From an optimization exercise on the open Yosys and OpenROAD flow, aimed at small area, a short achievable clock period and few clock cycles per item; shortcuts taken in it are not production practice.
RTL that was checked went through simulation tests only; none was proved equivalent to the original.
Not every run is shown, and edits may drop behaviour that the tests do not exercise.
No functional check of the RTL was part of runs 9 to 11.

==> flow/design.v <==
module divide(clk, rst, new_inp, dvdend, len_a, dvsor, len_b, quotient, remainder, count_add, count_sub, done);
	input clk;
	input rst;
	input new_inp;
	input [31:0] dvdend, dvsor;
	input [4:0] len_a, len_b;
	output reg [31:0] quotient, remainder;
	output reg done;
	output reg [4:0] count_add, count_sub;
	wire [4:0] shift;
	reg [1:0] state;
	reg [31:0] dvsor_;
	wire [5:0] iter_comp;
	reg [5:0] iter_count;
	wire [31:0] q_1, q_2;
	assign shift = len_a - len_b; 
	assign iter_comp = shift + 1;
	assign q_1 = ((quotient ^ 1'b1) << 1 ) | 1;
	assign q_2 = (quotient << 1) | 1;
	always @(posedge clk)
	begin
		if (rst == 1'b1)
		begin
			done <= 1;
			state <= 2'b00;
			quotient <= 0;
			remainder <= 0;
			count_add <= 0;
			count_sub <= 0;
			iter_count <= 0;
			dvsor_ <= 0;
		end
		else if (state == 2'b00)
		begin
			if (new_inp == 1'b1)
			begin
			done <= 0;
			count_add <= 0;
			iter_count <= 0;
			count_sub <= 0;
			remainder <= dvdend;
			quotient <= 0;
			if (dvsor == 0)
			begin
				quotient <= -1;
				remainder <= -1;
				state <= 2'b11;
			end
			else if (len_a < len_b)
			begin
				state <= 2'b11;
			end
			else
			begin
				dvsor_ <= (dvsor << shift);
				state <= 2'b01;
			end
			end
		end
		else if (state == 2'b01)
		begin
			if(iter_count != iter_comp)
			begin
				if (remainder[31] == 1'b1) 				
				begin
					remainder <= remainder + dvsor_;
					quotient <=  q_1;
					count_add <= count_add + 1;
				end
				else
				begin
					remainder <= remainder - dvsor_;
					quotient <= q_2;
					count_sub <= count_sub + 1;
				end
				dvsor_ <= ( dvsor_ >> 1);
				iter_count <= iter_count + 1;
			end
			else
			begin
				state <= 2'b10;
			end
		end
		else if (state == 2'b10)
		begin
			if (remainder[31] == 1'b1)
			begin
				remainder <= remainder + dvsor;
				quotient <= quotient ^ 1'b1;
				count_add <= count_add + 1;
			end
			state <= 2'b11;
			iter_count <= 0;
		end
		else if (state == 2'b11)
		begin
			state <= 2'b00; 
			done <= 1;
		end
	end
endmodule
==> flow/run.sh <==
#!/bin/bash
# synth_recipe.tcl (not shown) runs the flow's synth.tcl, then flattens the netlist and writes it again
# the make line also repeats each setting of config.mk as NAME=value (left out here)
make -C /OpenROAD-flow-scripts/flow DESIGN_CONFIG=/design/flow/config.mk WORK_HOME=/design/flow/orfs CLKGATE_MAP_FILE= SYNTH_SCRIPT=/design/flow/synth_recipe.tcl finish
==> flow/config.mk <==
export PLATFORM = sky130hd
export DESIGN_NAME = divide
export DESIGN_NICKNAME = divide
export VERILOG_FILES = /design/flow/design.v
export SDC_FILE = /design/flow/constraint.sdc
export NUM_CORES = 4
export LEC_CHECK = 0
export CAP_MARGIN = 20
export CORE_MARGIN = 2
export CORE_UTILIZATION = 40
export SLEW_MARGIN = 20
==> flow/constraint.sdc <==
create_clock -name core_clock -period 6.0 [get_ports {clk}]
set_input_delay 1.2000 -clock core_clock [delete_from_list [all_inputs] [get_ports {clk}]]
set_output_delay 1.2000 -clock core_clock [all_outputs]
set_load 0.01 [all_outputs]
Fig. 1: run 1, gate-type map
Scale bar: 50 µm.
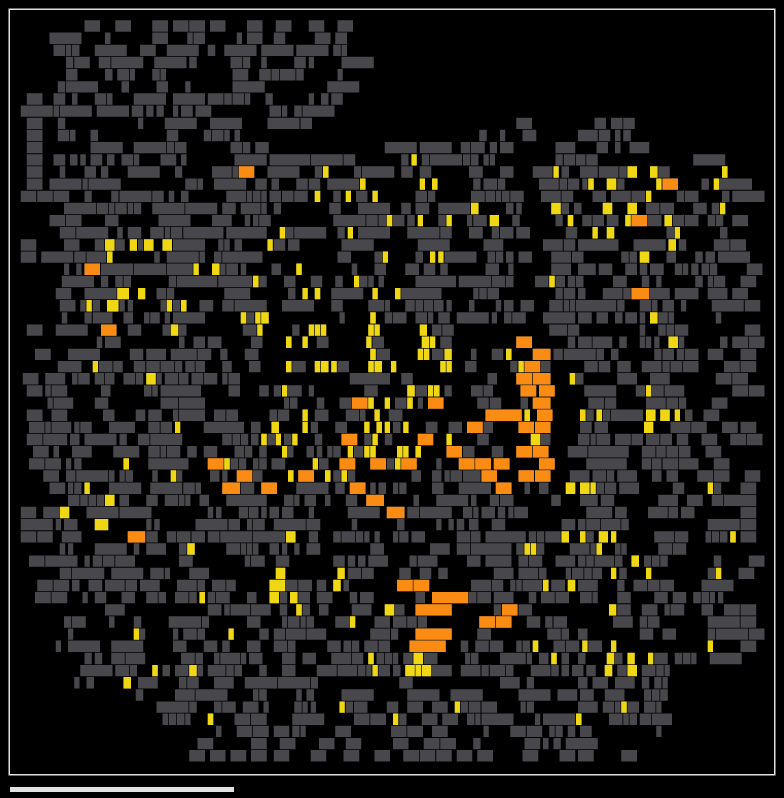
Orange stands for multiplexers, cells 55. Yellow stands for NAND gates, cells 205.

Fig. 2: run 1, placement density heat map
Scale bar: 50 µm. 17 x 17 tiles, from dark blue (low) to red (high), 0 to 100% covered.
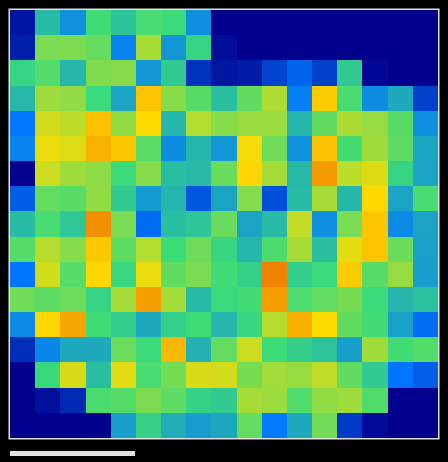
The fullest tile reaches 85%. The mean over all tiles is 44%. The emptiest ninth of the die: north-east. 11% of the tiles are nearly empty. 8.3% of the tiles are over 75% full.
fin util: 0.487
initial core utilization: 0.403
Core Region: 0.0276 mm²

Fig. 3: run 1, met1 routing
Scale bar: 50 µm. Supply wires on this layer in gray.
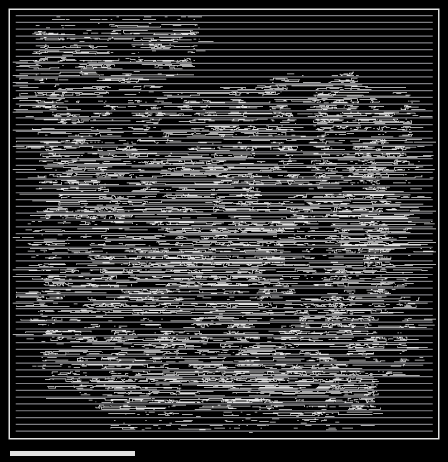
The layer holds 46% of the routed length. The wires run mostly horizontal. The layer carries 17,900 µm of wire. The longest straight run is 81.0 µm.
met1 Usage GRT: 0.362
DR vias: 11,800
Routed WL: 38,900 µm

Fig. 4: run 1, met4 routing
Supply wires on this layer in gray. Cells faint in the background.
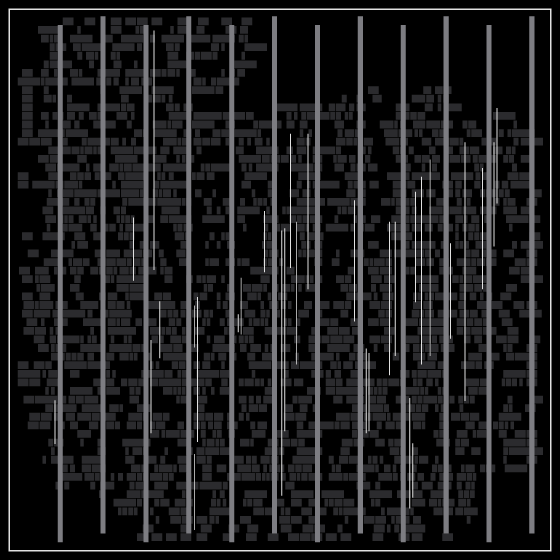
28 nets have wire on it. The layer holds 3.0% of the routed length. The layer carries 1,160 µm of wire.

==> summary.txt, run 1 <==
outcome timing/DRC/antenna clean; Mapped Nets 1,668; leading area contributor after synthesis dfxtp_1; Hold Path Depth 2; Mapped Avg Cell Area 7.40 µm²; worst path bufs/invs 1; Reg2Reg Depth 14; Main synth FF type dfxtp_1; most congested layer reported by global routing met2; HP Class register to register; PostCTS Resize Cnt 0; TritonRoute pass-1 iters 5; post-synthesis adder-cell area fraction 0.0975; TritonCTS clock tree yes; Setup TNS 0 ns; Post-CTS Setup Bufs 0; largest net degree at the start of global routing 73; multi-input gates 1,232; most frequent cells in the layout 180 x a21oi_1, 157 x nor2_1, 150 x clkdlybuf4s50_1; non-clock buffer area fraction after layout 0.123; final std cells w/o fill 1,983; DRC viols 0; reg2reg end remainder[26]; cell with the most instances after synthesis a21oi_1; Fmax 207 MHz; Post-synth EDFFs 0; TritonCTS Buffers 17; crit path from remainder[31]; Yosys warning count 1; async set-reset flop share out of synthesis 0; Area contributors post-synth dfxtp_1 21%, ha_1 9.2%, a21oi_1 8.1%, nor2_1 5.3%, nand2_1 4.8%; Final #Nets 1,754; clk_skew 0.0125 ns; Slew Limit Headroom 0.296; antenna cells 0; vias in the first global route 11,000; final hold vios 0; Area after DPL 0.0129 mm²; synthesized flop and latch total 115; pre-CTS setup slack 0.782 ns; max_cap viols 0; Final min period 4.82 ns; most common cell after layout, fill and taps aside a21oi_1; Yosys cell types 86; CTS Buffer Depth 2; crit start category register; Final setup viols 0; Crit. path cell count 14; CP required 6.29 ns; Synth Cell Area 0.0111 mm²; Die X 171 µm; Buffers, non-clock 171; routed wl met3 2380 µm; clock latency (worst-skew pair) 0.44 ns; Synth Area in Compound Gates 0.309; CP Data Arrival Time 5.11 ns; worst r2r src remainder[31]; largest family of logic cells by synthesized area compound AO/OA/AOI/OAI gates; sequential share of cell area 0.171; met3 usage 0.0433; RSZ-0062 raised after global routing no; Rows 61; fin crit share 0.804; Seq/Total Area, Yosys 0.207; met2 WL 17,500 µm; Setup CP Type register to register; Top Ports 152; number of non-clock inverters in the layout 55; Post-DP HPWL 29,200 µm; hold_sp dvsor_[31]; first-pass GRT wire length 61,100 µm; Synth Area in Simple Gates 0.194; Tapcell Cnt 378; number of fill cells in the layout 2,789; total grt overflow 0; Hold WS 0.491 ns; met2 Track Usage GR 0.425; Max Slew Vio Count 0; synth cell count leaders 180 x a21oi_1, 158 x nor2_1, 141 x nand2_1, 115 x dfxtp_1, 82 x ha_1; CP max stage delay 0.86 ns; Die Y 171 µm; Critical Path Sink Type register; final-layout clock buffer total 17
Testbench counts for the RTL of run 1, summed over its fixed seeds: cycles 47,567, items 4,000.
==> run 1 -> run 2 <==
==> flow/design.v (replaced) <==
module divide(clk, rst, new_inp, dvdend, len_a, dvsor, len_b, quotient, remainder, count_add, count_sub, done);
	input clk;
	input rst;
	input new_inp;
	input [31:0] dvdend, dvsor;
	input [4:0] len_a, len_b;
	output [31:0] quotient, remainder;
	output reg done;
	output reg [4:0] count_add, count_sub;
	reg [30:0] q;       
	reg [30:0] r;       
	reg z;              
	reg [30:0] e;       
	reg [3:0] m;        
	wire [5:0] sd = {1'b0, len_a} - {1'b0, len_b};
	wire bz = (dvsor[30:0] == 31'd0);
	wire lt = sd[5];
	wire [30:0] e0 = dvsor[30:0] << {sd[4:1], 1'b0};
	wire [32:0] t1 = {2'b00, r} - {1'b0, e, 1'b0};
	wire q1 = ~t1[32];
	wire [30:0] r1 = q1 ? t1[30:0] : r;
	wire [31:0] t2 = {1'b0, r1} - {1'b0, e};
	wire q2 = ~t2[31];
	wire [30:0] r2 = q2 ? t2[30:0] : r1;
	wire last = (m == 4'd0);
	wire start = done & new_inp;
	assign quotient = {z, q};
	assign remainder = {z, r};
	always @(posedge clk) begin
		if (done) begin
			e <= e0;
			m <= sd[4:1];
		end else begin
			e <= e >> 2;
			m <= m - 4'd1;
		end
	end
	always @(posedge clk) begin
		if (rst) begin
			done <= 1'b1;
		end else if (start) begin
			r <= dvdend[30:0] | {31{bz}};
			q <= {31{bz}};
			z <= bz;
			count_sub <= (bz | lt) ? 5'd0 : 5'd1;
			count_add <= (bz | lt) ? 5'd0 : sd[4:0] + 5'd1;
			done <= bz | lt;
		end else if (!done) begin
			r <= r2;
			q <= {q[28:0], q1, q2};
			count_add <= count_add - {4'd0, q1} - {4'd0, q2};
			count_sub <= count_sub + {4'd0, q1} + {4'd0, q2 & ~last};
			done <= last;
		end
	end
endmodule
--- a/flow/config.mk
+++ b/flow/config.mk
@@ -8,4 +8,5 @@
 export CAP_MARGIN = 20
 export CORE_MARGIN = 2
 export CORE_UTILIZATION = 40
+export SETUP_SLACK_MARGIN = 2.5
 export SLEW_MARGIN = 20
Fig. 5: run 2, clock routing
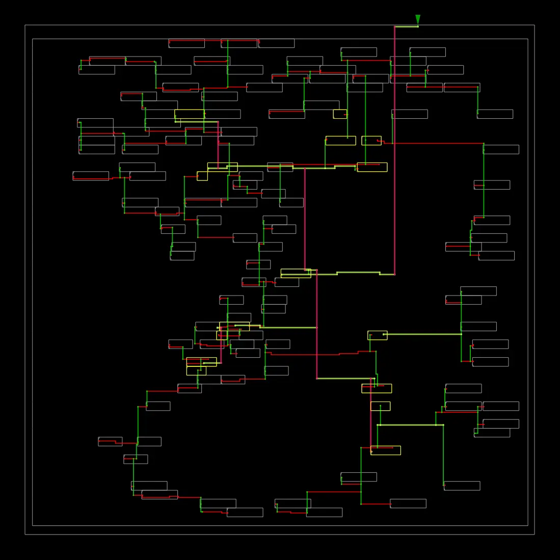
clk_skew: 0.0160 ns
TritonCTS Buffers: 9
final-layout clock buffer total: 9

Fig. 6: run 2, met4 routing
Supply wires on this layer in gray. Cells faint in the background.
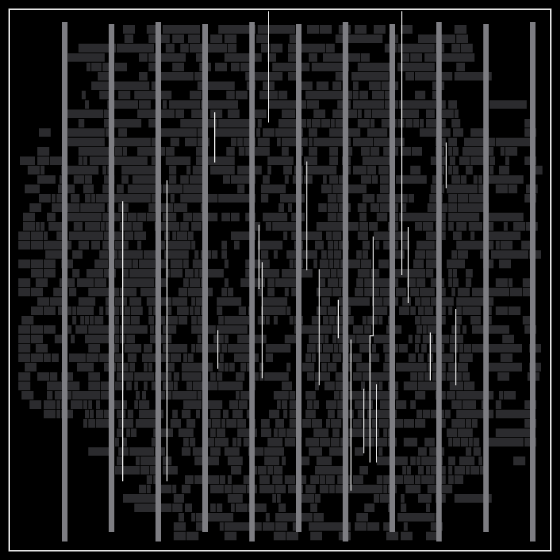
The wires run mostly vertical. The layer carries 649 µm of wire.

==> summary.txt, run 2 <==
Post-synth EDFFs 73; CP max stage delay 0.45 ns; antenna cells 0; Reg2Reg Depth 26; non-clock buffer area fraction after layout 0.204; crit path from r[5]; reg2reg end count_add[2]; leading area contributor after synthesis edfxtp_1; sequential share of cell area 0.218; outcome timing/DRC/antenna clean; TritonRoute pass-1 iters 5; Post-CTS Setup Bufs 25; Rows 55; first-pass GRT wire length 46,000 µm; Setup TNS 0 ns; CP Data Arrival Time 5.88 ns; initial core utilization 0.409; Die X 157 µm; max_cap viols 0; fin util 0.587; met1 Usage GRT 0.356; fin crit share 0.962; Routed WL 31,300 µm; HP Class register to register; Max Slew Vio Count 0; largest net degree at the start of global routing 45; routed wl met3 2040 µm; Area after DPL 0.0117 mm²; synth cell count leaders 98 x a21oi_1, 97 x nand2_1, 73 x edfxtp_1, 70 x ha_1, 68 x nor2_1; RSZ-0062 raised after global routing yes; Final setup viols 0; Fmax 173 MHz; met2 WL 13,800 µm; TritonCTS clock tree yes; Yosys cell types 75; Synth Area in Compound Gates 0.253; cell with the most instances after synthesis a21oi_1; Setup CP Type register to register; Post-DP HPWL 22,100 µm; Synth Cell Area 0.00931 mm²; total grt overflow 0; Main synth FF type edfxtp_1; Buffers, non-clock 262; worst r2r src r[5]; Final #Nets 1,435; Yosys warning count 1; met2 Track Usage GR 0.365
Testbench counts for the RTL of run 2, summed over its fixed seeds: cycles 21,027, items 4,000.
==> run 2 -> run 3 <==
--- a/flow/config.mk
+++ b/flow/config.mk
@@ -8,5 +8,4 @@
 export CAP_MARGIN = 20
 export CORE_MARGIN = 2
 export CORE_UTILIZATION = 40
-export SETUP_SLACK_MARGIN = 2.5
 export SLEW_MARGIN = 20
Fig. 7: run 3, met1 routing
Scale bar: 50 µm. Supply wires on this layer in gray.
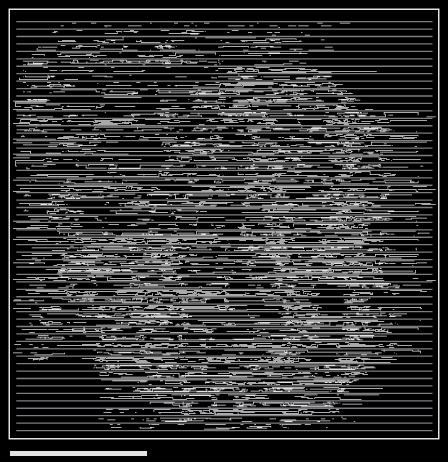
met1 Usage GRT: 0.336
DR vias: 8,739

Fig. 8: run 3, clock routing
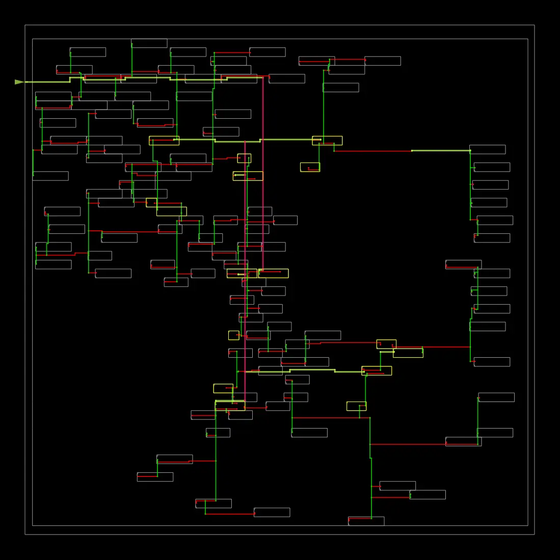
clk_skew: 0.0157 ns
Seq cells: 109

==> summary.txt, run 3 <==
outcome timing/DRC/antenna clean; worst r2r src r[5]; Mapped Avg Cell Area 8.81 µm²; Core Region 0.0228 mm²; largest family of logic cells by synthesized area compound AO/OA/AOI/OAI gates; Hold Path Depth 1; CP max stage delay 0.44 ns; Post-CTS Setup Bufs 0; pre-CTS setup slack 0.0136 ns; final hold vios 0; Mapped Nets 1,209; TritonRoute pass-1 iters 5; hold_sp m[0]; Fmax 173 MHz; CTS Buffer Depth 2; Post-DP HPWL 21,900 µm; Routed WL 28,900 µm; first-pass GRT wire length 45,100 µm; Final #Nets 1,418; Main synth FF type edfxtp_1; TritonCTS Buffers 9; routed wl met3 1790 µm; Crit. path cell count 28; clock latency (worst-skew pair) 0.37 ns; Reg2Reg Depth 28; initial core utilization 0.409; Max Slew Vio Count 0; post-synthesis adder-cell area fraction 0.105; Post-synth EDFFs 73; CP Data Arrival Time 5.87 ns; DRC viols 0; crit start category register; most frequent cells in the layout 149 x clkdlybuf4s50_1, 96 x nand2_1, 95 x a21oi_1; Synth Area in Compound Gates 0.253; crit path from r[5]; leading area contributor after synthesis edfxtp_1; Setup CP Type register to register; Area contributors post-synth edfxtp_1 24%, ha_1 9.4%, dfxtp_1 7.7%, mux2i_1 5.5%, a21oi_1 5.3%; Area after DPL 0.0118 mm²; reg2reg end count_sub[4]; Yosys cell types 75; Final min period 5.77 ns; met2 WL 12,800 µm; synth cell count leaders 98 x a21oi_1, 97 x nand2_1, 73 x edfxtp_1, 70 x ha_1, 68 x nor2_1; multi-input gates 841; Hold WS 0.480 ns; Final setup viols 0; non-clock buffer area fraction after layout 0.187
==> run 3 -> run 4 <==
--- a/flow/config.mk
+++ b/flow/config.mk
@@ -5,6 +5,7 @@
 export SDC_FILE = /design/flow/constraint.sdc
 export NUM_CORES = 4
 export LEC_CHECK = 0
+export ABC_CLOCK_PERIOD_IN_PS = 3000
 export CAP_MARGIN = 20
 export CORE_MARGIN = 2
 export CORE_UTILIZATION = 40
Fig. 9: run 4, placement density heat map
Scale bar: 50 µm. 16 x 16 tiles, from dark blue (low) to red (high), 0 to 100% covered.
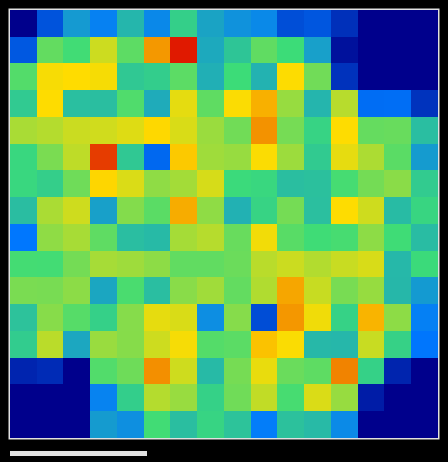
The fullest tile reaches 97%. The mean over all tiles is 48%. 5.9% of the tiles are over 75% full. 9.0% of the tiles are nearly empty.

Fig. 10: run 4, met4 routing
Supply wires on this layer in gray. Cells faint in the background.
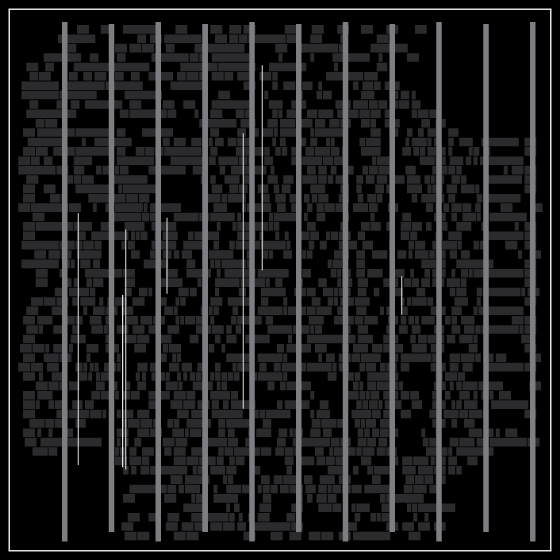
The layer carries 363 µm of wire. 6 nets have wire on it. The wires run mostly vertical.
Routed WL: 28,900 µm

==> summary.txt, run 4 <==
total grt overflow 0; synthesized flop and latch total 109; Die Y 157 µm; Die X 157 µm; routed wl met3 1790 µm; Yosys warning count 1; TritonRoute pass-1 iters 5; clock latency (worst-skew pair) 0.37 ns; most frequent cells in the layout 149 x clkdlybuf4s50_1, 96 x nand2_1, 95 x a21oi_1; non-clock buffer area fraction after layout 0.187; vias in the first global route 8,360; number of fill cells in the layout 2,167; cell with the most instances after synthesis a21oi_1; Post-synth EDFFs 73; outcome timing/DRC/antenna clean; Main synth FF type edfxtp_1; TritonCTS Buffers 9; DRC viols 0; hold_sp m[0]; Area contributors post-synth edfxtp_1 24%, ha_1 9.4%, dfxtp_1 7.7%, mux2i_1 5.5%, a21oi_1 5.3%; final hold vios 0; Top Ports 152; final-layout clock buffer total 9; Final #Nets 1,418; Buffers, non-clock 247; Synth Cell Area 0.00931 mm²; leading area contributor after synthesis edfxtp_1; initial core utilization 0.409; Final min period 5.77 ns; worst r2r src r[5]; crit start category register; CTS Buffer Depth 2; Hold Path Depth 1; met1 Usage GRT 0.336; Rows 55; Synth Area in Compound Gates 0.253; met3 usage 0.0388; largest family of logic cells by synthesized area compound AO/OA/AOI/OAI gates; post-synthesis adder-cell area fraction 0.105; Tapcell Cnt 313; first-pass GRT wire length 45,100 µm; multi-input gates 841; DR vias 8,739; Seq cells 109; Fmax 173 MHz; Post-DP HPWL 21,900 µm; Reg2Reg Depth 28; Hold WS 0.480 ns; Final setup viols 0; Setup CP Type register to register; Slew Limit Headroom 0.312; Max Slew Vio Count 0; sequential share of cell area 0.239; worst path bufs/invs 4; Synth Area in Simple Gates 0.133; CP required 6.09 ns
==> run 4 -> run 5 <==
==> flow/design.v (replaced) <==
module divide(clk, rst, new_inp, dvdend, len_a, dvsor, len_b, quotient, remainder, count_add, count_sub, done);
	input clk;
	input rst;
	input new_inp;
	input [31:0] dvdend, dvsor;
	input [4:0] len_a, len_b;
	output [31:0] quotient, remainder;
	output reg done;
	output [4:0] count_add, count_sub;
	reg [30:0] q;       
	reg [30:0] r;       
	reg z;              
	reg [30:0] e;       
	reg [4:0] m;        
	reg [4:0] ca;       
	reg [4:0] cs;       
	wire [5:0] sd = {1'b0, len_a} - {1'b0, len_b};
	wire bz = (dvsor[30:0] == 31'd0);
	wire lt = sd[5];
	wire [31:0] t = {1'b0, r} - {1'b0, e};
	wire qb = ~t[31];
	wire start = done & new_inp;
	assign quotient = {z, q};
	assign remainder = {z, r};
	assign count_add = ca + {4'd0, ~q[0]};
	assign count_sub = cs;
	always @(posedge clk) begin
		if (rst)
			done <= 1'b1;
		else if (start)
			done <= bz | lt;
		else if (!done)
			done <= (m == 5'd0);
	end
	always @(posedge clk) begin
		if (done) begin
			e <= dvsor[30:0] << sd[4:0];
			m <= sd[4:0];
		end else begin
			e <= e >> 1;
			m <= m - 5'd1;
		end
	end
	always @(posedge clk) begin
		if (start) begin
			r <= dvdend[30:0] | {31{bz}};
			q <= {31{bz}};
			z <= bz;
			ca <= bz ? 5'd0 : 5'd31;
			cs <= (bz | lt) ? 5'd0 : 5'd1;
		end else if (!done) begin
			if (qb)
				r <= t[30:0];
			q <= {q[29:0], qb};
			ca <= ca + {4'd0, ~q[0]};
			cs <= cs + {4'd0, q[0]};
		end
	end
endmodule
--- a/flow/config.mk
+++ b/flow/config.mk
@@ -5,8 +5,9 @@
 export SDC_FILE = /design/flow/constraint.sdc
 export NUM_CORES = 4
 export LEC_CHECK = 0
-export ABC_CLOCK_PERIOD_IN_PS = 3000
+export ABC_AREA = 1
 export CAP_MARGIN = 20
 export CORE_MARGIN = 2
 export CORE_UTILIZATION = 40
+export SETUP_SLACK_MARGIN = 3.3
 export SLEW_MARGIN = 20
Fig. 11: run 5, met1 routing
Scale bar: 50 µm. Supply wires on this layer in gray.
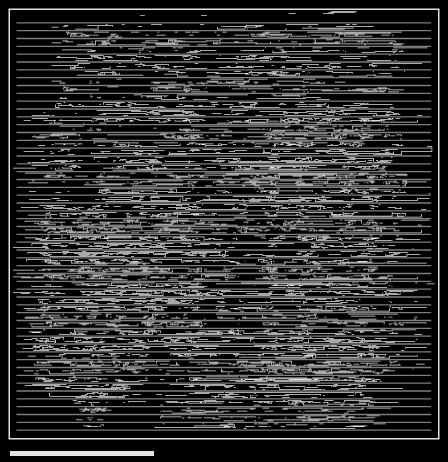
The wires run mostly horizontal. The layer holds 43% of the routed length. The longest straight run is 52.7 µm. 1,452 nets have wire on it. The layer carries 12,400 µm of wire.
Routed WL: 28,700 µm
DR vias: 8,837
met1 Usage GRT: 0.328

Fig. 12: run 5, clock routing
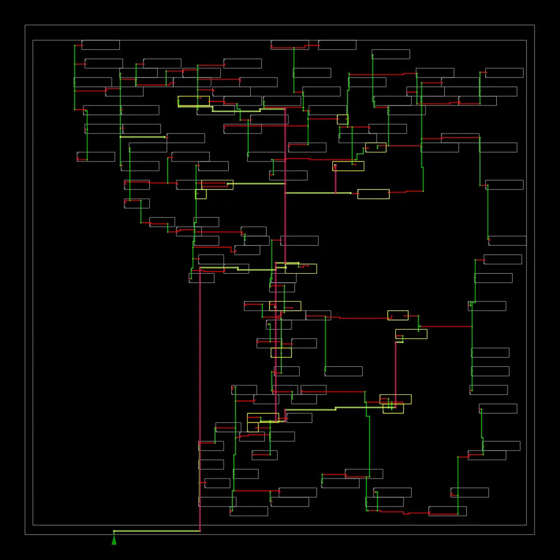
clk_skew: 0.0158 ns
clock latency (worst-skew pair): 0.38 ns

==> summary.txt, run 5 <==
sequential share of cell area 0.241; worst path bufs/invs 2; Post-synth EDFFs 73; final-layout clock buffer total 9; worst r2r src r[8]; crit path from ca[0]; largest net degree at the start of global routing 56; initial core utilization 0.411; TritonCTS clock tree yes; Hold Path Depth 1; non-clock buffer area fraction after layout 0.192; CP max stage delay 0.45 ns; fin util 0.598; Hold WS 0.462 ns; most common cell after layout, fill and taps aside nand2_1; TritonRoute pass-1 iters 5; Final min period 2.83 ns; total grt overflow 0; synth cell count leaders 495 x nand2_1, 184 x inv_1, 114 x nand3_1, 92 x nor2_1, 73 x edfxtp_1; Slew Limit Headroom 0.459; CTS Buffer Depth 2; most congested layer reported by global routing met2; multi-input gates 934; Main synth FF type edfxtp_1; RSZ-0062 raised after global routing yes; Fmax 354 MHz; Die Y 149 µm; Final setup viols 0; Top Ports 152; met3 usage 0.0316; vias in the first global route 8,018; number of fill cells in the layout 1,893; PostCTS Resize Cnt 141; routed wl met3 1280 µm; Tapcell Cnt 270; outcome timing/DRC/antenna clean; Synth Area in Simple Gates 0.346; Seq cells 110; Synth Cell Area 0.00837 mm²; Area after DPL 0.0101 mm²; TritonCTS Buffers 9; max_cap viols 0
Testbench counts for the RTL of run 5, summed over its fixed seeds: cycles 36,021, items 4,000.
==> run 5 -> run 6 <==
--- a/flow/config.mk
+++ b/flow/config.mk
@@ -9,5 +9,5 @@
 export CAP_MARGIN = 20
 export CORE_MARGIN = 2
 export CORE_UTILIZATION = 40
-export SETUP_SLACK_MARGIN = 3.3
+export SETUP_SLACK_MARGIN = 3
 export SLEW_MARGIN = 20
Fig. 13: run 6, gate-type map
Scale bar: 50 µm.
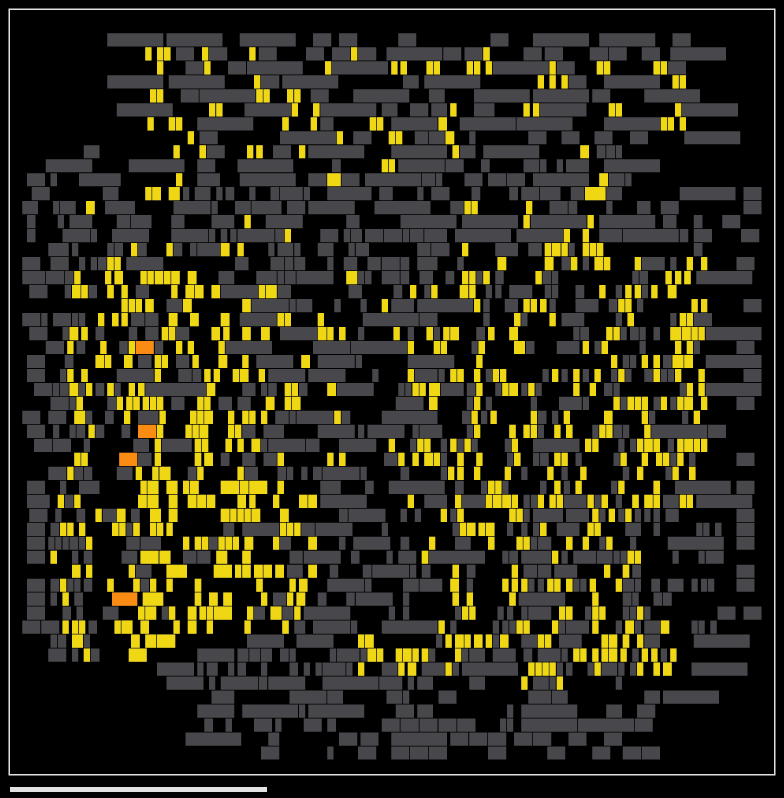
Orange stands for multiplexers, cells 4, where west. Yellow stands for NAND gates, cells 616, where all over the die.
final std cells w/o fill: 1,708
multi-input logic portion of the cell area: 0.431
most common cell after layout, fill and taps aside: nand2_1

Fig. 14: run 6, clock routing
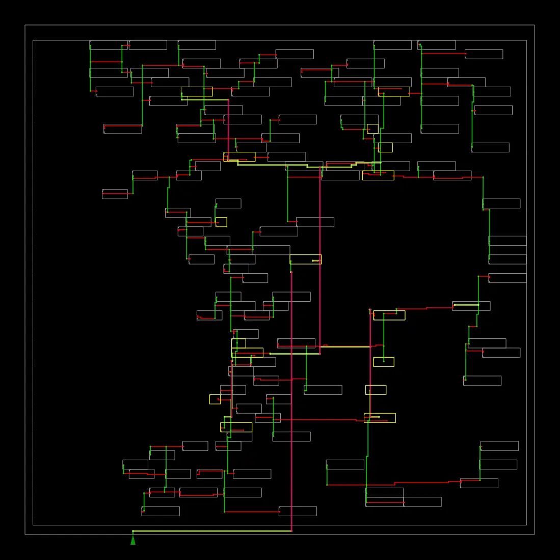
clk_skew: 0.0112 ns
clock latency (worst-skew pair): 0.37 ns

==> summary.txt, run 6 <==
outcome timing/DRC/antenna clean; Hold WS 0.475 ns; mux share of post-synthesis cell area 0.00479; Buffers, non-clock 187; DR vias 8,423; CTS Buffer Depth 2; Slew Limit Headroom 0.570; CP max stage delay 0.51 ns; Crit. path cell count 11; Hold Path Depth 1; TritonCTS Buffers 9; Synth Area in Compound Gates 0.0930; Post-DP HPWL 19,600 µm; pre-CTS setup slack 1.69 ns; cell-by-cell trace of the critical path clkdlybuf4s50_1, ha_4, a21oi_2, nand2_1, nand2_1, nand2_2, buf_12, buf_12, or2_2, nand3_1, nand3_1; leading area contributor after synthesis edfxtp_1; number of non-clock inverters in the layout 192; CP Data Arrival Time 3.17 ns; most congested layer reported by global routing met2; initial core utilization 0.411; crit start category input port; Final #Nets 1,554; Post-CTS Setup Bufs 14; async set-reset flop share out of synthesis 0; synth cell count leaders 495 x nand2_1, 184 x inv_1, 114 x nand3_1, 92 x nor2_1, 73 x edfxtp_1; antenna cells 0; met1 Usage GRT 0.324; TritonCTS Sinks 110; Fmax 344 MHz; Die X 149 µm; die area 0.0221 mm²; number of fill cells in the layout 2,058; Synth Area in Simple Gates 0.346; Reg2Reg Depth 10; Tapcell Cnt 270; first-pass GRT wire length 40,500 µm; non-clock buffer area fraction after layout 0.173; Worst Setup EP e[28]; met2 WL 12,100 µm; HP Class register to register; Setup CP Type input port to register; Clock-cell share 0.0280; Yosys cell types 41; met2 Track Usage GR 0.386; PostCTS Resize Cnt 72; largest net degree at the start of global routing 58; final hold vios 0; Setup TNS 0 ns; final-layout clock buffer total 9; most frequent cells in the layout 478 x nand2_1, 177 x inv_1, 139 x clkdlybuf4s50_1; Seq/Total Area, Yosys 0.351; Seq cells 110; Mapped Avg Cell Area 6.56 µm²; Synth Cell Area 0.00837 mm²; Die Y 149 µm; cell with the most instances after synthesis nand2_1; RSZ-0062 raised after global routing no; Post-synth EDFFs 73; met3 usage 0.0245; sequential share of cell area 0.268; fin util 0.538; routed wl met3 1030 µm; worst path bufs/invs 3; Max Slew Vio Count 0; hold_sp m[0]; TritonCTS clock tree yes; CP required 6.26 ns; cell area after layout 0.0110 mm²; Rows 52; max_cap viols 0; Final setup viols 0; vias in the first global route 7,825; TritonRoute pass-1 iters 6; multi-input gates 933; Yosys top cell area share 0.262; Main synth FF type edfxtp_1; Mapped Nets 1,396; synthesized flop and latch total 110; Final min period 2.91 ns; Area contributors post-synth edfxtp_1 26%, nand2_1 22%, dfxtp_1 8.9%, inv_1 8.3%, nand3_1 6.8%; Area after DPL 0.0100 mm²; Critical Path Sink Type register; fin crit share 0.484; crit path from len_a[2]; largest family of logic cells by synthesized area simple AND/OR/NAND/NOR gates; Yosys warning count 1; initial antenna violation count 0; Top Ports 152; post-synthesis adder-cell area fraction 0.0676; total grt overflow 0; worst r2r src r[8]; Global Route Usage Sum 0.235
==> run 6 -> run 7 <==
--- a/flow/design.v
+++ b/flow/design.v
@@ -6,14 +6,12 @@
 	input [4:0] len_a, len_b;
 	output [31:0] quotient, remainder;
 	output reg done;
-	output [4:0] count_add, count_sub;
+	output reg [4:0] count_add, count_sub;
 	reg [30:0] q;       
 	reg [30:0] r;       
 	reg z;              
 	reg [30:0] e;       
 	reg [4:0] m;        
-	reg [4:0] ca;       
-	reg [4:0] cs;       
 	wire [5:0] sd = {1'b0, len_a} - {1'b0, len_b};
 	wire bz = (dvsor[30:0] == 31'd0);
 	wire lt = sd[5];
@@ -22,8 +20,6 @@
 	wire start = done & new_inp;
 	assign quotient = {z, q};
 	assign remainder = {z, r};
-	assign count_add = ca + {4'd0, ~q[0]};
-	assign count_sub = cs;
 	always @(posedge clk) begin
 		if (rst)
 			done <= 1'b1;
@@ -46,14 +42,16 @@
 			r <= dvdend[30:0] | {31{bz}};
 			q <= {31{bz}};
 			z <= bz;
-			ca <= bz ? 5'd0 : 5'd31;
-			cs <= (bz | lt) ? 5'd0 : 5'd1;
+			count_add <= 5'd0;
+			count_sub <= (bz | lt) ? 5'd0 : 5'd1;
 		end else if (!done) begin
 			if (qb)
 				r <= t[30:0];
 			q <= {q[29:0], qb};
-			ca <= ca + {4'd0, ~q[0]};
-			cs <= cs + {4'd0, q[0]};
+			if (!qb)
+				count_add <= count_add + 5'd1;
+			else if (m != 5'd0)
+				count_sub <= count_sub + 5'd1;
 		end
 	end
 endmodule
==> flow/flow/run.sh (new file) <==
#!/bin/bash
# The standard layout (standard.sh, all ORFS steps unchanged), except
# that the port buffers buffer_ports inserts are plain buffers (buf_1, sized
# up later by the repair steps when needed) instead of the delay cells it
# picks by default. Make's full output goes to flow.log.
set -euo pipefail
bash standard.sh finish "BUFFER_PORTS_ARGS=-buffer_cell sky130_fd_sc_hd__buf_1" > flow.log 2>&1
==> flow/standard.sh (new file) <==
#!/bin/bash
# synth_recipe.tcl (not shown) runs the flow's synth.tcl, then flattens the netlist and writes it again
# the make line also repeats each setting of config.mk as NAME=value (left out here)
make -C /OpenROAD-flow-scripts/flow DESIGN_CONFIG=/design/flow/config.mk WORK_HOME=/design/flow/orfs CLKGATE_MAP_FILE= SYNTH_SCRIPT=/design/flow/synth_recipe.tcl "${@:-finish}"
--- a/flow/config.mk
+++ b/flow/config.mk
@@ -9,5 +9,5 @@
 export CAP_MARGIN = 20
 export CORE_MARGIN = 2
 export CORE_UTILIZATION = 40
-export SETUP_SLACK_MARGIN = 3
+export SETUP_SLACK_MARGIN = 3.3
 export SLEW_MARGIN = 20
removed: flow/run.sh
Fig. 15: run 7, placement density heat map
Scale bar: 50 µm. 15 x 15 tiles, from dark blue (low) to red (high), 0 to 100% covered.
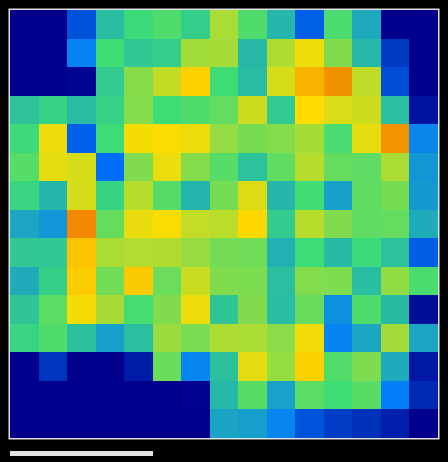
4.9% of the tiles are over 75% full. The emptiest ninth of the die: south-west. The fullest tile reaches 84%. 13% of the tiles are nearly empty.

Fig. 16: run 7, met1 routing
Scale bar: 50 µm. Supply wires on this layer in gray.
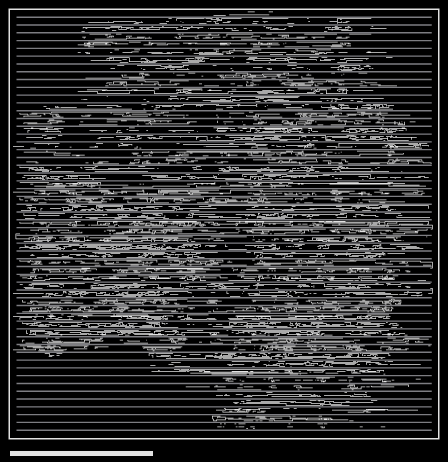
The longest straight run is 59.3 µm. The wires run mostly horizontal. 1,415 nets have wire on it.

==> summary.txt, run 7 <==
Slew Limit Headroom 0.496; outcome timing/DRC/antenna clean; multi-input gates 940; Post-DP HPWL 18,700 µm; worst path bufs/invs 5; DR vias 8,539; async set-reset flop share out of synthesis 0; Rows 53; cell with the most instances after synthesis nand2_1; met1 Usage GRT 0.305; Setup CP Type input port to register; Top Ports 152; RSZ-0062 raised after global routing yes; Fmax 356 MHz; CTS Buffer Depth 2; number of non-clock inverters in the layout 194; Synth Area in Compound Gates 0.110; Post-CTS Setup Bufs 13; Synth Cell Area 0.00846 mm²; met2 Track Usage GR 0.381; Global Route Usage Sum 0.225; crit path from len_a[0]; hold_sp e[16]; most frequent cells in the layout 468 x nand2_1, 186 x inv_1, 148 x buf_1; Tapcell Cnt 275; total grt overflow 0; die area 0.0223 mm²; largest family of logic cells by synthesized area simple AND/OR/NAND/NOR gates; max_cap viols 0; cell area after layout 0.0102 mm²; reg2reg end r[12]; TritonCTS clock tree yes; Setup TNS 0 ns; final-layout clock buffer total 9; Main synth FF type edfxtp_1; fin util 0.491; TritonCTS Buffers 9; most congested layer reported by global routing met2; Yosys cell types 47; Yosys warning count 1; Mapped Nets 1,409; Die X 149 µm; Clock-cell share 0.0298; final std cells w/o fill 1,718; routed wl met3 1160 µm; clock latency (worst-skew pair) 0.37 ns; largest net degree at the start of global routing 70; Yosys top cell area share 0.241; synth cell count leaders 479 x nand2_1, 190 x inv_1, 99 x nand3_1, 96 x o21ai_0, 80 x nor2_1; Mapped Avg Cell Area 6.55 µm²; synthesized flop and latch total 110; PostCTS Resize Cnt 54; Critical Path Sink Type register; placed cell count 1,671; cell-by-cell trace of the critical path buf_8, inv_12, ha_4, inv_2, fa_2, buf_12, buf_12, mux2i_4, nand2_1, o21ai_2, nand2_1, nand3_1, nand3_1; TritonCTS Sinks 110; pre-CTS setup slack 2.28 ns; Final setup viols 0; worst r2r src r[24]; Area contributors post-synth edfxtp_1 24%, nand2_1 21%, dfxtp_1 9.9%, inv_1 8.4%, ha_1 5.9%; sequential share of cell area 0.281; Synth Area in Simple Gates 0.344; Crit. path cell count 13; Die Y 149 µm; TritonRoute pass-1 iters 5; non-clock buffer area fraction after layout 0.0989; antenna cells 0; final hold vios 0; Hold WS 0.456 ns; CP Data Arrival Time 3.04 ns; multi-input logic portion of the cell area 0.481; most common cell after layout, fill and taps aside nand2_1; Final min period 2.81 ns; Max Slew Vio Count 0; Core Region 0.0209 mm²; Worst Setup EP e[22]; DRC viols 0; leading area contributor after synthesis edfxtp_1; Post-synth EDFFs 68; Buffers, non-clock 183; initial core utilization 0.405
Testbench counts for the RTL of run 7, summed over its fixed seeds: cycles 36,021, items 4,000.
==> run 7 -> run 8 <==
==> flow/flow/run.sh (replaced) <==
#!/bin/bash
# The standard layout (standard.sh: ORFS synthesis and every layout step
# unchanged) with two library choices added to config.mk:
#  - full and half adder cells are not used, so Yosys leaves adders to abc
#    as plain gates (faster than the fa/ha cells);
#  - buffer_ports inserts plain buf_1 port buffers (sized up later by the
#    repair steps where needed) instead of the delay cells it picks by default.
# Make's full output, with every tool's, goes to flow.log; ORFS also keeps
# each step's log under orfs/logs.
set -euo pipefail
cat >> config.mk <<'EOC'
export DONT_USE_CELLS = sky130_fd_sc_hd__fa_1 sky130_fd_sc_hd__fa_2 sky130_fd_sc_hd__fa_4 sky130_fd_sc_hd__ha_1 sky130_fd_sc_hd__ha_2 sky130_fd_sc_hd__ha_4
export BUFFER_PORTS_ARGS = -buffer_cell sky130_fd_sc_hd__buf_1
EOC
bash standard.sh finish > flow.log 2>&1
--- a/flow/config.mk
+++ b/flow/config.mk
@@ -9,5 +9,7 @@
 export CAP_MARGIN = 20
 export CORE_MARGIN = 2
 export CORE_UTILIZATION = 40
-export SETUP_SLACK_MARGIN = 3.3
+export SETUP_SLACK_MARGIN = 3.5
 export SLEW_MARGIN = 20
+export DONT_USE_CELLS = sky130_fd_sc_hd__fa_1 sky130_fd_sc_hd__fa_2 sky130_fd_sc_hd__fa_4 sky130_fd_sc_hd__ha_1 sky130_fd_sc_hd__ha_2 sky130_fd_sc_hd__ha_4
+export BUFFER_PORTS_ARGS = -buffer_cell sky130_fd_sc_hd__buf_1
Fig. 17: run 8, clock routing
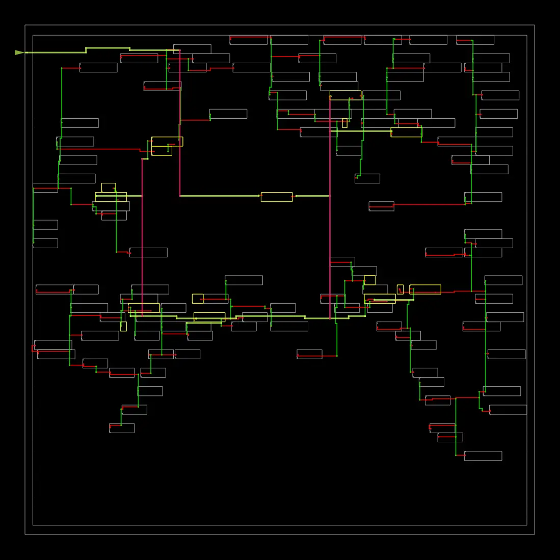
clk_skew: 0.0109 ns

Fig. 18: run 8, placement density heat map
Scale bar: 50 µm. 15 x 15 tiles, from dark blue (low) to red (high), 0 to 100% covered.
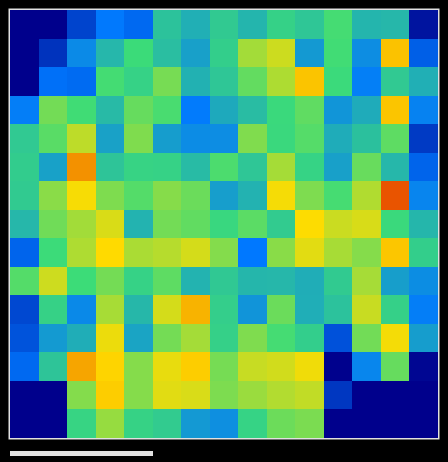
The mean over all tiles is 45%. 7.6% of the tiles are nearly empty. 5.3% of the tiles are over 75% full. The fullest tile reaches 91%.

==> summary.txt, run 8 <==
outcome timing/DRC/antenna clean; most frequent cells in the layout 573 x nand2_1, 202 x inv_1, 144 x buf_1; non-clock buffer area fraction after layout 0.108; Die Y 150 µm; placed cell count 1,797; CTS Buffer Depth 2; Hold WS 0.459 ns; async set-reset flop share out of synthesis 0; PostCTS Resize Cnt 40; Reg2Reg Depth 15; HP Class register to register; fin crit share 0.411; hold_sp e[28]; RSZ-0062 raised after global routing yes; Hold Path Depth 2; die area 0.0225 mm²; Top Ports 152; Seq/Total Area, Yosys 0.339; CP Data Arrival Time 2.71 ns; Final setup viols 0; sequential share of cell area 0.273; Post-CTS Setup Bufs 9; Final #Nets 1,657; Core Region 0.0210 mm²; largest family of logic cells by synthesized area simple AND/OR/NAND/NOR gates; pre-CTS setup slack 2.49 ns; routed wl met3 1630 µm; vias in the first global route 8,067; Routed WL 27,400 µm; multi-input gates 1,043; Tapcell Cnt 275; final std cells w/o fill 1,860; antenna cells 0; Mapped Nets 1,491; TritonCTS Sinks 110; reg2reg end r[14]; Critical Path Sink Type register; cell-by-cell trace of the critical path buf_4, inv_2, nand2_4, nand3_4, nand2_2, nand2_4, nand3_1, nand2_2, buf_12, inv_8, nand2_1, nand3_1, nand3_1, nand2_1; post-synthesis adder-cell area fraction 0; register area 0.00288 mm²; TritonCTS clock tree yes; first-pass GRT wire length 41,000 µm; DR vias 9,319; multi-input logic portion of the cell area 0.476; crit path from len_a[0]; leading area contributor after synthesis nand2_1; initial core utilization 0.406; Global Route Usage Sum 0.233; DRC viols 0; Post-DP HPWL 19,800 µm; total grt overflow 0; number of fill cells in the layout 2,261; CP required 6.25 ns; cell with the most instances after synthesis nand2_1; Synth Area in Simple Gates 0.417; Worst Setup EP e[24]; Setup TNS 0 ns; Main synth FF type edfxtp_1; Setup CP Type input port to register; TritonCTS Buffers 9; Max Slew Vio Count 0; Clock-cell share 0.0269; final hold vios 0; most common cell after layout, fill and taps aside nand2_1; Area after DPL 0.00925 mm²; Mapped Avg Cell Area 6.02 µm²; CP Max Fanout 25; mux share of post-synthesis cell area 0.00118; most congested layer reported by global routing met2; Buffers, non-clock 196; Final min period 2.47 ns; largest net degree at the start of global routing 80; fin util 0.503; Yosys warning count 1; Clock transition at path regs 0.08 ns; worst path bufs/invs 4; final-layout clock buffer total 9; hold path endpoint e[27]; synthesized flop and latch total 110; max_cap viols 0; crit start category input port; Area contributors post-synth nand2_1 26%, edfxtp_1 24%, dfxtp_1 9.9%, inv_1 9.2%, nand3_1 7.1%; met1 Usage GRT 0.328; clock latency (worst-skew pair) 0.37 ns; Crit. path cell count 14; Die X 150 µm; Synth Area in Compound Gates 0.112; Synth Cell Area 0.00851 mm²; Yosys cell types 39; number of non-clock inverters in the layout 220; met3 usage 0.0326; Slew Limit Headroom 0.477; met2 Track Usage GR 0.378; Seq cells 110; worst r2r src r[6]; met2 WL 12,300 µm; TritonRoute pass-1 iters 5
==> run 8 -> run 9 <==
==> flow/design.v (replaced) <==
module divide(clk, rst, new_inp, dvdend, len_a, dvsor, len_b, quotient, remainder, count_add, count_sub, done);
	input clk;
	input rst;
	input new_inp;
	input [31:0] dvdend, dvsor;
	input [4:0] len_a, len_b;
	output [31:0] quotient, remainder;
	output reg done;
	output [4:0] count_add, count_sub;
	reg [30:0] q;       
	reg [30:0] r;       
	reg z;              
	reg [30:0] h;       
	reg [3:0] m;        
	reg [4:0] ca;       
	reg [4:0] cs;       
	wire [5:0] sd = {1'b0, len_a} - {1'b0, len_b};
	wire bz = (dvsor[30:0] == 31'd0);
	wire lt = sd[5];
	wire [31:0] t1 = {1'b0, r} - {1'b0, h};
	wire [32:0] t2 = {2'b00, r} - {1'b0, h, 1'b0};
	wire [33:0] xa = {3'b000, r};
	wire [33:0] xb = ~{3'b000, h};
	wire [33:0] xc = ~{2'b00, h, 1'b0};
	wire [33:0] cs_s = xa ^ xb ^ xc;
	wire [33:0] cs_c = {(xa[32:0] & xb[32:0]) | (xa[32:0] & xc[32:0]) | (xb[32:0] & xc[32:0]), 1'b1};
	wire [33:0] t3 = cs_s + cs_c + 34'd1;
	wire c1 = ~t1[31];
	wire c2 = ~t2[32];
	wire c3 = ~t3[33];
	wire d1 = c2;
	wire d0 = c3 | (c1 & ~c2);
	wire [30:0] rn = c3 ? t3[30:0] : c2 ? t2[30:0] : c1 ? t1[30:0] : r;
	wire start = done & new_inp;
	assign quotient = {z, q};
	assign remainder = {z, r};
	assign count_add = ca + {4'd0, ~q[1]} + {4'd0, ~q[0]};
	assign count_sub = cs + {4'd0, q[1]};
	always @(posedge clk) begin
		if (rst)
			done <= 1'b1;
		else if (start)
			done <= bz | lt;
		else if (!done)
			done <= (m == 4'd0);
	end
	always @(posedge clk) begin
		if (done) begin
			h <= dvsor[30:0] << {sd[4:1], 1'b0};
			m <= sd[4:1];
		end else begin
			h <= h >> 2;
			m <= m - 4'd1;
		end
	end
	always @(posedge clk) begin
		if (start) begin
			r <= dvdend[30:0] | {31{bz}};
			q <= {31{bz}};
			z <= bz;
			ca <= bz ? 5'd0 : (lt | sd[0]) ? 5'd30 : 5'd29;
			cs <= bz ? 5'd31 : lt ? 5'd0 : 5'd1;
		end else if (!done) begin
			r <= rn;
			q <= {q[28:0], d1, d0};
			ca <= ca + {4'd0, ~q[1]} + {4'd0, ~q[0]};
			cs <= cs + {4'd0, q[1]} + {4'd0, q[0]};
		end
	end
endmodule
==> flow/run.sh (new file) <==
#!/bin/bash
# synth_recipe.tcl (not shown) runs the flow's synth.tcl, then flattens the netlist and writes it again
# the make line also repeats each setting of config.mk as NAME=value (left out here)
make -C /OpenROAD-flow-scripts/flow DESIGN_CONFIG=/design/flow/config.mk WORK_HOME=/design/flow/orfs CLKGATE_MAP_FILE= SYNTH_SCRIPT=/design/flow/synth_recipe.tcl finish
==> flow/config.mk (replaced) <==
export PLATFORM = sky130hd
export DESIGN_NAME = divide
export DESIGN_NICKNAME = divide
export VERILOG_FILES = /design/flow/design.v
export SDC_FILE = /design/flow/constraint.sdc
export NUM_CORES = 4
export LEC_CHECK = 0
export ABC_AREA = 1
export CAP_MARGIN = 20
export CORE_MARGIN = 2
export CORE_UTILIZATION = 40
export SETUP_SLACK_MARGIN = 3
export SLEW_MARGIN = 20
removed: flow/flow/run.sh
removed: flow/standard.sh
Fig. 19: run 9, clock routing
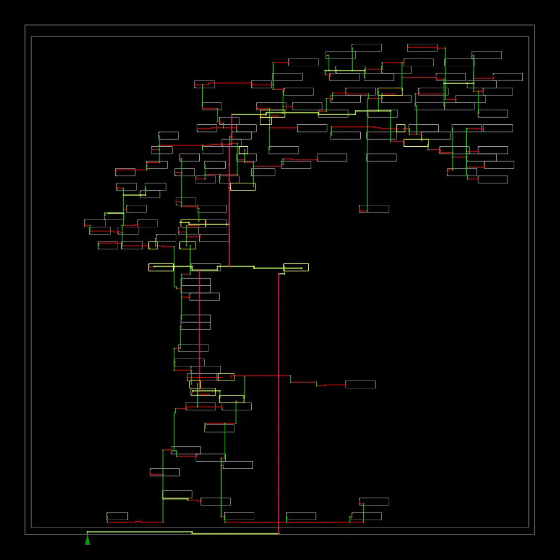
TritonCTS Sinks: 109
clk_skew: 0.0172 ns

Fig. 20: run 9, met1 routing
Scale bar: 50 µm. Supply wires on this layer in gray.
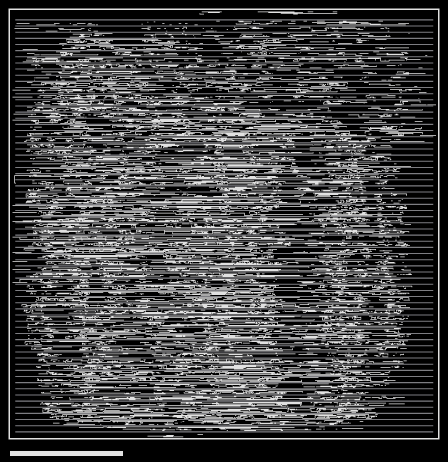
met1 Usage GRT: 0.445
Routed WL: 58,700 µm
DR vias: 15,700

==> summary.txt, run 9 <==
outcome timing/DRC/antenna clean; register area 0.00293 mm²; initial antenna violation count 1; most congested layer reported by global routing met2; Post-DP HPWL 42,000 µm; Mapped Nets 2,464; Crit. path cell count 16; Fmax 311 MHz; clock latency (worst-skew pair) 0.38 ns; Final setup viols 0; CTS Buffer Depth 2; fin util 0.562; Seq cells 109; hold path endpoint m[0]; die area 0.0358 mm²; Slew Limit Headroom 0.644; CP required 6.14 ns; Clock transition at path regs 0.09 ns; Area after DPL 0.0157 mm²; Post-synth EDFFs 73; synthesized flop and latch total 109; multi-input gates 1,668; Die X 189 µm; Final min period 3.21 ns; Yosys top cell area share 0.222; Buffers, non-clock 296; TritonCTS Buffers 9; met2 Track Usage GR 0.495; leading area contributor after synthesis nand2_1; vias in the first global route 14,600; Die Y 189 µm; worst r2r src h[17]; pre-CTS setup slack 1.79 ns; crit path from h[17]; met3 usage 0.0541; total grt overflow 0; Max Slew Vio Count 0; Mapped Avg Cell Area 6.11 µm²; Yosys cell types 50; Hold Path Depth 1; most frequent cells in the layout 788 x nand2_1, 370 x inv_1, 147 x nand3_1; crit start category register; number of non-clock inverters in the layout 428; RSZ-0062 raised after global routing yes; largest family of logic cells by synthesized area simple AND/OR/NAND/NOR gates; Synth Area in Simple Gates 0.371; Critical Path Sink Type register; non-clock buffer area fraction after layout 0.164; mux share of post-synthesis cell area 0.00291; Global Route Usage Sum 0.318; Setup TNS 0 ns; antenna cells 1; Rows 67; Synth Cell Area 0.0137 mm²; Seq/Total Area, Yosys 0.212; Setup CP Type register to register; cell-by-cell trace of the critical path clkinvlp_4, fa_1, ha_4, nand2_1, nand2_1, nand2_1, nand2_2, a21oi_2, nor2_1, nor2_2, nand2_8, buf_12, buf_8, buf_16, a21oi_4, a21oi_2; Hold WS 0.485 ns; Tapcell Cnt 448; Synth Area in Compound Gates 0.106; hold_sp m[0]; final std cells w/o fill 2,966; Area contributors post-synth nand2_1 22%, edfxtp_1 16%, inv_1 11%, ha_1 9.3%, nand3_1 6.0%; DRC viols 0; Clock-cell share 0.0162; final hold vios 0; largest net degree at the start of global routing 45; Reg2Reg Depth 16; max_cap viols 0; Worst Setup EP r[11]; Top Ports 152; Final #Nets 2,726; Core Region 0.0337 mm²; number of fill cells in the layout 3,290; multi-input logic portion of the cell area 0.539; async set-reset flop share out of synthesis 0; worst path bufs/invs 4; PostCTS Resize Cnt 284; TritonRoute pass-1 iters 6; CP Max Fanout 6; initial core utilization 0.408; post-synthesis adder-cell area fraction 0.144; met2 WL 25,400 µm; final-layout clock buffer total 9; TritonCTS clock tree yes; Yosys warning count 1
==> run 10: a larger rewrite; changed files in full <==
removed: flow/run.sh
==> flow/design.v <==
module divide(clk, rst, new_inp, dvdend, len_a, dvsor, len_b, quotient, remainder, count_add, count_sub, done);
	input clk;
	input rst;
	input new_inp;
	input [31:0] dvdend, dvsor;
	input [4:0] len_a, len_b;
	output [31:0] quotient, remainder;
	output reg done;
	output reg [4:0] count_add, count_sub;
	reg [30:0] q;       
	reg [30:0] r;       
	reg z;              
	reg [30:0] e;       
	reg [4:0] m;        
	wire [5:0] sd = {1'b0, len_a} - {1'b0, len_b};
	wire bz = (dvsor[30:0] == 31'd0);
	wire lt = sd[5];
	wire [30:0] t;
	wire qb;
	wire [31:0] sb_x = {1'd0, r};
	wire [31:0] sb_y = {1'd0, e};
	wire [31:0] sb_p = ~(sb_x ^ sb_y);
	wire [31:0] sb_g = sb_x & ~sb_y;
	wire sb_G0_0 = sb_g[0] | sb_p[0];
	wire sb_n1_g = sb_g[1] | (sb_p[1] & sb_G0_0);
	wire sb_n2_g = sb_g[3] | (sb_p[3] & sb_g[2]);
	wire sb_n2_p = sb_p[3] & sb_p[2];
	wire sb_n3_g = sb_g[5] | (sb_p[5] & sb_g[4]);
	wire sb_n3_p = sb_p[5] & sb_p[4];
	wire sb_n4_g = sb_g[7] | (sb_p[7] & sb_g[6]);
	wire sb_n4_p = sb_p[7] & sb_p[6];
	wire sb_n5_g = sb_g[9] | (sb_p[9] & sb_g[8]);
	wire sb_n5_p = sb_p[9] & sb_p[8];
	wire sb_n6_g = sb_g[11] | (sb_p[11] & sb_g[10]);
	wire sb_n6_p = sb_p[11] & sb_p[10];
	wire sb_n7_g = sb_g[13] | (sb_p[13] & sb_g[12]);
	wire sb_n7_p = sb_p[13] & sb_p[12];
	wire sb_n8_g = sb_g[15] | (sb_p[15] & sb_g[14]);
	wire sb_n8_p = sb_p[15] & sb_p[14];
	wire sb_n9_g = sb_g[17] | (sb_p[17] & sb_g[16]);
	wire sb_n9_p = sb_p[17] & sb_p[16];
	wire sb_n10_g = sb_g[19] | (sb_p[19] & sb_g[18]);
	wire sb_n10_p = sb_p[19] & sb_p[18];
	wire sb_n11_g = sb_g[21] | (sb_p[21] & sb_g[20]);
	wire sb_n11_p = sb_p[21] & sb_p[20];
	wire sb_n12_g = sb_g[23] | (sb_p[23] & sb_g[22]);
	wire sb_n12_p = sb_p[23] & sb_p[22];
	wire sb_n13_g = sb_g[25] | (sb_p[25] & sb_g[24]);
	wire sb_n13_p = sb_p[25] & sb_p[24];
	wire sb_n14_g = sb_g[27] | (sb_p[27] & sb_g[26]);
	wire sb_n14_p = sb_p[27] & sb_p[26];
	wire sb_n15_g = sb_g[29] | (sb_p[29] & sb_g[28]);
	wire sb_n15_p = sb_p[29] & sb_p[28];
	wire sb_n16_g = sb_g[31] | (sb_p[31] & sb_g[30]);
	wire sb_n16_p = sb_p[31] & sb_p[30];
	wire sb_n17_g = sb_n2_g | (sb_n2_p & sb_n1_g);
	wire sb_n18_g = sb_n4_g | (sb_n4_p & sb_n3_g);
	wire sb_n18_p = sb_n4_p & sb_n3_p;
	wire sb_n19_g = sb_n6_g | (sb_n6_p & sb_n5_g);
	wire sb_n19_p = sb_n6_p & sb_n5_p;
	wire sb_n20_g = sb_n8_g | (sb_n8_p & sb_n7_g);
	wire sb_n20_p = sb_n8_p & sb_n7_p;
	wire sb_n21_g = sb_n10_g | (sb_n10_p & sb_n9_g);
	wire sb_n21_p = sb_n10_p & sb_n9_p;
	wire sb_n22_g = sb_n12_g | (sb_n12_p & sb_n11_g);
	wire sb_n22_p = sb_n12_p & sb_n11_p;
	wire sb_n23_g = sb_n14_g | (sb_n14_p & sb_n13_g);
	wire sb_n23_p = sb_n14_p & sb_n13_p;
	wire sb_n24_g = sb_n16_g | (sb_n16_p & sb_n15_g);
	wire sb_n24_p = sb_n16_p & sb_n15_p;
	wire sb_n25_g = sb_n18_g | (sb_n18_p & sb_n17_g);
	wire sb_n26_g = sb_n20_g | (sb_n20_p & sb_n19_g);
	wire sb_n26_p = sb_n20_p & sb_n19_p;
	wire sb_n27_g = sb_n22_g | (sb_n22_p & sb_n21_g);
	wire sb_n27_p = sb_n22_p & sb_n21_p;
	wire sb_n28_g = sb_n24_g | (sb_n24_p & sb_n23_g);
	wire sb_n28_p = sb_n24_p & sb_n23_p;
	wire sb_n29_g = sb_n26_g | (sb_n26_p & sb_n25_g);
	wire sb_n30_g = sb_n28_g | (sb_n28_p & sb_n27_g);
	wire sb_n30_p = sb_n28_p & sb_n27_p;
	wire sb_n31_g = sb_n30_g | (sb_n30_p & sb_n29_g);
	wire sb_n32_g = sb_n27_g | (sb_n27_p & sb_n29_g);
	wire sb_n33_g = sb_n19_g | (sb_n19_p & sb_n25_g);
	wire sb_n34_g = sb_n21_g | (sb_n21_p & sb_n29_g);
	wire sb_n35_g = sb_n23_g | (sb_n23_p & sb_n32_g);
	wire sb_n36_g = sb_n3_g | (sb_n3_p & sb_n17_g);
	wire sb_n37_g = sb_n5_g | (sb_n5_p & sb_n25_g);
	wire sb_n38_g = sb_n7_g | (sb_n7_p & sb_n33_g);
	wire sb_n39_g = sb_n9_g | (sb_n9_p & sb_n29_g);
	wire sb_n40_g = sb_n11_g | (sb_n11_p & sb_n34_g);
	wire sb_n41_g = sb_n13_g | (sb_n13_p & sb_n32_g);
	wire sb_n42_g = sb_n15_g | (sb_n15_p & sb_n35_g);
	wire sb_n43_g = sb_g[2] | (sb_p[2] & sb_n1_g);
	wire sb_n44_g = sb_g[4] | (sb_p[4] & sb_n17_g);
	wire sb_n45_g = sb_g[6] | (sb_p[6] & sb_n36_g);
	wire sb_n46_g = sb_g[8] | (sb_p[8] & sb_n25_g);
	wire sb_n47_g = sb_g[10] | (sb_p[10] & sb_n37_g);
	wire sb_n48_g = sb_g[12] | (sb_p[12] & sb_n33_g);
	wire sb_n49_g = sb_g[14] | (sb_p[14] & sb_n38_g);
	wire sb_n50_g = sb_g[16] | (sb_p[16] & sb_n29_g);
	wire sb_n51_g = sb_g[18] | (sb_p[18] & sb_n39_g);
	wire sb_n52_g = sb_g[20] | (sb_p[20] & sb_n34_g);
	wire sb_n53_g = sb_g[22] | (sb_p[22] & sb_n40_g);
	wire sb_n54_g = sb_g[24] | (sb_p[24] & sb_n32_g);
	wire sb_n55_g = sb_g[26] | (sb_p[26] & sb_n41_g);
	wire sb_n56_g = sb_g[28] | (sb_p[28] & sb_n35_g);
	wire sb_n57_g = sb_g[30] | (sb_p[30] & sb_n42_g);
	wire [32:0] sb_c = {sb_n31_g, sb_n57_g, sb_n42_g, sb_n56_g, sb_n35_g, sb_n55_g, sb_n41_g, sb_n54_g, sb_n32_g, sb_n53_g, sb_n40_g, sb_n52_g, sb_n34_g, sb_n51_g, sb_n39_g, sb_n50_g, sb_n29_g, sb_n49_g, sb_n38_g, sb_n48_g, sb_n33_g, sb_n47_g, sb_n37_g, sb_n46_g, sb_n25_g, sb_n45_g, sb_n36_g, sb_n44_g, sb_n17_g, sb_n43_g, sb_n1_g, sb_G0_0, 1'b1};
	assign t = sb_p[30:0] ^ sb_c[30:0];
	assign qb = sb_c[32];
	wire start = done & new_inp;
	assign quotient = {z, q};
	assign remainder = {z, r};
	always @(posedge clk) begin
		if (rst)
			done <= 1'b1;
		else if (start)
			done <= bz | lt;
		else if (!done)
			done <= (m == 5'd0);
	end
	always @(posedge clk) begin
		if (done) begin
			e <= dvsor[30:0] << sd[4:0];
			m <= sd[4:0];
		end else begin
			e <= e >> 1;
			m <= m - 5'd1;
		end
	end
	always @(posedge clk) begin
		if (start) begin
			r <= dvdend[30:0] | {31{bz}};
			q <= {31{bz}};
			z <= bz;
			count_add <= 5'd0;
			count_sub <= (bz | lt) ? 5'd0 : 5'd1;
		end else if (!done) begin
			if (qb)
				r <= t;
			q <= {q[29:0], qb};
			if (!qb)
				count_add <= count_add + 5'd1;
			else if (m != 5'd0)
				count_sub <= count_sub + 5'd1;
		end
	end
endmodule
==> flow/flow/run.sh <==
#!/bin/bash
# The standard layout (standard.sh: ORFS synthesis and every layout step
# unchanged) with two library choices added to config.mk:
#  - full and half adder cells are not used, so Yosys leaves adders to abc
#    as plain gates (faster than the fa/ha cells);
#  - buffer_ports inserts plain buf_1 port buffers (sized up later by the
#    repair steps where needed) instead of the delay cells it picks by default.
# Make's full output, with every tool's, goes to flow.log; ORFS also keeps
# each step's log under orfs/logs.
set -euo pipefail
cat >> config.mk <<'EOC'
export DONT_USE_CELLS = sky130_fd_sc_hd__fa_1 sky130_fd_sc_hd__fa_2 sky130_fd_sc_hd__fa_4 sky130_fd_sc_hd__ha_1 sky130_fd_sc_hd__ha_2 sky130_fd_sc_hd__ha_4
export BUFFER_PORTS_ARGS = -buffer_cell sky130_fd_sc_hd__buf_1
EOC
bash standard.sh finish > flow.log 2>&1
==> flow/standard.sh <==
#!/bin/bash
# synth_recipe.tcl (not shown) runs the flow's synth.tcl, then flattens the netlist and writes it again
# the make line also repeats each setting of config.mk as NAME=value (left out here)
make -C /OpenROAD-flow-scripts/flow DESIGN_CONFIG=/design/flow/config.mk WORK_HOME=/design/flow/orfs CLKGATE_MAP_FILE= SYNTH_SCRIPT=/design/flow/synth_recipe.tcl "${@:-finish}"
==> flow/config.mk <==
export PLATFORM = sky130hd
export DESIGN_NAME = divide
export DESIGN_NICKNAME = divide
export VERILOG_FILES = /design/flow/design.v
export SDC_FILE = /design/flow/constraint.sdc
export NUM_CORES = 4
export LEC_CHECK = 0
export ABC_AREA = 1
export CAP_MARGIN = 20
export CORE_MARGIN = 2
export CORE_UTILIZATION = 40
export SETUP_SLACK_MARGIN = 3.45
export SLEW_MARGIN = 20
export DONT_USE_CELLS = sky130_fd_sc_hd__fa_1 sky130_fd_sc_hd__fa_2 sky130_fd_sc_hd__fa_4 sky130_fd_sc_hd__ha_1 sky130_fd_sc_hd__ha_2 sky130_fd_sc_hd__ha_4
export BUFFER_PORTS_ARGS = -buffer_cell sky130_fd_sc_hd__buf_1
Fig. 21: run 10, clock routing
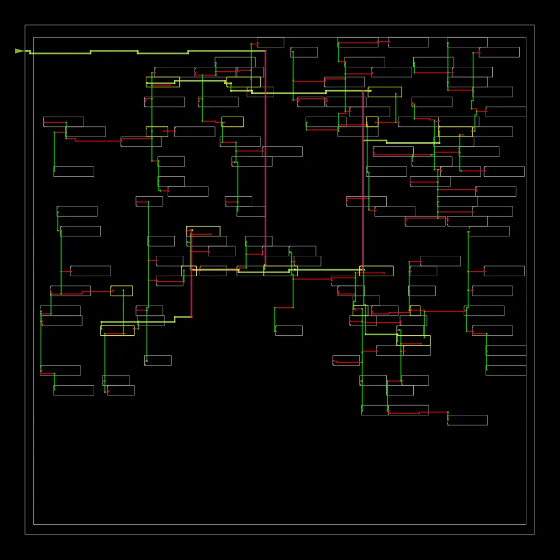
TritonCTS Sinks: 110
clk_skew: 0.0124 ns

Fig. 22: run 10, met1 routing
Scale bar: 50 µm. Supply wires on this layer in gray.
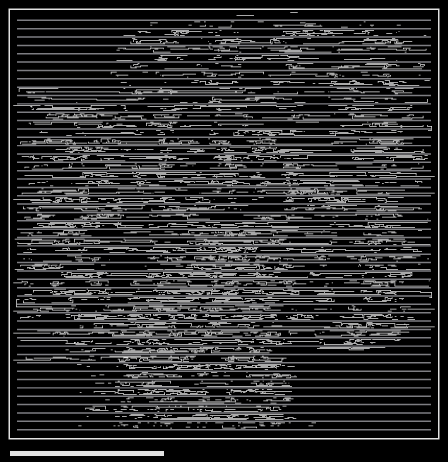
The wires run mostly horizontal. The longest straight run is 36.3 µm.

==> summary.txt, run 10 <==
outcome timing/DRC/antenna clean; Mapped Nets 1,183; met1 Usage GRT 0.297; max_cap viols 0; reg2reg end r[5]; Tapcell Cnt 229; worst r2r src r[29]; Crit. path cell count 15; Die Y 139 µm; Post-synth EDFFs 68; placed cell count 1,441; Hold Path Depth 2; register area 0.00288 mm²; HP Class register to register; Mapped Avg Cell Area 6.63 µm²; Wirelength per Cell 14.2 µm; Setup TNS 0 ns; cell with the most instances after synthesis nand2_1; CP Max Fanout 14; Top Ports 152; DR vias 7,554; synthesized flop and latch total 110; cell-by-cell trace of the critical path buf_8, nand2_8, inv_6, nor2_4, nand2_8, buf_4, nand3_2, nand2_8, buf_12, nand2_1, o21ai_2, or2_1, nand2_1, nand3_1, o21ai_1; routed wl met3 1240 µm; number of non-clock inverters in the layout 159; Setup CP Type input port to register; Yosys warning count 1; initial core utilization 0.408; number of fill cells in the layout 1,792; met2 Track Usage GR 0.352; largest family of logic cells by synthesized area simple AND/OR/NAND/NOR gates; Hold WS 0.465 ns; Routed WL 21,400 µm; DRC viols 0; total grt overflow 0; crit start category input port; TritonRoute pass-1 iters 5; most common cell after layout, fill and taps aside nand2_1; Clock-cell share 0.0333; initial antenna violation count 0; final std cells w/o fill 1,508; CP max stage delay 0.24 ns; Core Region 0.0180 mm²; Seq/Total Area, Yosys 0.393; Yosys top cell area share 0.279; leading area contributor after synthesis edfxtp_1; Rows 49; CP required 6.30 ns; met3 usage 0.0379; Seq cells 110; antenna cells 0; crit path from len_a[1]; fin crit share 0.454; Final setup viols 0; CTS Buffer Depth 2; Area after DPL 0.00804 mm²; mux share of post-synthesis cell area 0.00888; multi-input logic portion of the cell area 0.439; sequential share of cell area 0.307; first-pass GRT wire length 33,700 µm; pre-CTS setup slack 2.02 ns; Slew Limit Headroom 0.719; final-layout clock buffer total 9; Buffers, non-clock 194; vias in the first global route 6,717; async set-reset flop share out of synthesis 0; largest net degree at the start of global routing 53; Die X 139 µm; Synth Area in Compound Gates 0.161; Max Slew Vio Count 0; Yosys cell types 43; Final #Nets 1,351; TritonCTS clock tree yes; Post-DP HPWL 14,000 µm; RSZ-0062 raised after global routing yes; cell area after layout 0.00940 mm²; Clock transition at path regs 0.07 ns; CP Data Arrival Time 3.02 ns; TritonCTS Buffers 9; Main synth FF type edfxtp_1; non-clock buffer area fraction after layout 0.118; Synth Area in Simple Gates 0.317; die area 0.0194 mm²; PostCTS Resize Cnt 64; clock latency (worst-skew pair) 0.37 ns; worst path bufs/invs 4; met2 WL 10,000 µm; Post-CTS Setup Bufs 28; multi-input gates 800; Reg2Reg Depth 12; Global Route Usage Sum 0.215; synth cell count leaders 347 x nand2_1, 147 x inv_1, 112 x nor2_1, 97 x o21ai_0, 68 x edfxtp_1; most congested layer reported by global routing met2; Critical Path Sink Type register; Area contributors post-synth edfxtp_1 28%, nand2_1 18%, dfxtp_1 11%, inv_1 7.5%, o21ai_0 6.6%; post-synthesis adder-cell area fraction 0; final hold vios 0; Final min period 2.72 ns; Synth Cell Area 0.00733 mm²
==> run 10 -> run 11 <==
--- a/flow/config.mk
+++ b/flow/config.mk
@@ -9,7 +9,7 @@
 export CAP_MARGIN = 20
 export CORE_MARGIN = 2
 export CORE_UTILIZATION = 40
-export SETUP_SLACK_MARGIN = 3.45
+export SETUP_SLACK_MARGIN = 3.35
 export SLEW_MARGIN = 20
 export DONT_USE_CELLS = sky130_fd_sc_hd__fa_1 sky130_fd_sc_hd__fa_2 sky130_fd_sc_hd__fa_4 sky130_fd_sc_hd__ha_1 sky130_fd_sc_hd__ha_2 sky130_fd_sc_hd__ha_4
 export BUFFER_PORTS_ARGS = -buffer_cell sky130_fd_sc_hd__buf_1
Fig. 23: run 11, clock routing
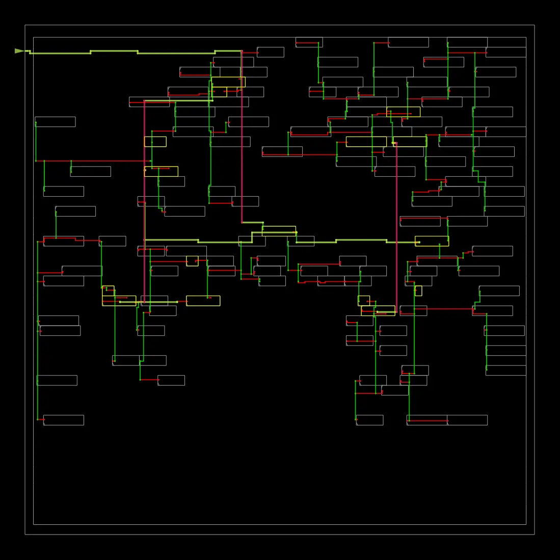
clock latency (worst-skew pair): 0.36 ns
Seq cells: 110
clk_skew: 0.0110 ns

Fig. 24: run 11, placement density heat map
Scale bar: 50 µm. 14 x 14 tiles, from dark blue (low) to red (high), 0 to 100% covered.
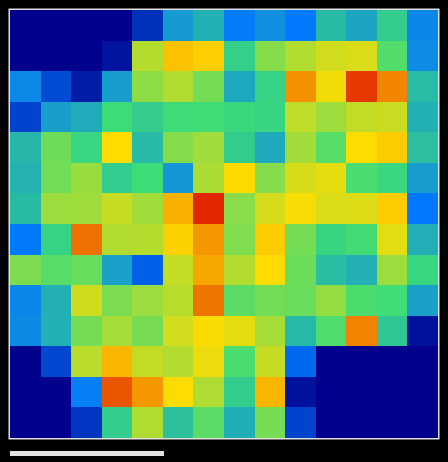
fin util: 0.526
initial core utilization: 0.408
Core Region: 0.0180 mm²

==> summary.txt, run 11 <==
first-pass GRT wire length 32,900 µm; Reg2Reg Depth 15; met2 Track Usage GR 0.353; Buffers, non-clock 198; Post-DP HPWL 14,400 µm; register area 0.00288 mm²; Mapped Avg Cell Area 6.63 µm²; Yosys top cell area share 0.279; met3 usage 0.0392; number of fill cells in the layout 1,779; Global Route Usage Sum 0.209; mux share of post-synthesis cell area 0.00888; hold path endpoint count_add[1]; final std cells w/o fill 1,507; Post-CTS Setup Bufs 23; multi-input gates 796; final-layout clock buffer total 9; synth cell count leaders 347 x nand2_1, 147 x inv_1, 112 x nor2_1, 97 x o21ai_0, 68 x edfxtp_1; vias in the first global route 6,730; antenna cells 0; TritonCTS Sinks 110; max_cap viols 0; outcome timing/DRC/antenna clean; Main synth FF type edfxtp_1; sequential share of cell area 0.305; Critical Path Sink Type register; DRC viols 0; Crit. path cell count 15; Final #Nets 1,350; crit start category input port; Top Ports 152; CP Max Fanout 4; Fmax 374 MHz; most frequent cells in the layout 327 x nand2_1, 143 x inv_1, 137 x buf_1; fin crit share 0.446; pre-CTS setup slack 2.33 ns; cell-by-cell trace of the critical path buf_1, inv_2, nor2_4, nor2_4, nand2_4, nand2_4, a21oi_4, nor2_2, nor2_4, xnor2_4, buf_6, buf_4, nand3_1, nand3_2, o21ai_0; cell with the most instances after synthesis nand2_1; Die X 139 µm; Area after DPL 0.00803 mm²; total grt overflow 0; CP required 6.23 ns; TritonCTS Buffers 9; final hold vios 0; Hold WS 0.466 ns; most congested layer reported by global routing met2; post-synthesis adder-cell area fraction 0; most common cell after layout, fill and taps aside nand2_1; largest net degree at the start of global routing 53; RSZ-0062 raised after global routing yes; number of non-clock inverters in the layout 158
==> run 12: a larger rewrite; changed files in full <==
==> flow/design.v <==
module divide(clk, rst, new_inp, dvdend, len_a, dvsor, len_b, quotient, remainder, count_add, count_sub, done);
	input clk;
	input rst;
	input new_inp;
	input [31:0] dvdend, dvsor;
	input [4:0] len_a, len_b;
	output [31:0] quotient, remainder;
	output reg done;
	output reg [4:0] count_add, count_sub;
	reg [30:0] q;       
	reg [30:0] r;       
	reg z;              
	reg [30:0] h;       
	reg [3:0] m;        
	wire [5:0] sd = {1'b0, len_a} - {1'b0, len_b};
	wire bz = (dvsor[30:0] == 31'd0);
	wire lt = sd[5];
	wire [33:0] xa = {3'b000, r};
	wire [33:0] xb = ~{3'b000, h};
	wire [33:0] xc = ~{2'b00, h, 1'b0};
	wire [33:0] cs_s = xa ^ xb ^ xc;
	wire [33:0] cs_c = {(xa[32:0] & xb[32:0]) | (xa[32:0] & xc[32:0]) | (xb[32:0] & xc[32:0]), 1'b1};
	wire [31:0] a1_a = {1'b0,r};
	wire [31:0] a1_b = ~{1'b0,h};
	wire [31:0] a1_p = a1_a ^ a1_b;
	wire [31:0] a1_g = a1_a & a1_b;
	wire a1_gc = a1_g[0] | a1_p[0];
	wire a1_n1_g = a1_g[1] | (a1_p[1] & a1_gc);
	wire a1_n2_g = a1_g[3] | (a1_p[3] & a1_g[2]);
	wire a1_n2_p = a1_p[3] & a1_p[2];
	wire a1_n3_g = a1_g[5] | (a1_p[5] & a1_g[4]);
	wire a1_n3_p = a1_p[5] & a1_p[4];
	wire a1_n4_g = a1_g[7] | (a1_p[7] & a1_g[6]);
	wire a1_n4_p = a1_p[7] & a1_p[6];
	wire a1_n5_g = a1_g[9] | (a1_p[9] & a1_g[8]);
	wire a1_n5_p = a1_p[9] & a1_p[8];
	wire a1_n6_g = a1_g[11] | (a1_p[11] & a1_g[10]);
	wire a1_n6_p = a1_p[11] & a1_p[10];
	wire a1_n7_g = a1_g[13] | (a1_p[13] & a1_g[12]);
	wire a1_n7_p = a1_p[13] & a1_p[12];
	wire a1_n8_g = a1_g[15] | (a1_p[15] & a1_g[14]);
	wire a1_n8_p = a1_p[15] & a1_p[14];
	wire a1_n9_g = a1_g[17] | (a1_p[17] & a1_g[16]);
	wire a1_n9_p = a1_p[17] & a1_p[16];
	wire a1_n10_g = a1_g[19] | (a1_p[19] & a1_g[18]);
	wire a1_n10_p = a1_p[19] & a1_p[18];
	wire a1_n11_g = a1_g[21] | (a1_p[21] & a1_g[20]);
	wire a1_n11_p = a1_p[21] & a1_p[20];
	wire a1_n12_g = a1_g[23] | (a1_p[23] & a1_g[22]);
	wire a1_n12_p = a1_p[23] & a1_p[22];
	wire a1_n13_g = a1_g[25] | (a1_p[25] & a1_g[24]);
	wire a1_n13_p = a1_p[25] & a1_p[24];
	wire a1_n14_g = a1_g[27] | (a1_p[27] & a1_g[26]);
	wire a1_n14_p = a1_p[27] & a1_p[26];
	wire a1_n15_g = a1_g[29] | (a1_p[29] & a1_g[28]);
	wire a1_n15_p = a1_p[29] & a1_p[28];
	wire a1_n16_g = a1_g[31] | (a1_p[31] & a1_g[30]);
	wire a1_n16_p = a1_p[31] & a1_p[30];
	wire a1_n17_g = a1_n2_g | (a1_n2_p & a1_n1_g);
	wire a1_n18_g = a1_n4_g | (a1_n4_p & a1_n3_g);
	wire a1_n18_p = a1_n4_p & a1_n3_p;
	wire a1_n19_g = a1_n6_g | (a1_n6_p & a1_n5_g);
	wire a1_n19_p = a1_n6_p & a1_n5_p;
	wire a1_n20_g = a1_n8_g | (a1_n8_p & a1_n7_g);
	wire a1_n20_p = a1_n8_p & a1_n7_p;
	wire a1_n21_g = a1_n10_g | (a1_n10_p & a1_n9_g);
	wire a1_n21_p = a1_n10_p & a1_n9_p;
	wire a1_n22_g = a1_n12_g | (a1_n12_p & a1_n11_g);
	wire a1_n22_p = a1_n12_p & a1_n11_p;
	wire a1_n23_g = a1_n14_g | (a1_n14_p & a1_n13_g);
	wire a1_n23_p = a1_n14_p & a1_n13_p;
	wire a1_n24_g = a1_n16_g | (a1_n16_p & a1_n15_g);
	wire a1_n24_p = a1_n16_p & a1_n15_p;
	wire a1_n25_g = a1_n18_g | (a1_n18_p & a1_n17_g);
	wire a1_n26_g = a1_n20_g | (a1_n20_p & a1_n19_g);
	wire a1_n26_p = a1_n20_p & a1_n19_p;
	wire a1_n27_g = a1_n22_g | (a1_n22_p & a1_n21_g);
	wire a1_n27_p = a1_n22_p & a1_n21_p;
	wire a1_n28_g = a1_n24_g | (a1_n24_p & a1_n23_g);
	wire a1_n28_p = a1_n24_p & a1_n23_p;
	wire a1_n29_g = a1_n26_g | (a1_n26_p & a1_n25_g);
	wire a1_n30_g = a1_n28_g | (a1_n28_p & a1_n27_g);
	wire a1_n30_p = a1_n28_p & a1_n27_p;
	wire a1_n31_g = a1_n30_g | (a1_n30_p & a1_n29_g);
	wire a1_n32_g = a1_n27_g | (a1_n27_p & a1_n29_g);
	wire a1_n33_g = a1_n19_g | (a1_n19_p & a1_n25_g);
	wire a1_n34_g = a1_n21_g | (a1_n21_p & a1_n29_g);
	wire a1_n35_g = a1_n23_g | (a1_n23_p & a1_n32_g);
	wire a1_n36_g = a1_n3_g | (a1_n3_p & a1_n17_g);
	wire a1_n37_g = a1_n5_g | (a1_n5_p & a1_n25_g);
	wire a1_n38_g = a1_n7_g | (a1_n7_p & a1_n33_g);
	wire a1_n39_g = a1_n9_g | (a1_n9_p & a1_n29_g);
	wire a1_n40_g = a1_n11_g | (a1_n11_p & a1_n34_g);
	wire a1_n41_g = a1_n13_g | (a1_n13_p & a1_n32_g);
	wire a1_n42_g = a1_n15_g | (a1_n15_p & a1_n35_g);
	wire a1_n43_g = a1_g[2] | (a1_p[2] & a1_n1_g);
	wire a1_n44_g = a1_g[4] | (a1_p[4] & a1_n17_g);
	wire a1_n45_g = a1_g[6] | (a1_p[6] & a1_n36_g);
	wire a1_n46_g = a1_g[8] | (a1_p[8] & a1_n25_g);
	wire a1_n47_g = a1_g[10] | (a1_p[10] & a1_n37_g);
	wire a1_n48_g = a1_g[12] | (a1_p[12] & a1_n33_g);
	wire a1_n49_g = a1_g[14] | (a1_p[14] & a1_n38_g);
	wire a1_n50_g = a1_g[16] | (a1_p[16] & a1_n29_g);
	wire a1_n51_g = a1_g[18] | (a1_p[18] & a1_n39_g);
	wire a1_n52_g = a1_g[20] | (a1_p[20] & a1_n34_g);
	wire a1_n53_g = a1_g[22] | (a1_p[22] & a1_n40_g);
	wire a1_n54_g = a1_g[24] | (a1_p[24] & a1_n32_g);
	wire a1_n55_g = a1_g[26] | (a1_p[26] & a1_n41_g);
	wire a1_n56_g = a1_g[28] | (a1_p[28] & a1_n35_g);
	wire a1_n57_g = a1_g[30] | (a1_p[30] & a1_n42_g);
	wire [32:0] a1_c = {a1_n31_g, a1_n57_g, a1_n42_g, a1_n56_g, a1_n35_g, a1_n55_g, a1_n41_g, a1_n54_g, a1_n32_g, a1_n53_g, a1_n40_g, a1_n52_g, a1_n34_g, a1_n51_g, a1_n39_g, a1_n50_g, a1_n29_g, a1_n49_g, a1_n38_g, a1_n48_g, a1_n33_g, a1_n47_g, a1_n37_g, a1_n46_g, a1_n25_g, a1_n45_g, a1_n36_g, a1_n44_g, a1_n17_g, a1_n43_g, a1_n1_g, a1_gc, 1'b1};
	wire [31:0] a1_s = a1_p ^ a1_c[31:0];
	wire a1_co = a1_c[32];
	wire [31:0] a2_a = {1'b0,r};
	wire [31:0] a2_b = ~{h,1'b0};
	wire [31:0] a2_p = a2_a ^ a2_b;
	wire [31:0] a2_g = a2_a & a2_b;
	wire a2_gc = a2_g[0] | a2_p[0];
	wire a2_n1_g = a2_g[1] | (a2_p[1] & a2_gc);
	wire a2_n2_g = a2_g[3] | (a2_p[3] & a2_g[2]);
	wire a2_n2_p = a2_p[3] & a2_p[2];
	wire a2_n3_g = a2_g[5] | (a2_p[5] & a2_g[4]);
	wire a2_n3_p = a2_p[5] & a2_p[4];
	wire a2_n4_g = a2_g[7] | (a2_p[7] & a2_g[6]);
	wire a2_n4_p = a2_p[7] & a2_p[6];
	wire a2_n5_g = a2_g[9] | (a2_p[9] & a2_g[8]);
	wire a2_n5_p = a2_p[9] & a2_p[8];
	wire a2_n6_g = a2_g[11] | (a2_p[11] & a2_g[10]);
	wire a2_n6_p = a2_p[11] & a2_p[10];
	wire a2_n7_g = a2_g[13] | (a2_p[13] & a2_g[12]);
	wire a2_n7_p = a2_p[13] & a2_p[12];
	wire a2_n8_g = a2_g[15] | (a2_p[15] & a2_g[14]);
	wire a2_n8_p = a2_p[15] & a2_p[14];
	wire a2_n9_g = a2_g[17] | (a2_p[17] & a2_g[16]);
	wire a2_n9_p = a2_p[17] & a2_p[16];
	wire a2_n10_g = a2_g[19] | (a2_p[19] & a2_g[18]);
	wire a2_n10_p = a2_p[19] & a2_p[18];
	wire a2_n11_g = a2_g[21] | (a2_p[21] & a2_g[20]);
	wire a2_n11_p = a2_p[21] & a2_p[20];
	wire a2_n12_g = a2_g[23] | (a2_p[23] & a2_g[22]);
	wire a2_n12_p = a2_p[23] & a2_p[22];
	wire a2_n13_g = a2_g[25] | (a2_p[25] & a2_g[24]);
	wire a2_n13_p = a2_p[25] & a2_p[24];
	wire a2_n14_g = a2_g[27] | (a2_p[27] & a2_g[26]);
	wire a2_n14_p = a2_p[27] & a2_p[26];
	wire a2_n15_g = a2_g[29] | (a2_p[29] & a2_g[28]);
	wire a2_n15_p = a2_p[29] & a2_p[28];
	wire a2_n16_g = a2_g[31] | (a2_p[31] & a2_g[30]);
	wire a2_n16_p = a2_p[31] & a2_p[30];
	wire a2_n17_g = a2_n2_g | (a2_n2_p & a2_n1_g);
	wire a2_n18_g = a2_n4_g | (a2_n4_p & a2_n3_g);
	wire a2_n18_p = a2_n4_p & a2_n3_p;
	wire a2_n19_g = a2_n6_g | (a2_n6_p & a2_n5_g);
	wire a2_n19_p = a2_n6_p & a2_n5_p;
	wire a2_n20_g = a2_n8_g | (a2_n8_p & a2_n7_g);
	wire a2_n20_p = a2_n8_p & a2_n7_p;
	wire a2_n21_g = a2_n10_g | (a2_n10_p & a2_n9_g);
	wire a2_n21_p = a2_n10_p & a2_n9_p;
	wire a2_n22_g = a2_n12_g | (a2_n12_p & a2_n11_g);
	wire a2_n22_p = a2_n12_p & a2_n11_p;
	wire a2_n23_g = a2_n14_g | (a2_n14_p & a2_n13_g);
	wire a2_n23_p = a2_n14_p & a2_n13_p;
	wire a2_n24_g = a2_n16_g | (a2_n16_p & a2_n15_g);
	wire a2_n24_p = a2_n16_p & a2_n15_p;
	wire a2_n25_g = a2_n18_g | (a2_n18_p & a2_n17_g);
	wire a2_n26_g = a2_n20_g | (a2_n20_p & a2_n19_g);
	wire a2_n26_p = a2_n20_p & a2_n19_p;
	wire a2_n27_g = a2_n22_g | (a2_n22_p & a2_n21_g);
	wire a2_n27_p = a2_n22_p & a2_n21_p;
	wire a2_n28_g = a2_n24_g | (a2_n24_p & a2_n23_g);
	wire a2_n28_p = a2_n24_p & a2_n23_p;
	wire a2_n29_g = a2_n26_g | (a2_n26_p & a2_n25_g);
	wire a2_n30_g = a2_n28_g | (a2_n28_p & a2_n27_g);
	wire a2_n30_p = a2_n28_p & a2_n27_p;
	wire a2_n31_g = a2_n30_g | (a2_n30_p & a2_n29_g);
	wire a2_n32_g = a2_n27_g | (a2_n27_p & a2_n29_g);
	wire a2_n33_g = a2_n19_g | (a2_n19_p & a2_n25_g);
	wire a2_n34_g = a2_n21_g | (a2_n21_p & a2_n29_g);
	wire a2_n35_g = a2_n23_g | (a2_n23_p & a2_n32_g);
	wire a2_n36_g = a2_n3_g | (a2_n3_p & a2_n17_g);
	wire a2_n37_g = a2_n5_g | (a2_n5_p & a2_n25_g);
	wire a2_n38_g = a2_n7_g | (a2_n7_p & a2_n33_g);
	wire a2_n39_g = a2_n9_g | (a2_n9_p & a2_n29_g);
	wire a2_n40_g = a2_n11_g | (a2_n11_p & a2_n34_g);
	wire a2_n41_g = a2_n13_g | (a2_n13_p & a2_n32_g);
	wire a2_n42_g = a2_n15_g | (a2_n15_p & a2_n35_g);
	wire a2_n43_g = a2_g[2] | (a2_p[2] & a2_n1_g);
	wire a2_n44_g = a2_g[4] | (a2_p[4] & a2_n17_g);
	wire a2_n45_g = a2_g[6] | (a2_p[6] & a2_n36_g);
	wire a2_n46_g = a2_g[8] | (a2_p[8] & a2_n25_g);
	wire a2_n47_g = a2_g[10] | (a2_p[10] & a2_n37_g);
	wire a2_n48_g = a2_g[12] | (a2_p[12] & a2_n33_g);
	wire a2_n49_g = a2_g[14] | (a2_p[14] & a2_n38_g);
	wire a2_n50_g = a2_g[16] | (a2_p[16] & a2_n29_g);
	wire a2_n51_g = a2_g[18] | (a2_p[18] & a2_n39_g);
	wire a2_n52_g = a2_g[20] | (a2_p[20] & a2_n34_g);
	wire a2_n53_g = a2_g[22] | (a2_p[22] & a2_n40_g);
	wire a2_n54_g = a2_g[24] | (a2_p[24] & a2_n32_g);
	wire a2_n55_g = a2_g[26] | (a2_p[26] & a2_n41_g);
	wire a2_n56_g = a2_g[28] | (a2_p[28] & a2_n35_g);
	wire a2_n57_g = a2_g[30] | (a2_p[30] & a2_n42_g);
	wire [32:0] a2_c = {a2_n31_g, a2_n57_g, a2_n42_g, a2_n56_g, a2_n35_g, a2_n55_g, a2_n41_g, a2_n54_g, a2_n32_g, a2_n53_g, a2_n40_g, a2_n52_g, a2_n34_g, a2_n51_g, a2_n39_g, a2_n50_g, a2_n29_g, a2_n49_g, a2_n38_g, a2_n48_g, a2_n33_g, a2_n47_g, a2_n37_g, a2_n46_g, a2_n25_g, a2_n45_g, a2_n36_g, a2_n44_g, a2_n17_g, a2_n43_g, a2_n1_g, a2_gc, 1'b1};
	wire [31:0] a2_s = a2_p ^ a2_c[31:0];
	wire a2_co = a2_c[32];
	wire [33:0] a3_a = cs_s;
	wire [33:0] a3_b = cs_c;
	wire [33:0] a3_p = a3_a ^ a3_b;
	wire [33:0] a3_g = a3_a & a3_b;
	wire a3_gc = a3_g[0] | a3_p[0];
	wire a3_n1_g = a3_g[1] | (a3_p[1] & a3_gc);
	wire a3_n2_g = a3_g[3] | (a3_p[3] & a3_g[2]);
	wire a3_n2_p = a3_p[3] & a3_p[2];
	wire a3_n3_g = a3_g[5] | (a3_p[5] & a3_g[4]);
	wire a3_n3_p = a3_p[5] & a3_p[4];
	wire a3_n4_g = a3_g[7] | (a3_p[7] & a3_g[6]);
	wire a3_n4_p = a3_p[7] & a3_p[6];
	wire a3_n5_g = a3_g[9] | (a3_p[9] & a3_g[8]);
	wire a3_n5_p = a3_p[9] & a3_p[8];
	wire a3_n6_g = a3_g[11] | (a3_p[11] & a3_g[10]);
	wire a3_n6_p = a3_p[11] & a3_p[10];
	wire a3_n7_g = a3_g[13] | (a3_p[13] & a3_g[12]);
	wire a3_n7_p = a3_p[13] & a3_p[12];
	wire a3_n8_g = a3_g[15] | (a3_p[15] & a3_g[14]);
	wire a3_n8_p = a3_p[15] & a3_p[14];
	wire a3_n9_g = a3_g[17] | (a3_p[17] & a3_g[16]);
	wire a3_n9_p = a3_p[17] & a3_p[16];
	wire a3_n10_g = a3_g[19] | (a3_p[19] & a3_g[18]);
	wire a3_n10_p = a3_p[19] & a3_p[18];
	wire a3_n11_g = a3_g[21] | (a3_p[21] & a3_g[20]);
	wire a3_n11_p = a3_p[21] & a3_p[20];
	wire a3_n12_g = a3_g[23] | (a3_p[23] & a3_g[22]);
	wire a3_n12_p = a3_p[23] & a3_p[22];
	wire a3_n13_g = a3_g[25] | (a3_p[25] & a3_g[24]);
	wire a3_n13_p = a3_p[25] & a3_p[24];
	wire a3_n14_g = a3_g[27] | (a3_p[27] & a3_g[26]);
	wire a3_n14_p = a3_p[27] & a3_p[26];
	wire a3_n15_g = a3_g[29] | (a3_p[29] & a3_g[28]);
	wire a3_n15_p = a3_p[29] & a3_p[28];
	wire a3_n16_g = a3_g[31] | (a3_p[31] & a3_g[30]);
	wire a3_n16_p = a3_p[31] & a3_p[30];
	wire a3_n17_g = a3_g[33] | (a3_p[33] & a3_g[32]);
	wire a3_n17_p = a3_p[33] & a3_p[32];
	wire a3_n18_g = a3_n2_g | (a3_n2_p & a3_n1_g);
	wire a3_n19_g = a3_n4_g | (a3_n4_p & a3_n3_g);
	wire a3_n19_p = a3_n4_p & a3_n3_p;
	wire a3_n20_g = a3_n6_g | (a3_n6_p & a3_n5_g);
	wire a3_n20_p = a3_n6_p & a3_n5_p;
	wire a3_n21_g = a3_n8_g | (a3_n8_p & a3_n7_g);
	wire a3_n21_p = a3_n8_p & a3_n7_p;
	wire a3_n22_g = a3_n10_g | (a3_n10_p & a3_n9_g);
	wire a3_n22_p = a3_n10_p & a3_n9_p;
	wire a3_n23_g = a3_n12_g | (a3_n12_p & a3_n11_g);
	wire a3_n23_p = a3_n12_p & a3_n11_p;
	wire a3_n24_g = a3_n14_g | (a3_n14_p & a3_n13_g);
	wire a3_n24_p = a3_n14_p & a3_n13_p;
	wire a3_n25_g = a3_n16_g | (a3_n16_p & a3_n15_g);
	wire a3_n25_p = a3_n16_p & a3_n15_p;
	wire a3_n26_g = a3_n19_g | (a3_n19_p & a3_n18_g);
	wire a3_n27_g = a3_n21_g | (a3_n21_p & a3_n20_g);
	wire a3_n27_p = a3_n21_p & a3_n20_p;
	wire a3_n28_g = a3_n23_g | (a3_n23_p & a3_n22_g);
	wire a3_n28_p = a3_n23_p & a3_n22_p;
	wire a3_n29_g = a3_n25_g | (a3_n25_p & a3_n24_g);
	wire a3_n29_p = a3_n25_p & a3_n24_p;
	wire a3_n30_g = a3_n27_g | (a3_n27_p & a3_n26_g);
	wire a3_n31_g = a3_n29_g | (a3_n29_p & a3_n28_g);
	wire a3_n31_p = a3_n29_p & a3_n28_p;
	wire a3_n32_g = a3_n31_g | (a3_n31_p & a3_n30_g);
	wire a3_n33_g = a3_n28_g | (a3_n28_p & a3_n30_g);
	wire a3_n34_g = a3_n20_g | (a3_n20_p & a3_n26_g);
	wire a3_n35_g = a3_n22_g | (a3_n22_p & a3_n30_g);
	wire a3_n36_g = a3_n24_g | (a3_n24_p & a3_n33_g);
	wire a3_n37_g = a3_n3_g | (a3_n3_p & a3_n18_g);
	wire a3_n38_g = a3_n5_g | (a3_n5_p & a3_n26_g);
	wire a3_n39_g = a3_n7_g | (a3_n7_p & a3_n34_g);
	wire a3_n40_g = a3_n9_g | (a3_n9_p & a3_n30_g);
	wire a3_n41_g = a3_n11_g | (a3_n11_p & a3_n35_g);
	wire a3_n42_g = a3_n13_g | (a3_n13_p & a3_n33_g);
	wire a3_n43_g = a3_n15_g | (a3_n15_p & a3_n36_g);
	wire a3_n44_g = a3_n17_g | (a3_n17_p & a3_n32_g);
	wire a3_n45_g = a3_g[2] | (a3_p[2] & a3_n1_g);
	wire a3_n46_g = a3_g[4] | (a3_p[4] & a3_n18_g);
	wire a3_n47_g = a3_g[6] | (a3_p[6] & a3_n37_g);
	wire a3_n48_g = a3_g[8] | (a3_p[8] & a3_n26_g);
	wire a3_n49_g = a3_g[10] | (a3_p[10] & a3_n38_g);
	wire a3_n50_g = a3_g[12] | (a3_p[12] & a3_n34_g);
	wire a3_n51_g = a3_g[14] | (a3_p[14] & a3_n39_g);
	wire a3_n52_g = a3_g[16] | (a3_p[16] & a3_n30_g);
	wire a3_n53_g = a3_g[18] | (a3_p[18] & a3_n40_g);
	wire a3_n54_g = a3_g[20] | (a3_p[20] & a3_n35_g);
	wire a3_n55_g = a3_g[22] | (a3_p[22] & a3_n41_g);
	wire a3_n56_g = a3_g[24] | (a3_p[24] & a3_n33_g);
	wire a3_n57_g = a3_g[26] | (a3_p[26] & a3_n42_g);
	wire a3_n58_g = a3_g[28] | (a3_p[28] & a3_n36_g);
	wire a3_n59_g = a3_g[30] | (a3_p[30] & a3_n43_g);
	wire a3_n60_g = a3_g[32] | (a3_p[32] & a3_n32_g);
	wire [34:0] a3_c = {a3_n44_g, a3_n60_g, a3_n32_g, a3_n59_g, a3_n43_g, a3_n58_g, a3_n36_g, a3_n57_g, a3_n42_g, a3_n56_g, a3_n33_g, a3_n55_g, a3_n41_g, a3_n54_g, a3_n35_g, a3_n53_g, a3_n40_g, a3_n52_g, a3_n30_g, a3_n51_g, a3_n39_g, a3_n50_g, a3_n34_g, a3_n49_g, a3_n38_g, a3_n48_g, a3_n26_g, a3_n47_g, a3_n37_g, a3_n46_g, a3_n18_g, a3_n45_g, a3_n1_g, a3_gc, 1'b1};
	wire [33:0] a3_s = a3_p ^ a3_c[33:0];
	wire a3_co = a3_c[34];
	wire c1 = a1_co;    
	wire c2 = a2_co;    
	wire c3 = a3_co;    
	wire d1 = c2;
	wire d0 = c3 | (c1 & ~c2);
	wire [30:0] rn = c3 ? a3_s[30:0] : c2 ? a2_s[30:0] : a1_s[30:0];
	wire last = (m == 4'd0);
	wire start = done & new_inp;
	assign quotient = {z, q};
	assign remainder = {z, r};
	always @(posedge clk) begin
		if (rst)
			done <= 1'b1;
		else if (start)
			done <= bz | lt;
		else if (!done)
			done <= last;
	end
	always @(posedge clk) begin
		if (done) begin
			h <= dvsor[30:0] << {sd[4:1], 1'b0};
			m <= sd[4:1];
		end else begin
			h <= h >> 2;
			m <= m - 4'd1;
		end
	end
	always @(posedge clk) begin
		if (start) begin
			r <= dvdend[30:0] | {31{bz}};
			q <= {31{bz}};
			z <= bz;
			count_add <= (bz | lt | sd[0]) ? 5'd0 : 5'd31;
			count_sub <= (bz | lt) ? 5'd0 : 5'd1;
		end else if (!done) begin
			if (c1)
				r <= rn;
			q <= {q[28:0], d1, d0};
			count_add <= count_add + {4'd0, ~d1} + {4'd0, ~d0};
			count_sub <= count_sub + {4'd0, d1} + {4'd0, d0 & ~last};
		end
	end
endmodule
==> flow/config.mk <==
export PLATFORM = sky130hd
export DESIGN_NAME = divide
export DESIGN_NICKNAME = divide
export VERILOG_FILES = /design/flow/design.v
export SDC_FILE = /design/flow/constraint.sdc
export NUM_CORES = 4
export LEC_CHECK = 0
export ABC_AREA = 1
export CAP_MARGIN = 20
export CORE_MARGIN = 2
export CORE_UTILIZATION = 40
export SETUP_SLACK_MARGIN = 3.2
export SLEW_MARGIN = 20
export DONT_USE_CELLS = sky130_fd_sc_hd__fa_1 sky130_fd_sc_hd__fa_2 sky130_fd_sc_hd__fa_4 sky130_fd_sc_hd__ha_1 sky130_fd_sc_hd__ha_2 sky130_fd_sc_hd__ha_4
export BUFFER_PORTS_ARGS = -buffer_cell sky130_fd_sc_hd__buf_1
Fig. 25: run 12, clock routing
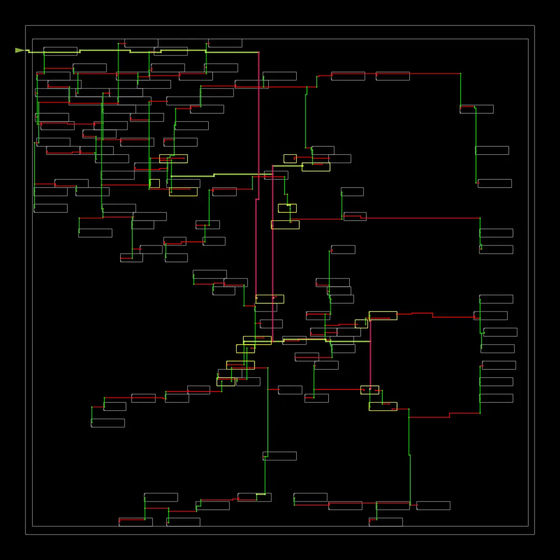
TritonCTS Sinks: 109
Seq cells: 109

Fig. 26: run 12, placement density heat map
Scale bar: 50 µm. 17 x 17 tiles, from dark blue (low) to red (high), 0 to 100% covered.
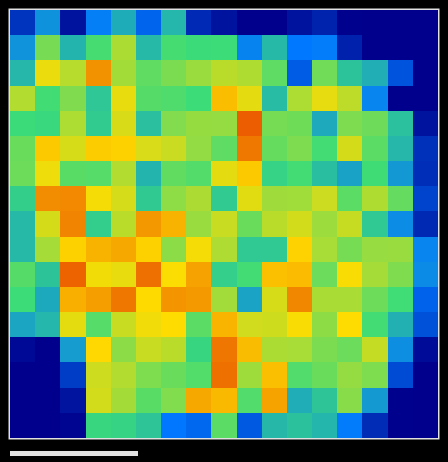
The fullest tile reaches 89%. 14% of the tiles are over 75% full. The mean over all tiles is 50%. 9.0% of the tiles are nearly empty. The emptiest ninth of the die: north-east.
fin util: 0.549
Core Region: 0.0262 mm²

==> summary.txt, run 12 <==
leading area contributor after synthesis nand2_1; reg2reg end r[28]; register area 0.00294 mm²; Setup TNS 0 ns; outcome timing/DRC/antenna clean; TritonCTS clock tree yes; sequential share of cell area 0.204; Tapcell Cnt 335; largest family of logic cells by synthesized area simple AND/OR/NAND/NOR gates; crit path from len_a[1]; Worst Setup EP h[18]; Clock transition at path regs 0.09 ns; Post-CTS Setup Bufs 44; Die Y 168 µm; hold_sp m[0]; Mapped Avg Cell Area 5.85 µm²; met2 Track Usage GR 0.401; async set-reset flop share out of synthesis 0; Rows 59; Post-DP HPWL 25,400 µm; HP Class register to register; Hold Path Depth 1; final hold vios 0; clock latency (worst-skew pair) 0.37 ns; CP Data Arrival Time 3.16 ns; RSZ-0062 raised after global routing yes; Slew Limit Headroom 0.587; Final #Nets 2,151; Top Ports 152; DRC viols 0; DR vias 12,900; Synth Area in Simple Gates 0.437; number of fill cells in the layout 2,632; initial antenna violation count 0; Hold WS 0.492 ns; Final min period 2.86 ns; TritonCTS Buffers 9; CP max stage delay 0.26 ns; vias in the first global route 11,100; fin crit share 0.476; max_cap viols 0; CP Max Fanout 7; multi-input logic portion of the cell area 0.556; PostCTS Resize Cnt 118; Setup CP Type input port to register; non-clock buffer area fraction after layout 0.119; Fmax 350 MHz; Final setup viols 0; most congested layer reported by global routing met2; Crit. path cell count 15; met3 usage 0.0449; CTS Buffer Depth 2; Critical Path Sink Type register; pre-CTS setup slack 1.91 ns; die area 0.0281 mm²; synthesized flop and latch total 109; met2 WL 17,500 µm; multi-input gates 1,454; Synth Cell Area 0.0107 mm²; Yosys cell types 53; Main synth FF type edfxtp_1; most frequent cells in the layout 601 x nand2_1, 148 x buf_1, 145 x inv_1; worst path bufs/invs 4; post-synthesis adder-cell area fraction 0; Seq/Total Area, Yosys 0.272; Yosys warning count 1; synth cell count leaders 700 x nand2_1, 180 x nand3_1, 164 x inv_1, 144 x nor2_1, 123 x o21ai_0; cell area after layout 0.0144 mm²; final-layout clock buffer total 9; most common cell after layout, fill and taps aside nand2_1; first-pass GRT wire length 57,400 µm; CP required 6.30 ns; Wirelength per Cell 16.0 µm; Post-synth EDFFs 73; Routed WL 38,700 µm; Yosys top cell area share 0.245; Global Route Usage Sum 0.254; total grt overflow 0; clk_skew 0.0269 ns; Buffers, non-clock 272; met1 Usage GRT 0.359; cell-by-cell trace of the critical path buf_6, inv_4, or2_4, nand3_4, nand2_2, and3_4, nor2_4, nor2_4, nor2_4, xor2_2, buf_6, clkinvlp_4, nand3_2, nand3_4, o21ai_1; mux share of post-synthesis cell area 0.00561; TritonRoute pass-1 iters 6
Testbench counts for the RTL of run 12, summed over its fixed seeds: cycles 21,027, items 4,000.
==> run 12 -> run 13 <==
--- a/flow/config.mk
+++ b/flow/config.mk
@@ -9,7 +9,7 @@
 export CAP_MARGIN = 20
 export CORE_MARGIN = 2
 export CORE_UTILIZATION = 40
-export SETUP_SLACK_MARGIN = 3.2
+export SETUP_SLACK_MARGIN = 3.0
 export SLEW_MARGIN = 20
 export DONT_USE_CELLS = sky130_fd_sc_hd__fa_1 sky130_fd_sc_hd__fa_2 sky130_fd_sc_hd__fa_4 sky130_fd_sc_hd__ha_1 sky130_fd_sc_hd__ha_2 sky130_fd_sc_hd__ha_4
 export BUFFER_PORTS_ARGS = -buffer_cell sky130_fd_sc_hd__buf_1
Fig. 27: run 13, placement density heat map
Scale bar: 50 µm. 17 x 17 tiles, from dark blue (low) to red (high), 0 to 100% covered.
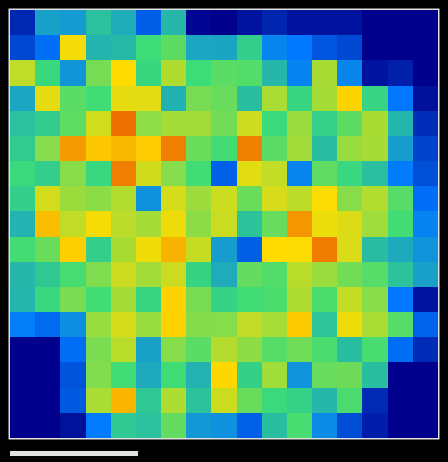
The fullest tile reaches 87%. The mean over all tiles is 46%. 6.6% of the tiles are over 75% full. The emptiest ninth of the die: north-east. 8.0% of the tiles are nearly empty.

Fig. 28: run 13, met4 routing
Supply wires on this layer in gray. Cells faint in the background.
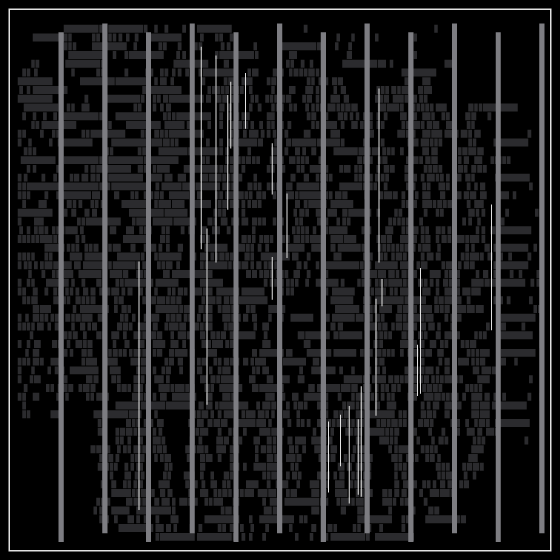
Routed WL: 36,700 µm
DR vias: 12,700

==> summary.txt, run 13 <==
Hold WS 0.488 ns; Core Region 0.0262 mm²; TritonRoute pass-1 iters 5; Slew Limit Headroom 0.478; Setup TNS 0 ns; Synth Area in Simple Gates 0.437; Fmax 342 MHz; fin crit share 0.488; placed cell count 2,270; Rows 59; Seq/Total Area, Yosys 0.272; Synth Cell Area 0.0107 mm²; CP required 6.26 ns; Area contributors post-synth nand2_1 25%, edfxtp_1 20%, nand3_1 8.4%, dfxtp_1 6.7%, inv_1 5.7%; sequential share of cell area 0.220; Final setup viols 0; Main synth FF type edfxtp_1; Worst Setup EP h[22]; initial antenna violation count 0; final hold vios 0; register area 0.00293 mm²; Top Ports 152; cell-by-cell trace of the critical path buf_1, inv_1, or2_4, nand3_4, nand2_1, and3_4, nor2_4, buf_12, clkinvlp_4, buf_6, o21ai_0, or2_1, a21oi_2, o21ai_2, o21ai_0; Max Slew Vio Count 0; antenna cells 0; PostCTS Resize Cnt 30; fin util 0.509; crit start category input port; Buffers, non-clock 230; die area 0.0281 mm²; initial core utilization 0.409; most frequent cells in the layout 649 x nand2_1, 153 x nand3_1, 152 x inv_1; Global Route Usage Sum 0.245; largest family of logic cells by synthesized area simple AND/OR/NAND/NOR gates; DRC viols 0; async set-reset flop share out of synthesis 0; Die X 168 µm; Reg2Reg Depth 13; clock latency (worst-skew pair) 0.38 ns; Area after DPL 0.0115 mm²; cell area after layout 0.0133 mm²; leading area contributor after synthesis nand2_1; Mapped Nets 1,907; Clock-cell share 0.0245; Final #Nets 2,105; TritonCTS Buffers 9; largest net degree at the start of global routing 67; max_cap viols 0; Critical Path Sink Type register; Setup CP Type input port to register; Clock transition at path regs 0.10 ns; multi-input gates 1,454; met2 Track Usage GR 0.376; Yosys warning count 1; met3 usage 0.0364; vias in the first global route 10,700; hold_sp m[2]; RSZ-0062 raised after global routing yes; pre-CTS setup slack 1.88 ns; Post-DP HPWL 25,400 µm; post-synthesis adder-cell area fraction 0; TritonCTS Sinks 109; final std cells w/o fill 2,368; synth cell count leaders 700 x nand2_1, 180 x nand3_1, 164 x inv_1, 144 x nor2_1, 123 x o21ai_0; clk_skew 0.0206 ns; multi-input logic portion of the cell area 0.556; routed wl met3 2600 µm; Yosys cell types 53; CP Max Fanout 6; synthesized flop and latch total 109; crit path from len_a[1]; Mapped Avg Cell Area 5.85 µm²; TritonCTS clock tree yes; Hold Path Depth 2; number of fill cells in the layout 2,743; met1 Usage GRT 0.362; CTS Buffer Depth 2; mux share of post-synthesis cell area 0.00561; met2 WL 16,100 µm; HP Class register to register; hold path endpoint m[2]; worst r2r src r[5]; CP Data Arrival Time 3.19 ns; Post-CTS Setup Bufs 5; Seq cells 109; outcome timing/DRC/antenna clean
==> run 13 -> run 14 <==
--- a/flow/config.mk
+++ b/flow/config.mk
@@ -9,7 +9,7 @@
 export CAP_MARGIN = 20
 export CORE_MARGIN = 2
 export CORE_UTILIZATION = 40
-export SETUP_SLACK_MARGIN = 3.0
+export SETUP_SLACK_MARGIN = 3.4
 export SLEW_MARGIN = 20
 export DONT_USE_CELLS = sky130_fd_sc_hd__fa_1 sky130_fd_sc_hd__fa_2 sky130_fd_sc_hd__fa_4 sky130_fd_sc_hd__ha_1 sky130_fd_sc_hd__ha_2 sky130_fd_sc_hd__ha_4
 export BUFFER_PORTS_ARGS = -buffer_cell sky130_fd_sc_hd__buf_1
Fig. 29: run 14, clock routing
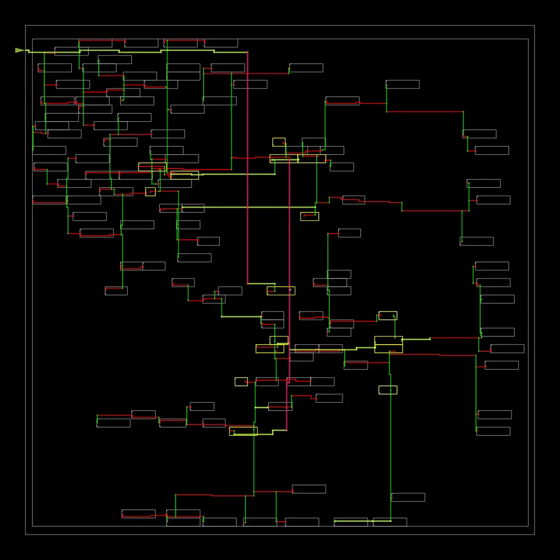
clock latency (worst-skew pair): 0.38 ns
clk_skew: 0.0267 ns

Fig. 30: run 14, gate-type map
Scale bar: 50 µm.
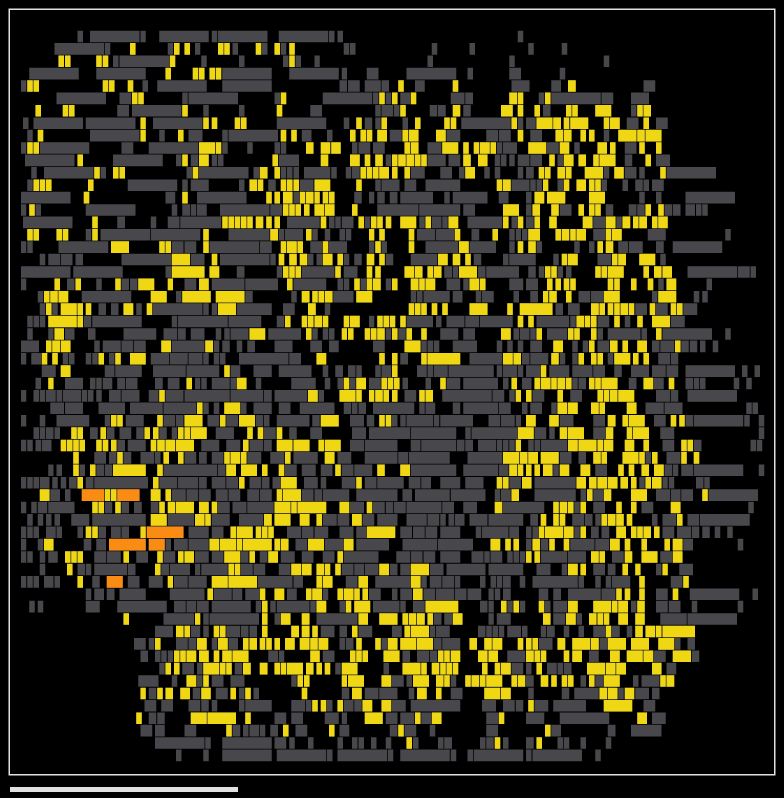
Yellow stands for NAND gates, cells 937, where all over the die. Orange stands for multiplexers, cells 6.

==> summary.txt, run 14 <==
async set-reset flop share out of synthesis 0; CP max stage delay 0.26 ns; antenna cells 0; outcome timing/DRC/antenna clean; Buffers, non-clock 352; RSZ-0062 raised after global routing yes; Die Y 168 µm; TritonCTS Buffers 9; Yosys warning count 1; Mapped Avg Cell Area 5.85 µm²; non-clock buffer area fraction after layout 0.168; Rows 59; Yosys top cell area share 0.245; cell area after layout 0.0159 mm²; Setup CP Type input port to register; total grt overflow 0; hold_sp m[0]; Worst Setup EP h[18]; met1 Usage GRT 0.379; post-synthesis adder-cell area fraction 0; Crit. path cell count 17; most common cell after layout, fill and taps aside nand2_1; largest family of logic cells by synthesized area simple AND/OR/NAND/NOR gates; Top Ports 152; worst path bufs/invs 6; Area contributors post-synth nand2_1 25%, edfxtp_1 20%, nand3_1 8.4%, dfxtp_1 6.7%, inv_1 5.7%; CTS Buffer Depth 2; Hold Path Depth 1; HP Class register to register; pre-CTS setup slack 2.06 ns; Yosys cell types 53; synth cell count leaders 700 x nand2_1, 180 x nand3_1, 164 x inv_1, 144 x nor2_1, 123 x o21ai_0; Critical Path Sink Type register; crit start category input port; max_cap viols 0; Final setup viols 0; Seq cells 109; number of non-clock inverters in the layout 231; die area 0.0281 mm²; Post-synth EDFFs 73; leading area contributor after synthesis nand2_1; Hold WS 0.489 ns; Seq/Total Area, Yosys 0.272
==> run 14 -> run 15 <==
--- a/flow/config.mk
+++ b/flow/config.mk
@@ -9,7 +9,7 @@
 export CAP_MARGIN = 20
 export CORE_MARGIN = 2
 export CORE_UTILIZATION = 40
-export SETUP_SLACK_MARGIN = 3.4
+export SETUP_SLACK_MARGIN = 2.3
 export SLEW_MARGIN = 20
 export DONT_USE_CELLS = sky130_fd_sc_hd__fa_1 sky130_fd_sc_hd__fa_2 sky130_fd_sc_hd__fa_4 sky130_fd_sc_hd__ha_1 sky130_fd_sc_hd__ha_2 sky130_fd_sc_hd__ha_4
 export BUFFER_PORTS_ARGS = -buffer_cell sky130_fd_sc_hd__buf_1
Fig. 31: run 15, clock routing
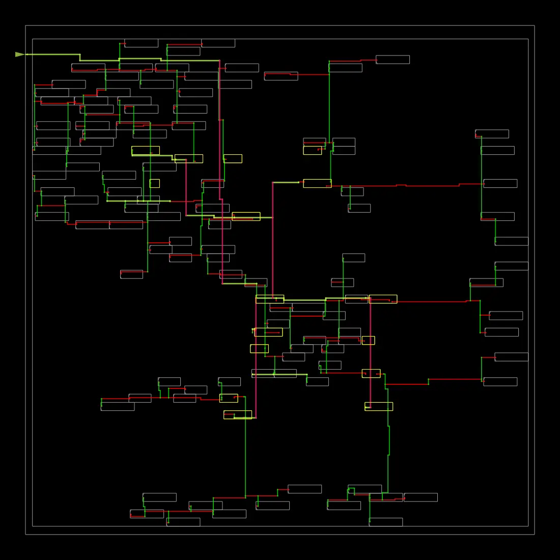
clk_skew: 0.0169 ns
clock latency (worst-skew pair): 0.37 ns

Fig. 32: run 15, met1 routing
Scale bar: 50 µm. Supply wires on this layer in gray.
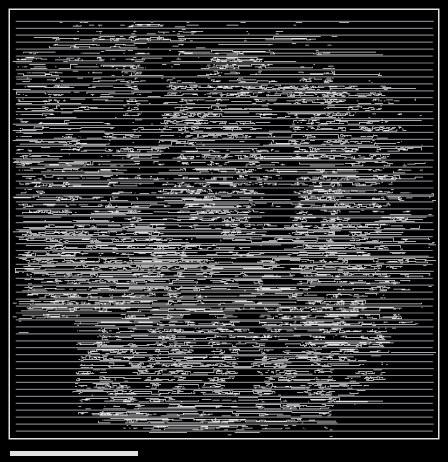
1,862 nets have wire on it. The wires run mostly horizontal. The layer holds 49% of the routed length. The layer carries 16,400 µm of wire.

==> summary.txt, run 15 <==
Max Slew Vio Count 0; Hold Path Depth 2; Area contributors post-synth nand2_1 25%, edfxtp_1 20%, nand3_1 8.4%, dfxtp_1 6.7%, inv_1 5.7%; Post-synth EDFFs 73; crit start category input port; Yosys cell types 53; first-pass GRT wire length 54,000 µm; routed wl met3 2210 µm; vias in the first global route 10,500; multi-input logic portion of the cell area 0.569; CTS Buffer Depth 2; initial core utilization 0.409; Yosys top cell area share 0.245; reg2reg end r[17]; TritonCTS Sinks 109; Final setup viols 0; TritonRoute pass-1 iters 6; worst path bufs/invs 5; Tapcell Cnt 335; fin util 0.454; die area 0.0281 mm²; final hold vios 0; HP Class register to register; non-clock buffer area fraction after layout 0.0539; initial antenna violation count 0; DR vias 11,900; pre-CTS setup slack 1.88 ns; final std cells w/o fill 2,290; Post-DP HPWL 25,300 µm; Mapped Nets 1,907; cell-by-cell trace of the critical path buf_1, inv_1, or2_1, nand2_1, nand3_1, nand2_1, buf_4, clkinvlp_4, or2_2, o21ai_0, inv_1, o21ai_0, o21ai_0, o21ai_1, o21ai_0; Mapped Avg Cell Area 5.85 µm²; Seq/Total Area, Yosys 0.272; hold_sp m[2]; outcome timing/DRC/antenna clean; post-synthesis adder-cell area fraction 0; TritonCTS Buffers 9; Global Route Usage Sum 0.237; Final #Nets 2,027; multi-input gates 1,452; Critical Path Sink Type register; largest family of logic cells by synthesized area simple AND/OR/NAND/NOR gates; most common cell after layout, fill and taps aside nand2_1; synthesized flop and latch total 109; Hold WS 0.488 ns; cell with the most instances after synthesis nand2_1; register area 0.00291 mm²; most frequent cells in the layout 698 x nand2_1, 180 x nand3_1, 162 x inv_1; Routed WL 33,400 µm; met3 usage 0.0378; mux share of post-synthesis cell area 0.00561; placed cell count 2,269; Die X 168 µm; Worst Setup EP h[22]; Main synth FF type edfxtp_1; most congested layer reported by global routing met2; met2 Track Usage GR 0.364; Setup CP Type input port to register; Final min period 3.44 ns; number of non-clock inverters in the layout 218; async set-reset flop share out of synthesis 0; Buffers, non-clock 160; sequential share of cell area 0.245; Rows 59; met1 Usage GRT 0.345; Wirelength per Cell 14.6 µm; leading area contributor after synthesis nand2_1; Reg2Reg Depth 16; Core Region 0.0262 mm²; Fmax 291 MHz; Synth Area in Compound Gates 0.157; antenna cells 0; Top Ports 152; CP Max Fanout 42; Yosys warning count 1; total grt overflow 0; fin crit share 0.574; Seq cells 109; CP required 6.23 ns; final-layout clock buffer total 9; Synth Area in Simple Gates 0.437; Slew Limit Headroom 0.332; PostCTS Resize Cnt 1; Setup TNS 0 ns; CP max stage delay 0.34 ns; cell area after layout 0.0119 mm²; RSZ-0062 raised after global routing no

==> notes/layouts.md <==
Pictures saved along the way, in no particular order.

Met1 routing.
Scale bar: 50 µm. Supply wires on this layer in gray.
image #1
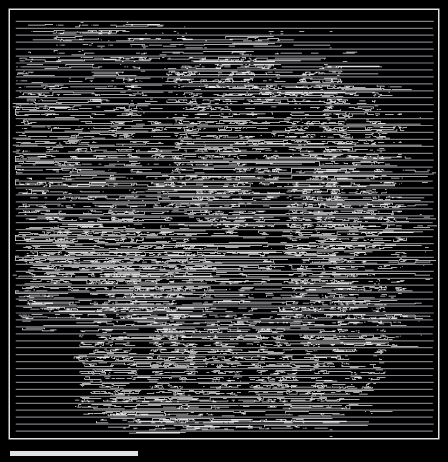
image #2
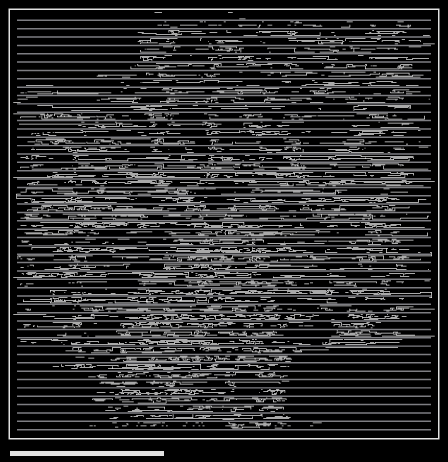
For run 11, see image #2.
For run 13, see image #1.
The one with the largest die is image #1.


==> layout pictures side by side <==
Placement density heat map.
(a)
Scale bar: 50 µm. 15 x 15 tiles, from dark blue (low) to red (high), 0 to 100% covered.
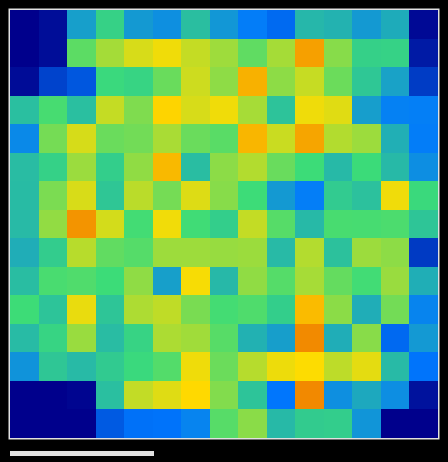
(b)
Scale bar: 50 µm. 17 x 17 tiles, from dark blue (low) to red (high), 0 to 100% covered.
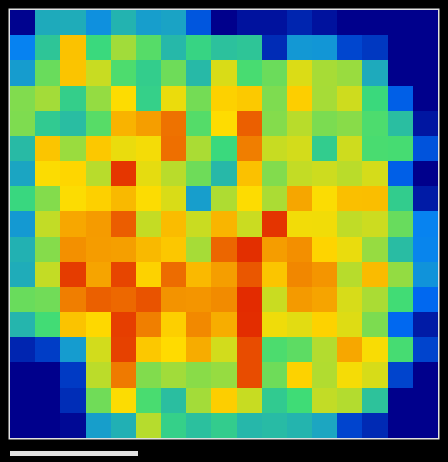
(c)
Scale bar: 50 µm. 17 x 17 tiles, from dark blue (low) to red (high), 0 to 100% covered.
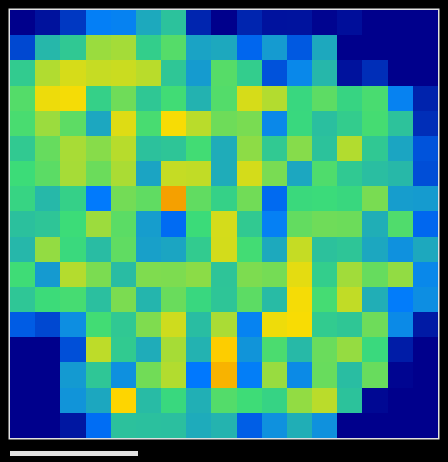
(d)
Scale bar: 50 µm. 14 x 14 tiles, from dark blue (low) to red (high), 0 to 100% covered.
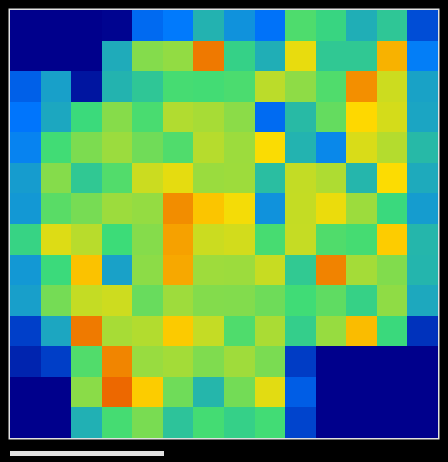
(e)
Scale bar: 50 µm. 19 x 19 tiles, from dark blue (low) to red (high), 0 to 100% covered.
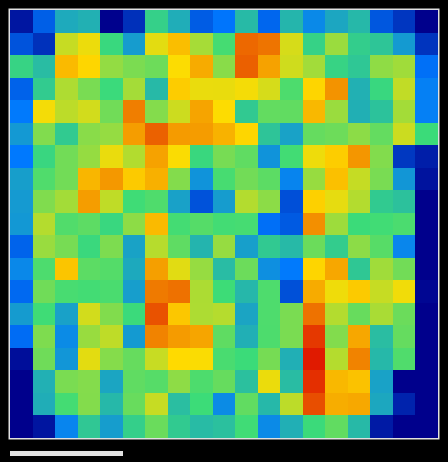
(f)
Scale bar: 50 µm. 15 x 15 tiles, from dark blue (low) to red (high), 0 to 100% covered.
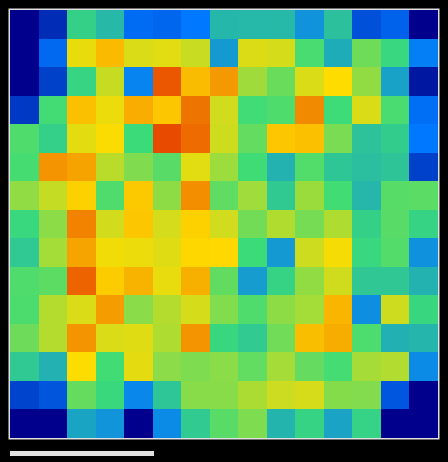
Run 10 is (d).
Run 9 is (e).
Run 6 is (a).
Run 14 is (b).
Run 15 is (c).
Run 5 is (f).

port drivers added, routing unchanged:
Ports are ideal in the flow. The routed layouts listed here were re-timed in OpenROAD.
Step 1 sets driving cells, clkbuf_16 on the clock port and buf_2 on the other inputs (assumed; they add their load-dependent delay and slew).
Step 2, shift: input delay + t, output delay - t, t = (earliest + latest rising clock arrival at the registers) / 2. This alone moves slack from input paths to output paths.
Three values: ideal ports, drivers, drivers and shift; two values: the first two.
| run | t (ns) | setup slack, ns | worst setup path at the end | clock arrival spread, ns | pins driven straight from the clock port |
|---|---|---|---|---|---|
| run 1 | 0.485 | 1.178 / 1.178 / 0.762 | input to register | 0.013 / 0.013 | 1 |
| run 2 | 0.416 | 0.228 / 0.228 / 0.228 | register to register | 0.016 / 0.016 | 1 |
| run 3 | 0.412 | 0.227 / 0.227 / 0.227 | register to register | 0.015 / 0.016 | 1 |
| run 4 | 0.412 | 0.227 / 0.227 / 0.227 | register to register | 0.015 / 0.016 | 1 |
| run 5 | 0.414 | 3.172 / 3.127 / 2.816 | input to register | 0.017 / 0.017 | 1 |
| run 6 | 0.410 | 3.094 / 3.081 / 2.704 | input to register | 0.013 / 0.012 | 1 |
| run 7 | 0.413 | 3.191 / 3.192 / 2.779 | input to register | 0.017 / 0.016 | 1 |
| run 8 | 0.401 | 3.534 / 3.546 / 3.144 | input to register | 0.010 / 0.011 | 1 |
| run 9 | 0.421 | 2.786 / 2.786 / 2.590 | input to register | 0.017 / 0.017 | 1 |
| run 10 | 0.405 | 3.278 / 3.272 / 2.867 | input to register | 0.012 / 0.012 | 1 |
| run 11 | 0.397 | 3.323 / 3.341 / 2.944 | input to register | 0.011 / 0.011 | 1 |
| run 12 | 0.410 | 3.141 / 3.151 / 2.741 | input to register | 0.029 / 0.030 | 1 |
| run 13 | 0.422 | 3.074 / 3.102 / 2.680 | input to register | 0.021 / 0.022 | 1 |
| run 14 | 0.423 | 3.090 / 3.108 / 2.684 | input to register | 0.026 / 0.027 | 1 |
| run 15 | 0.418 | 2.558 / 2.585 / 2.166 | input to register | 0.021 / 0.021 | 1 |
After both steps setup and hold are still met in every run listed. For run 1, which loses most, drivers alone change the setup slack by 0.000 ns; drivers and shift together by -0.416 ns.
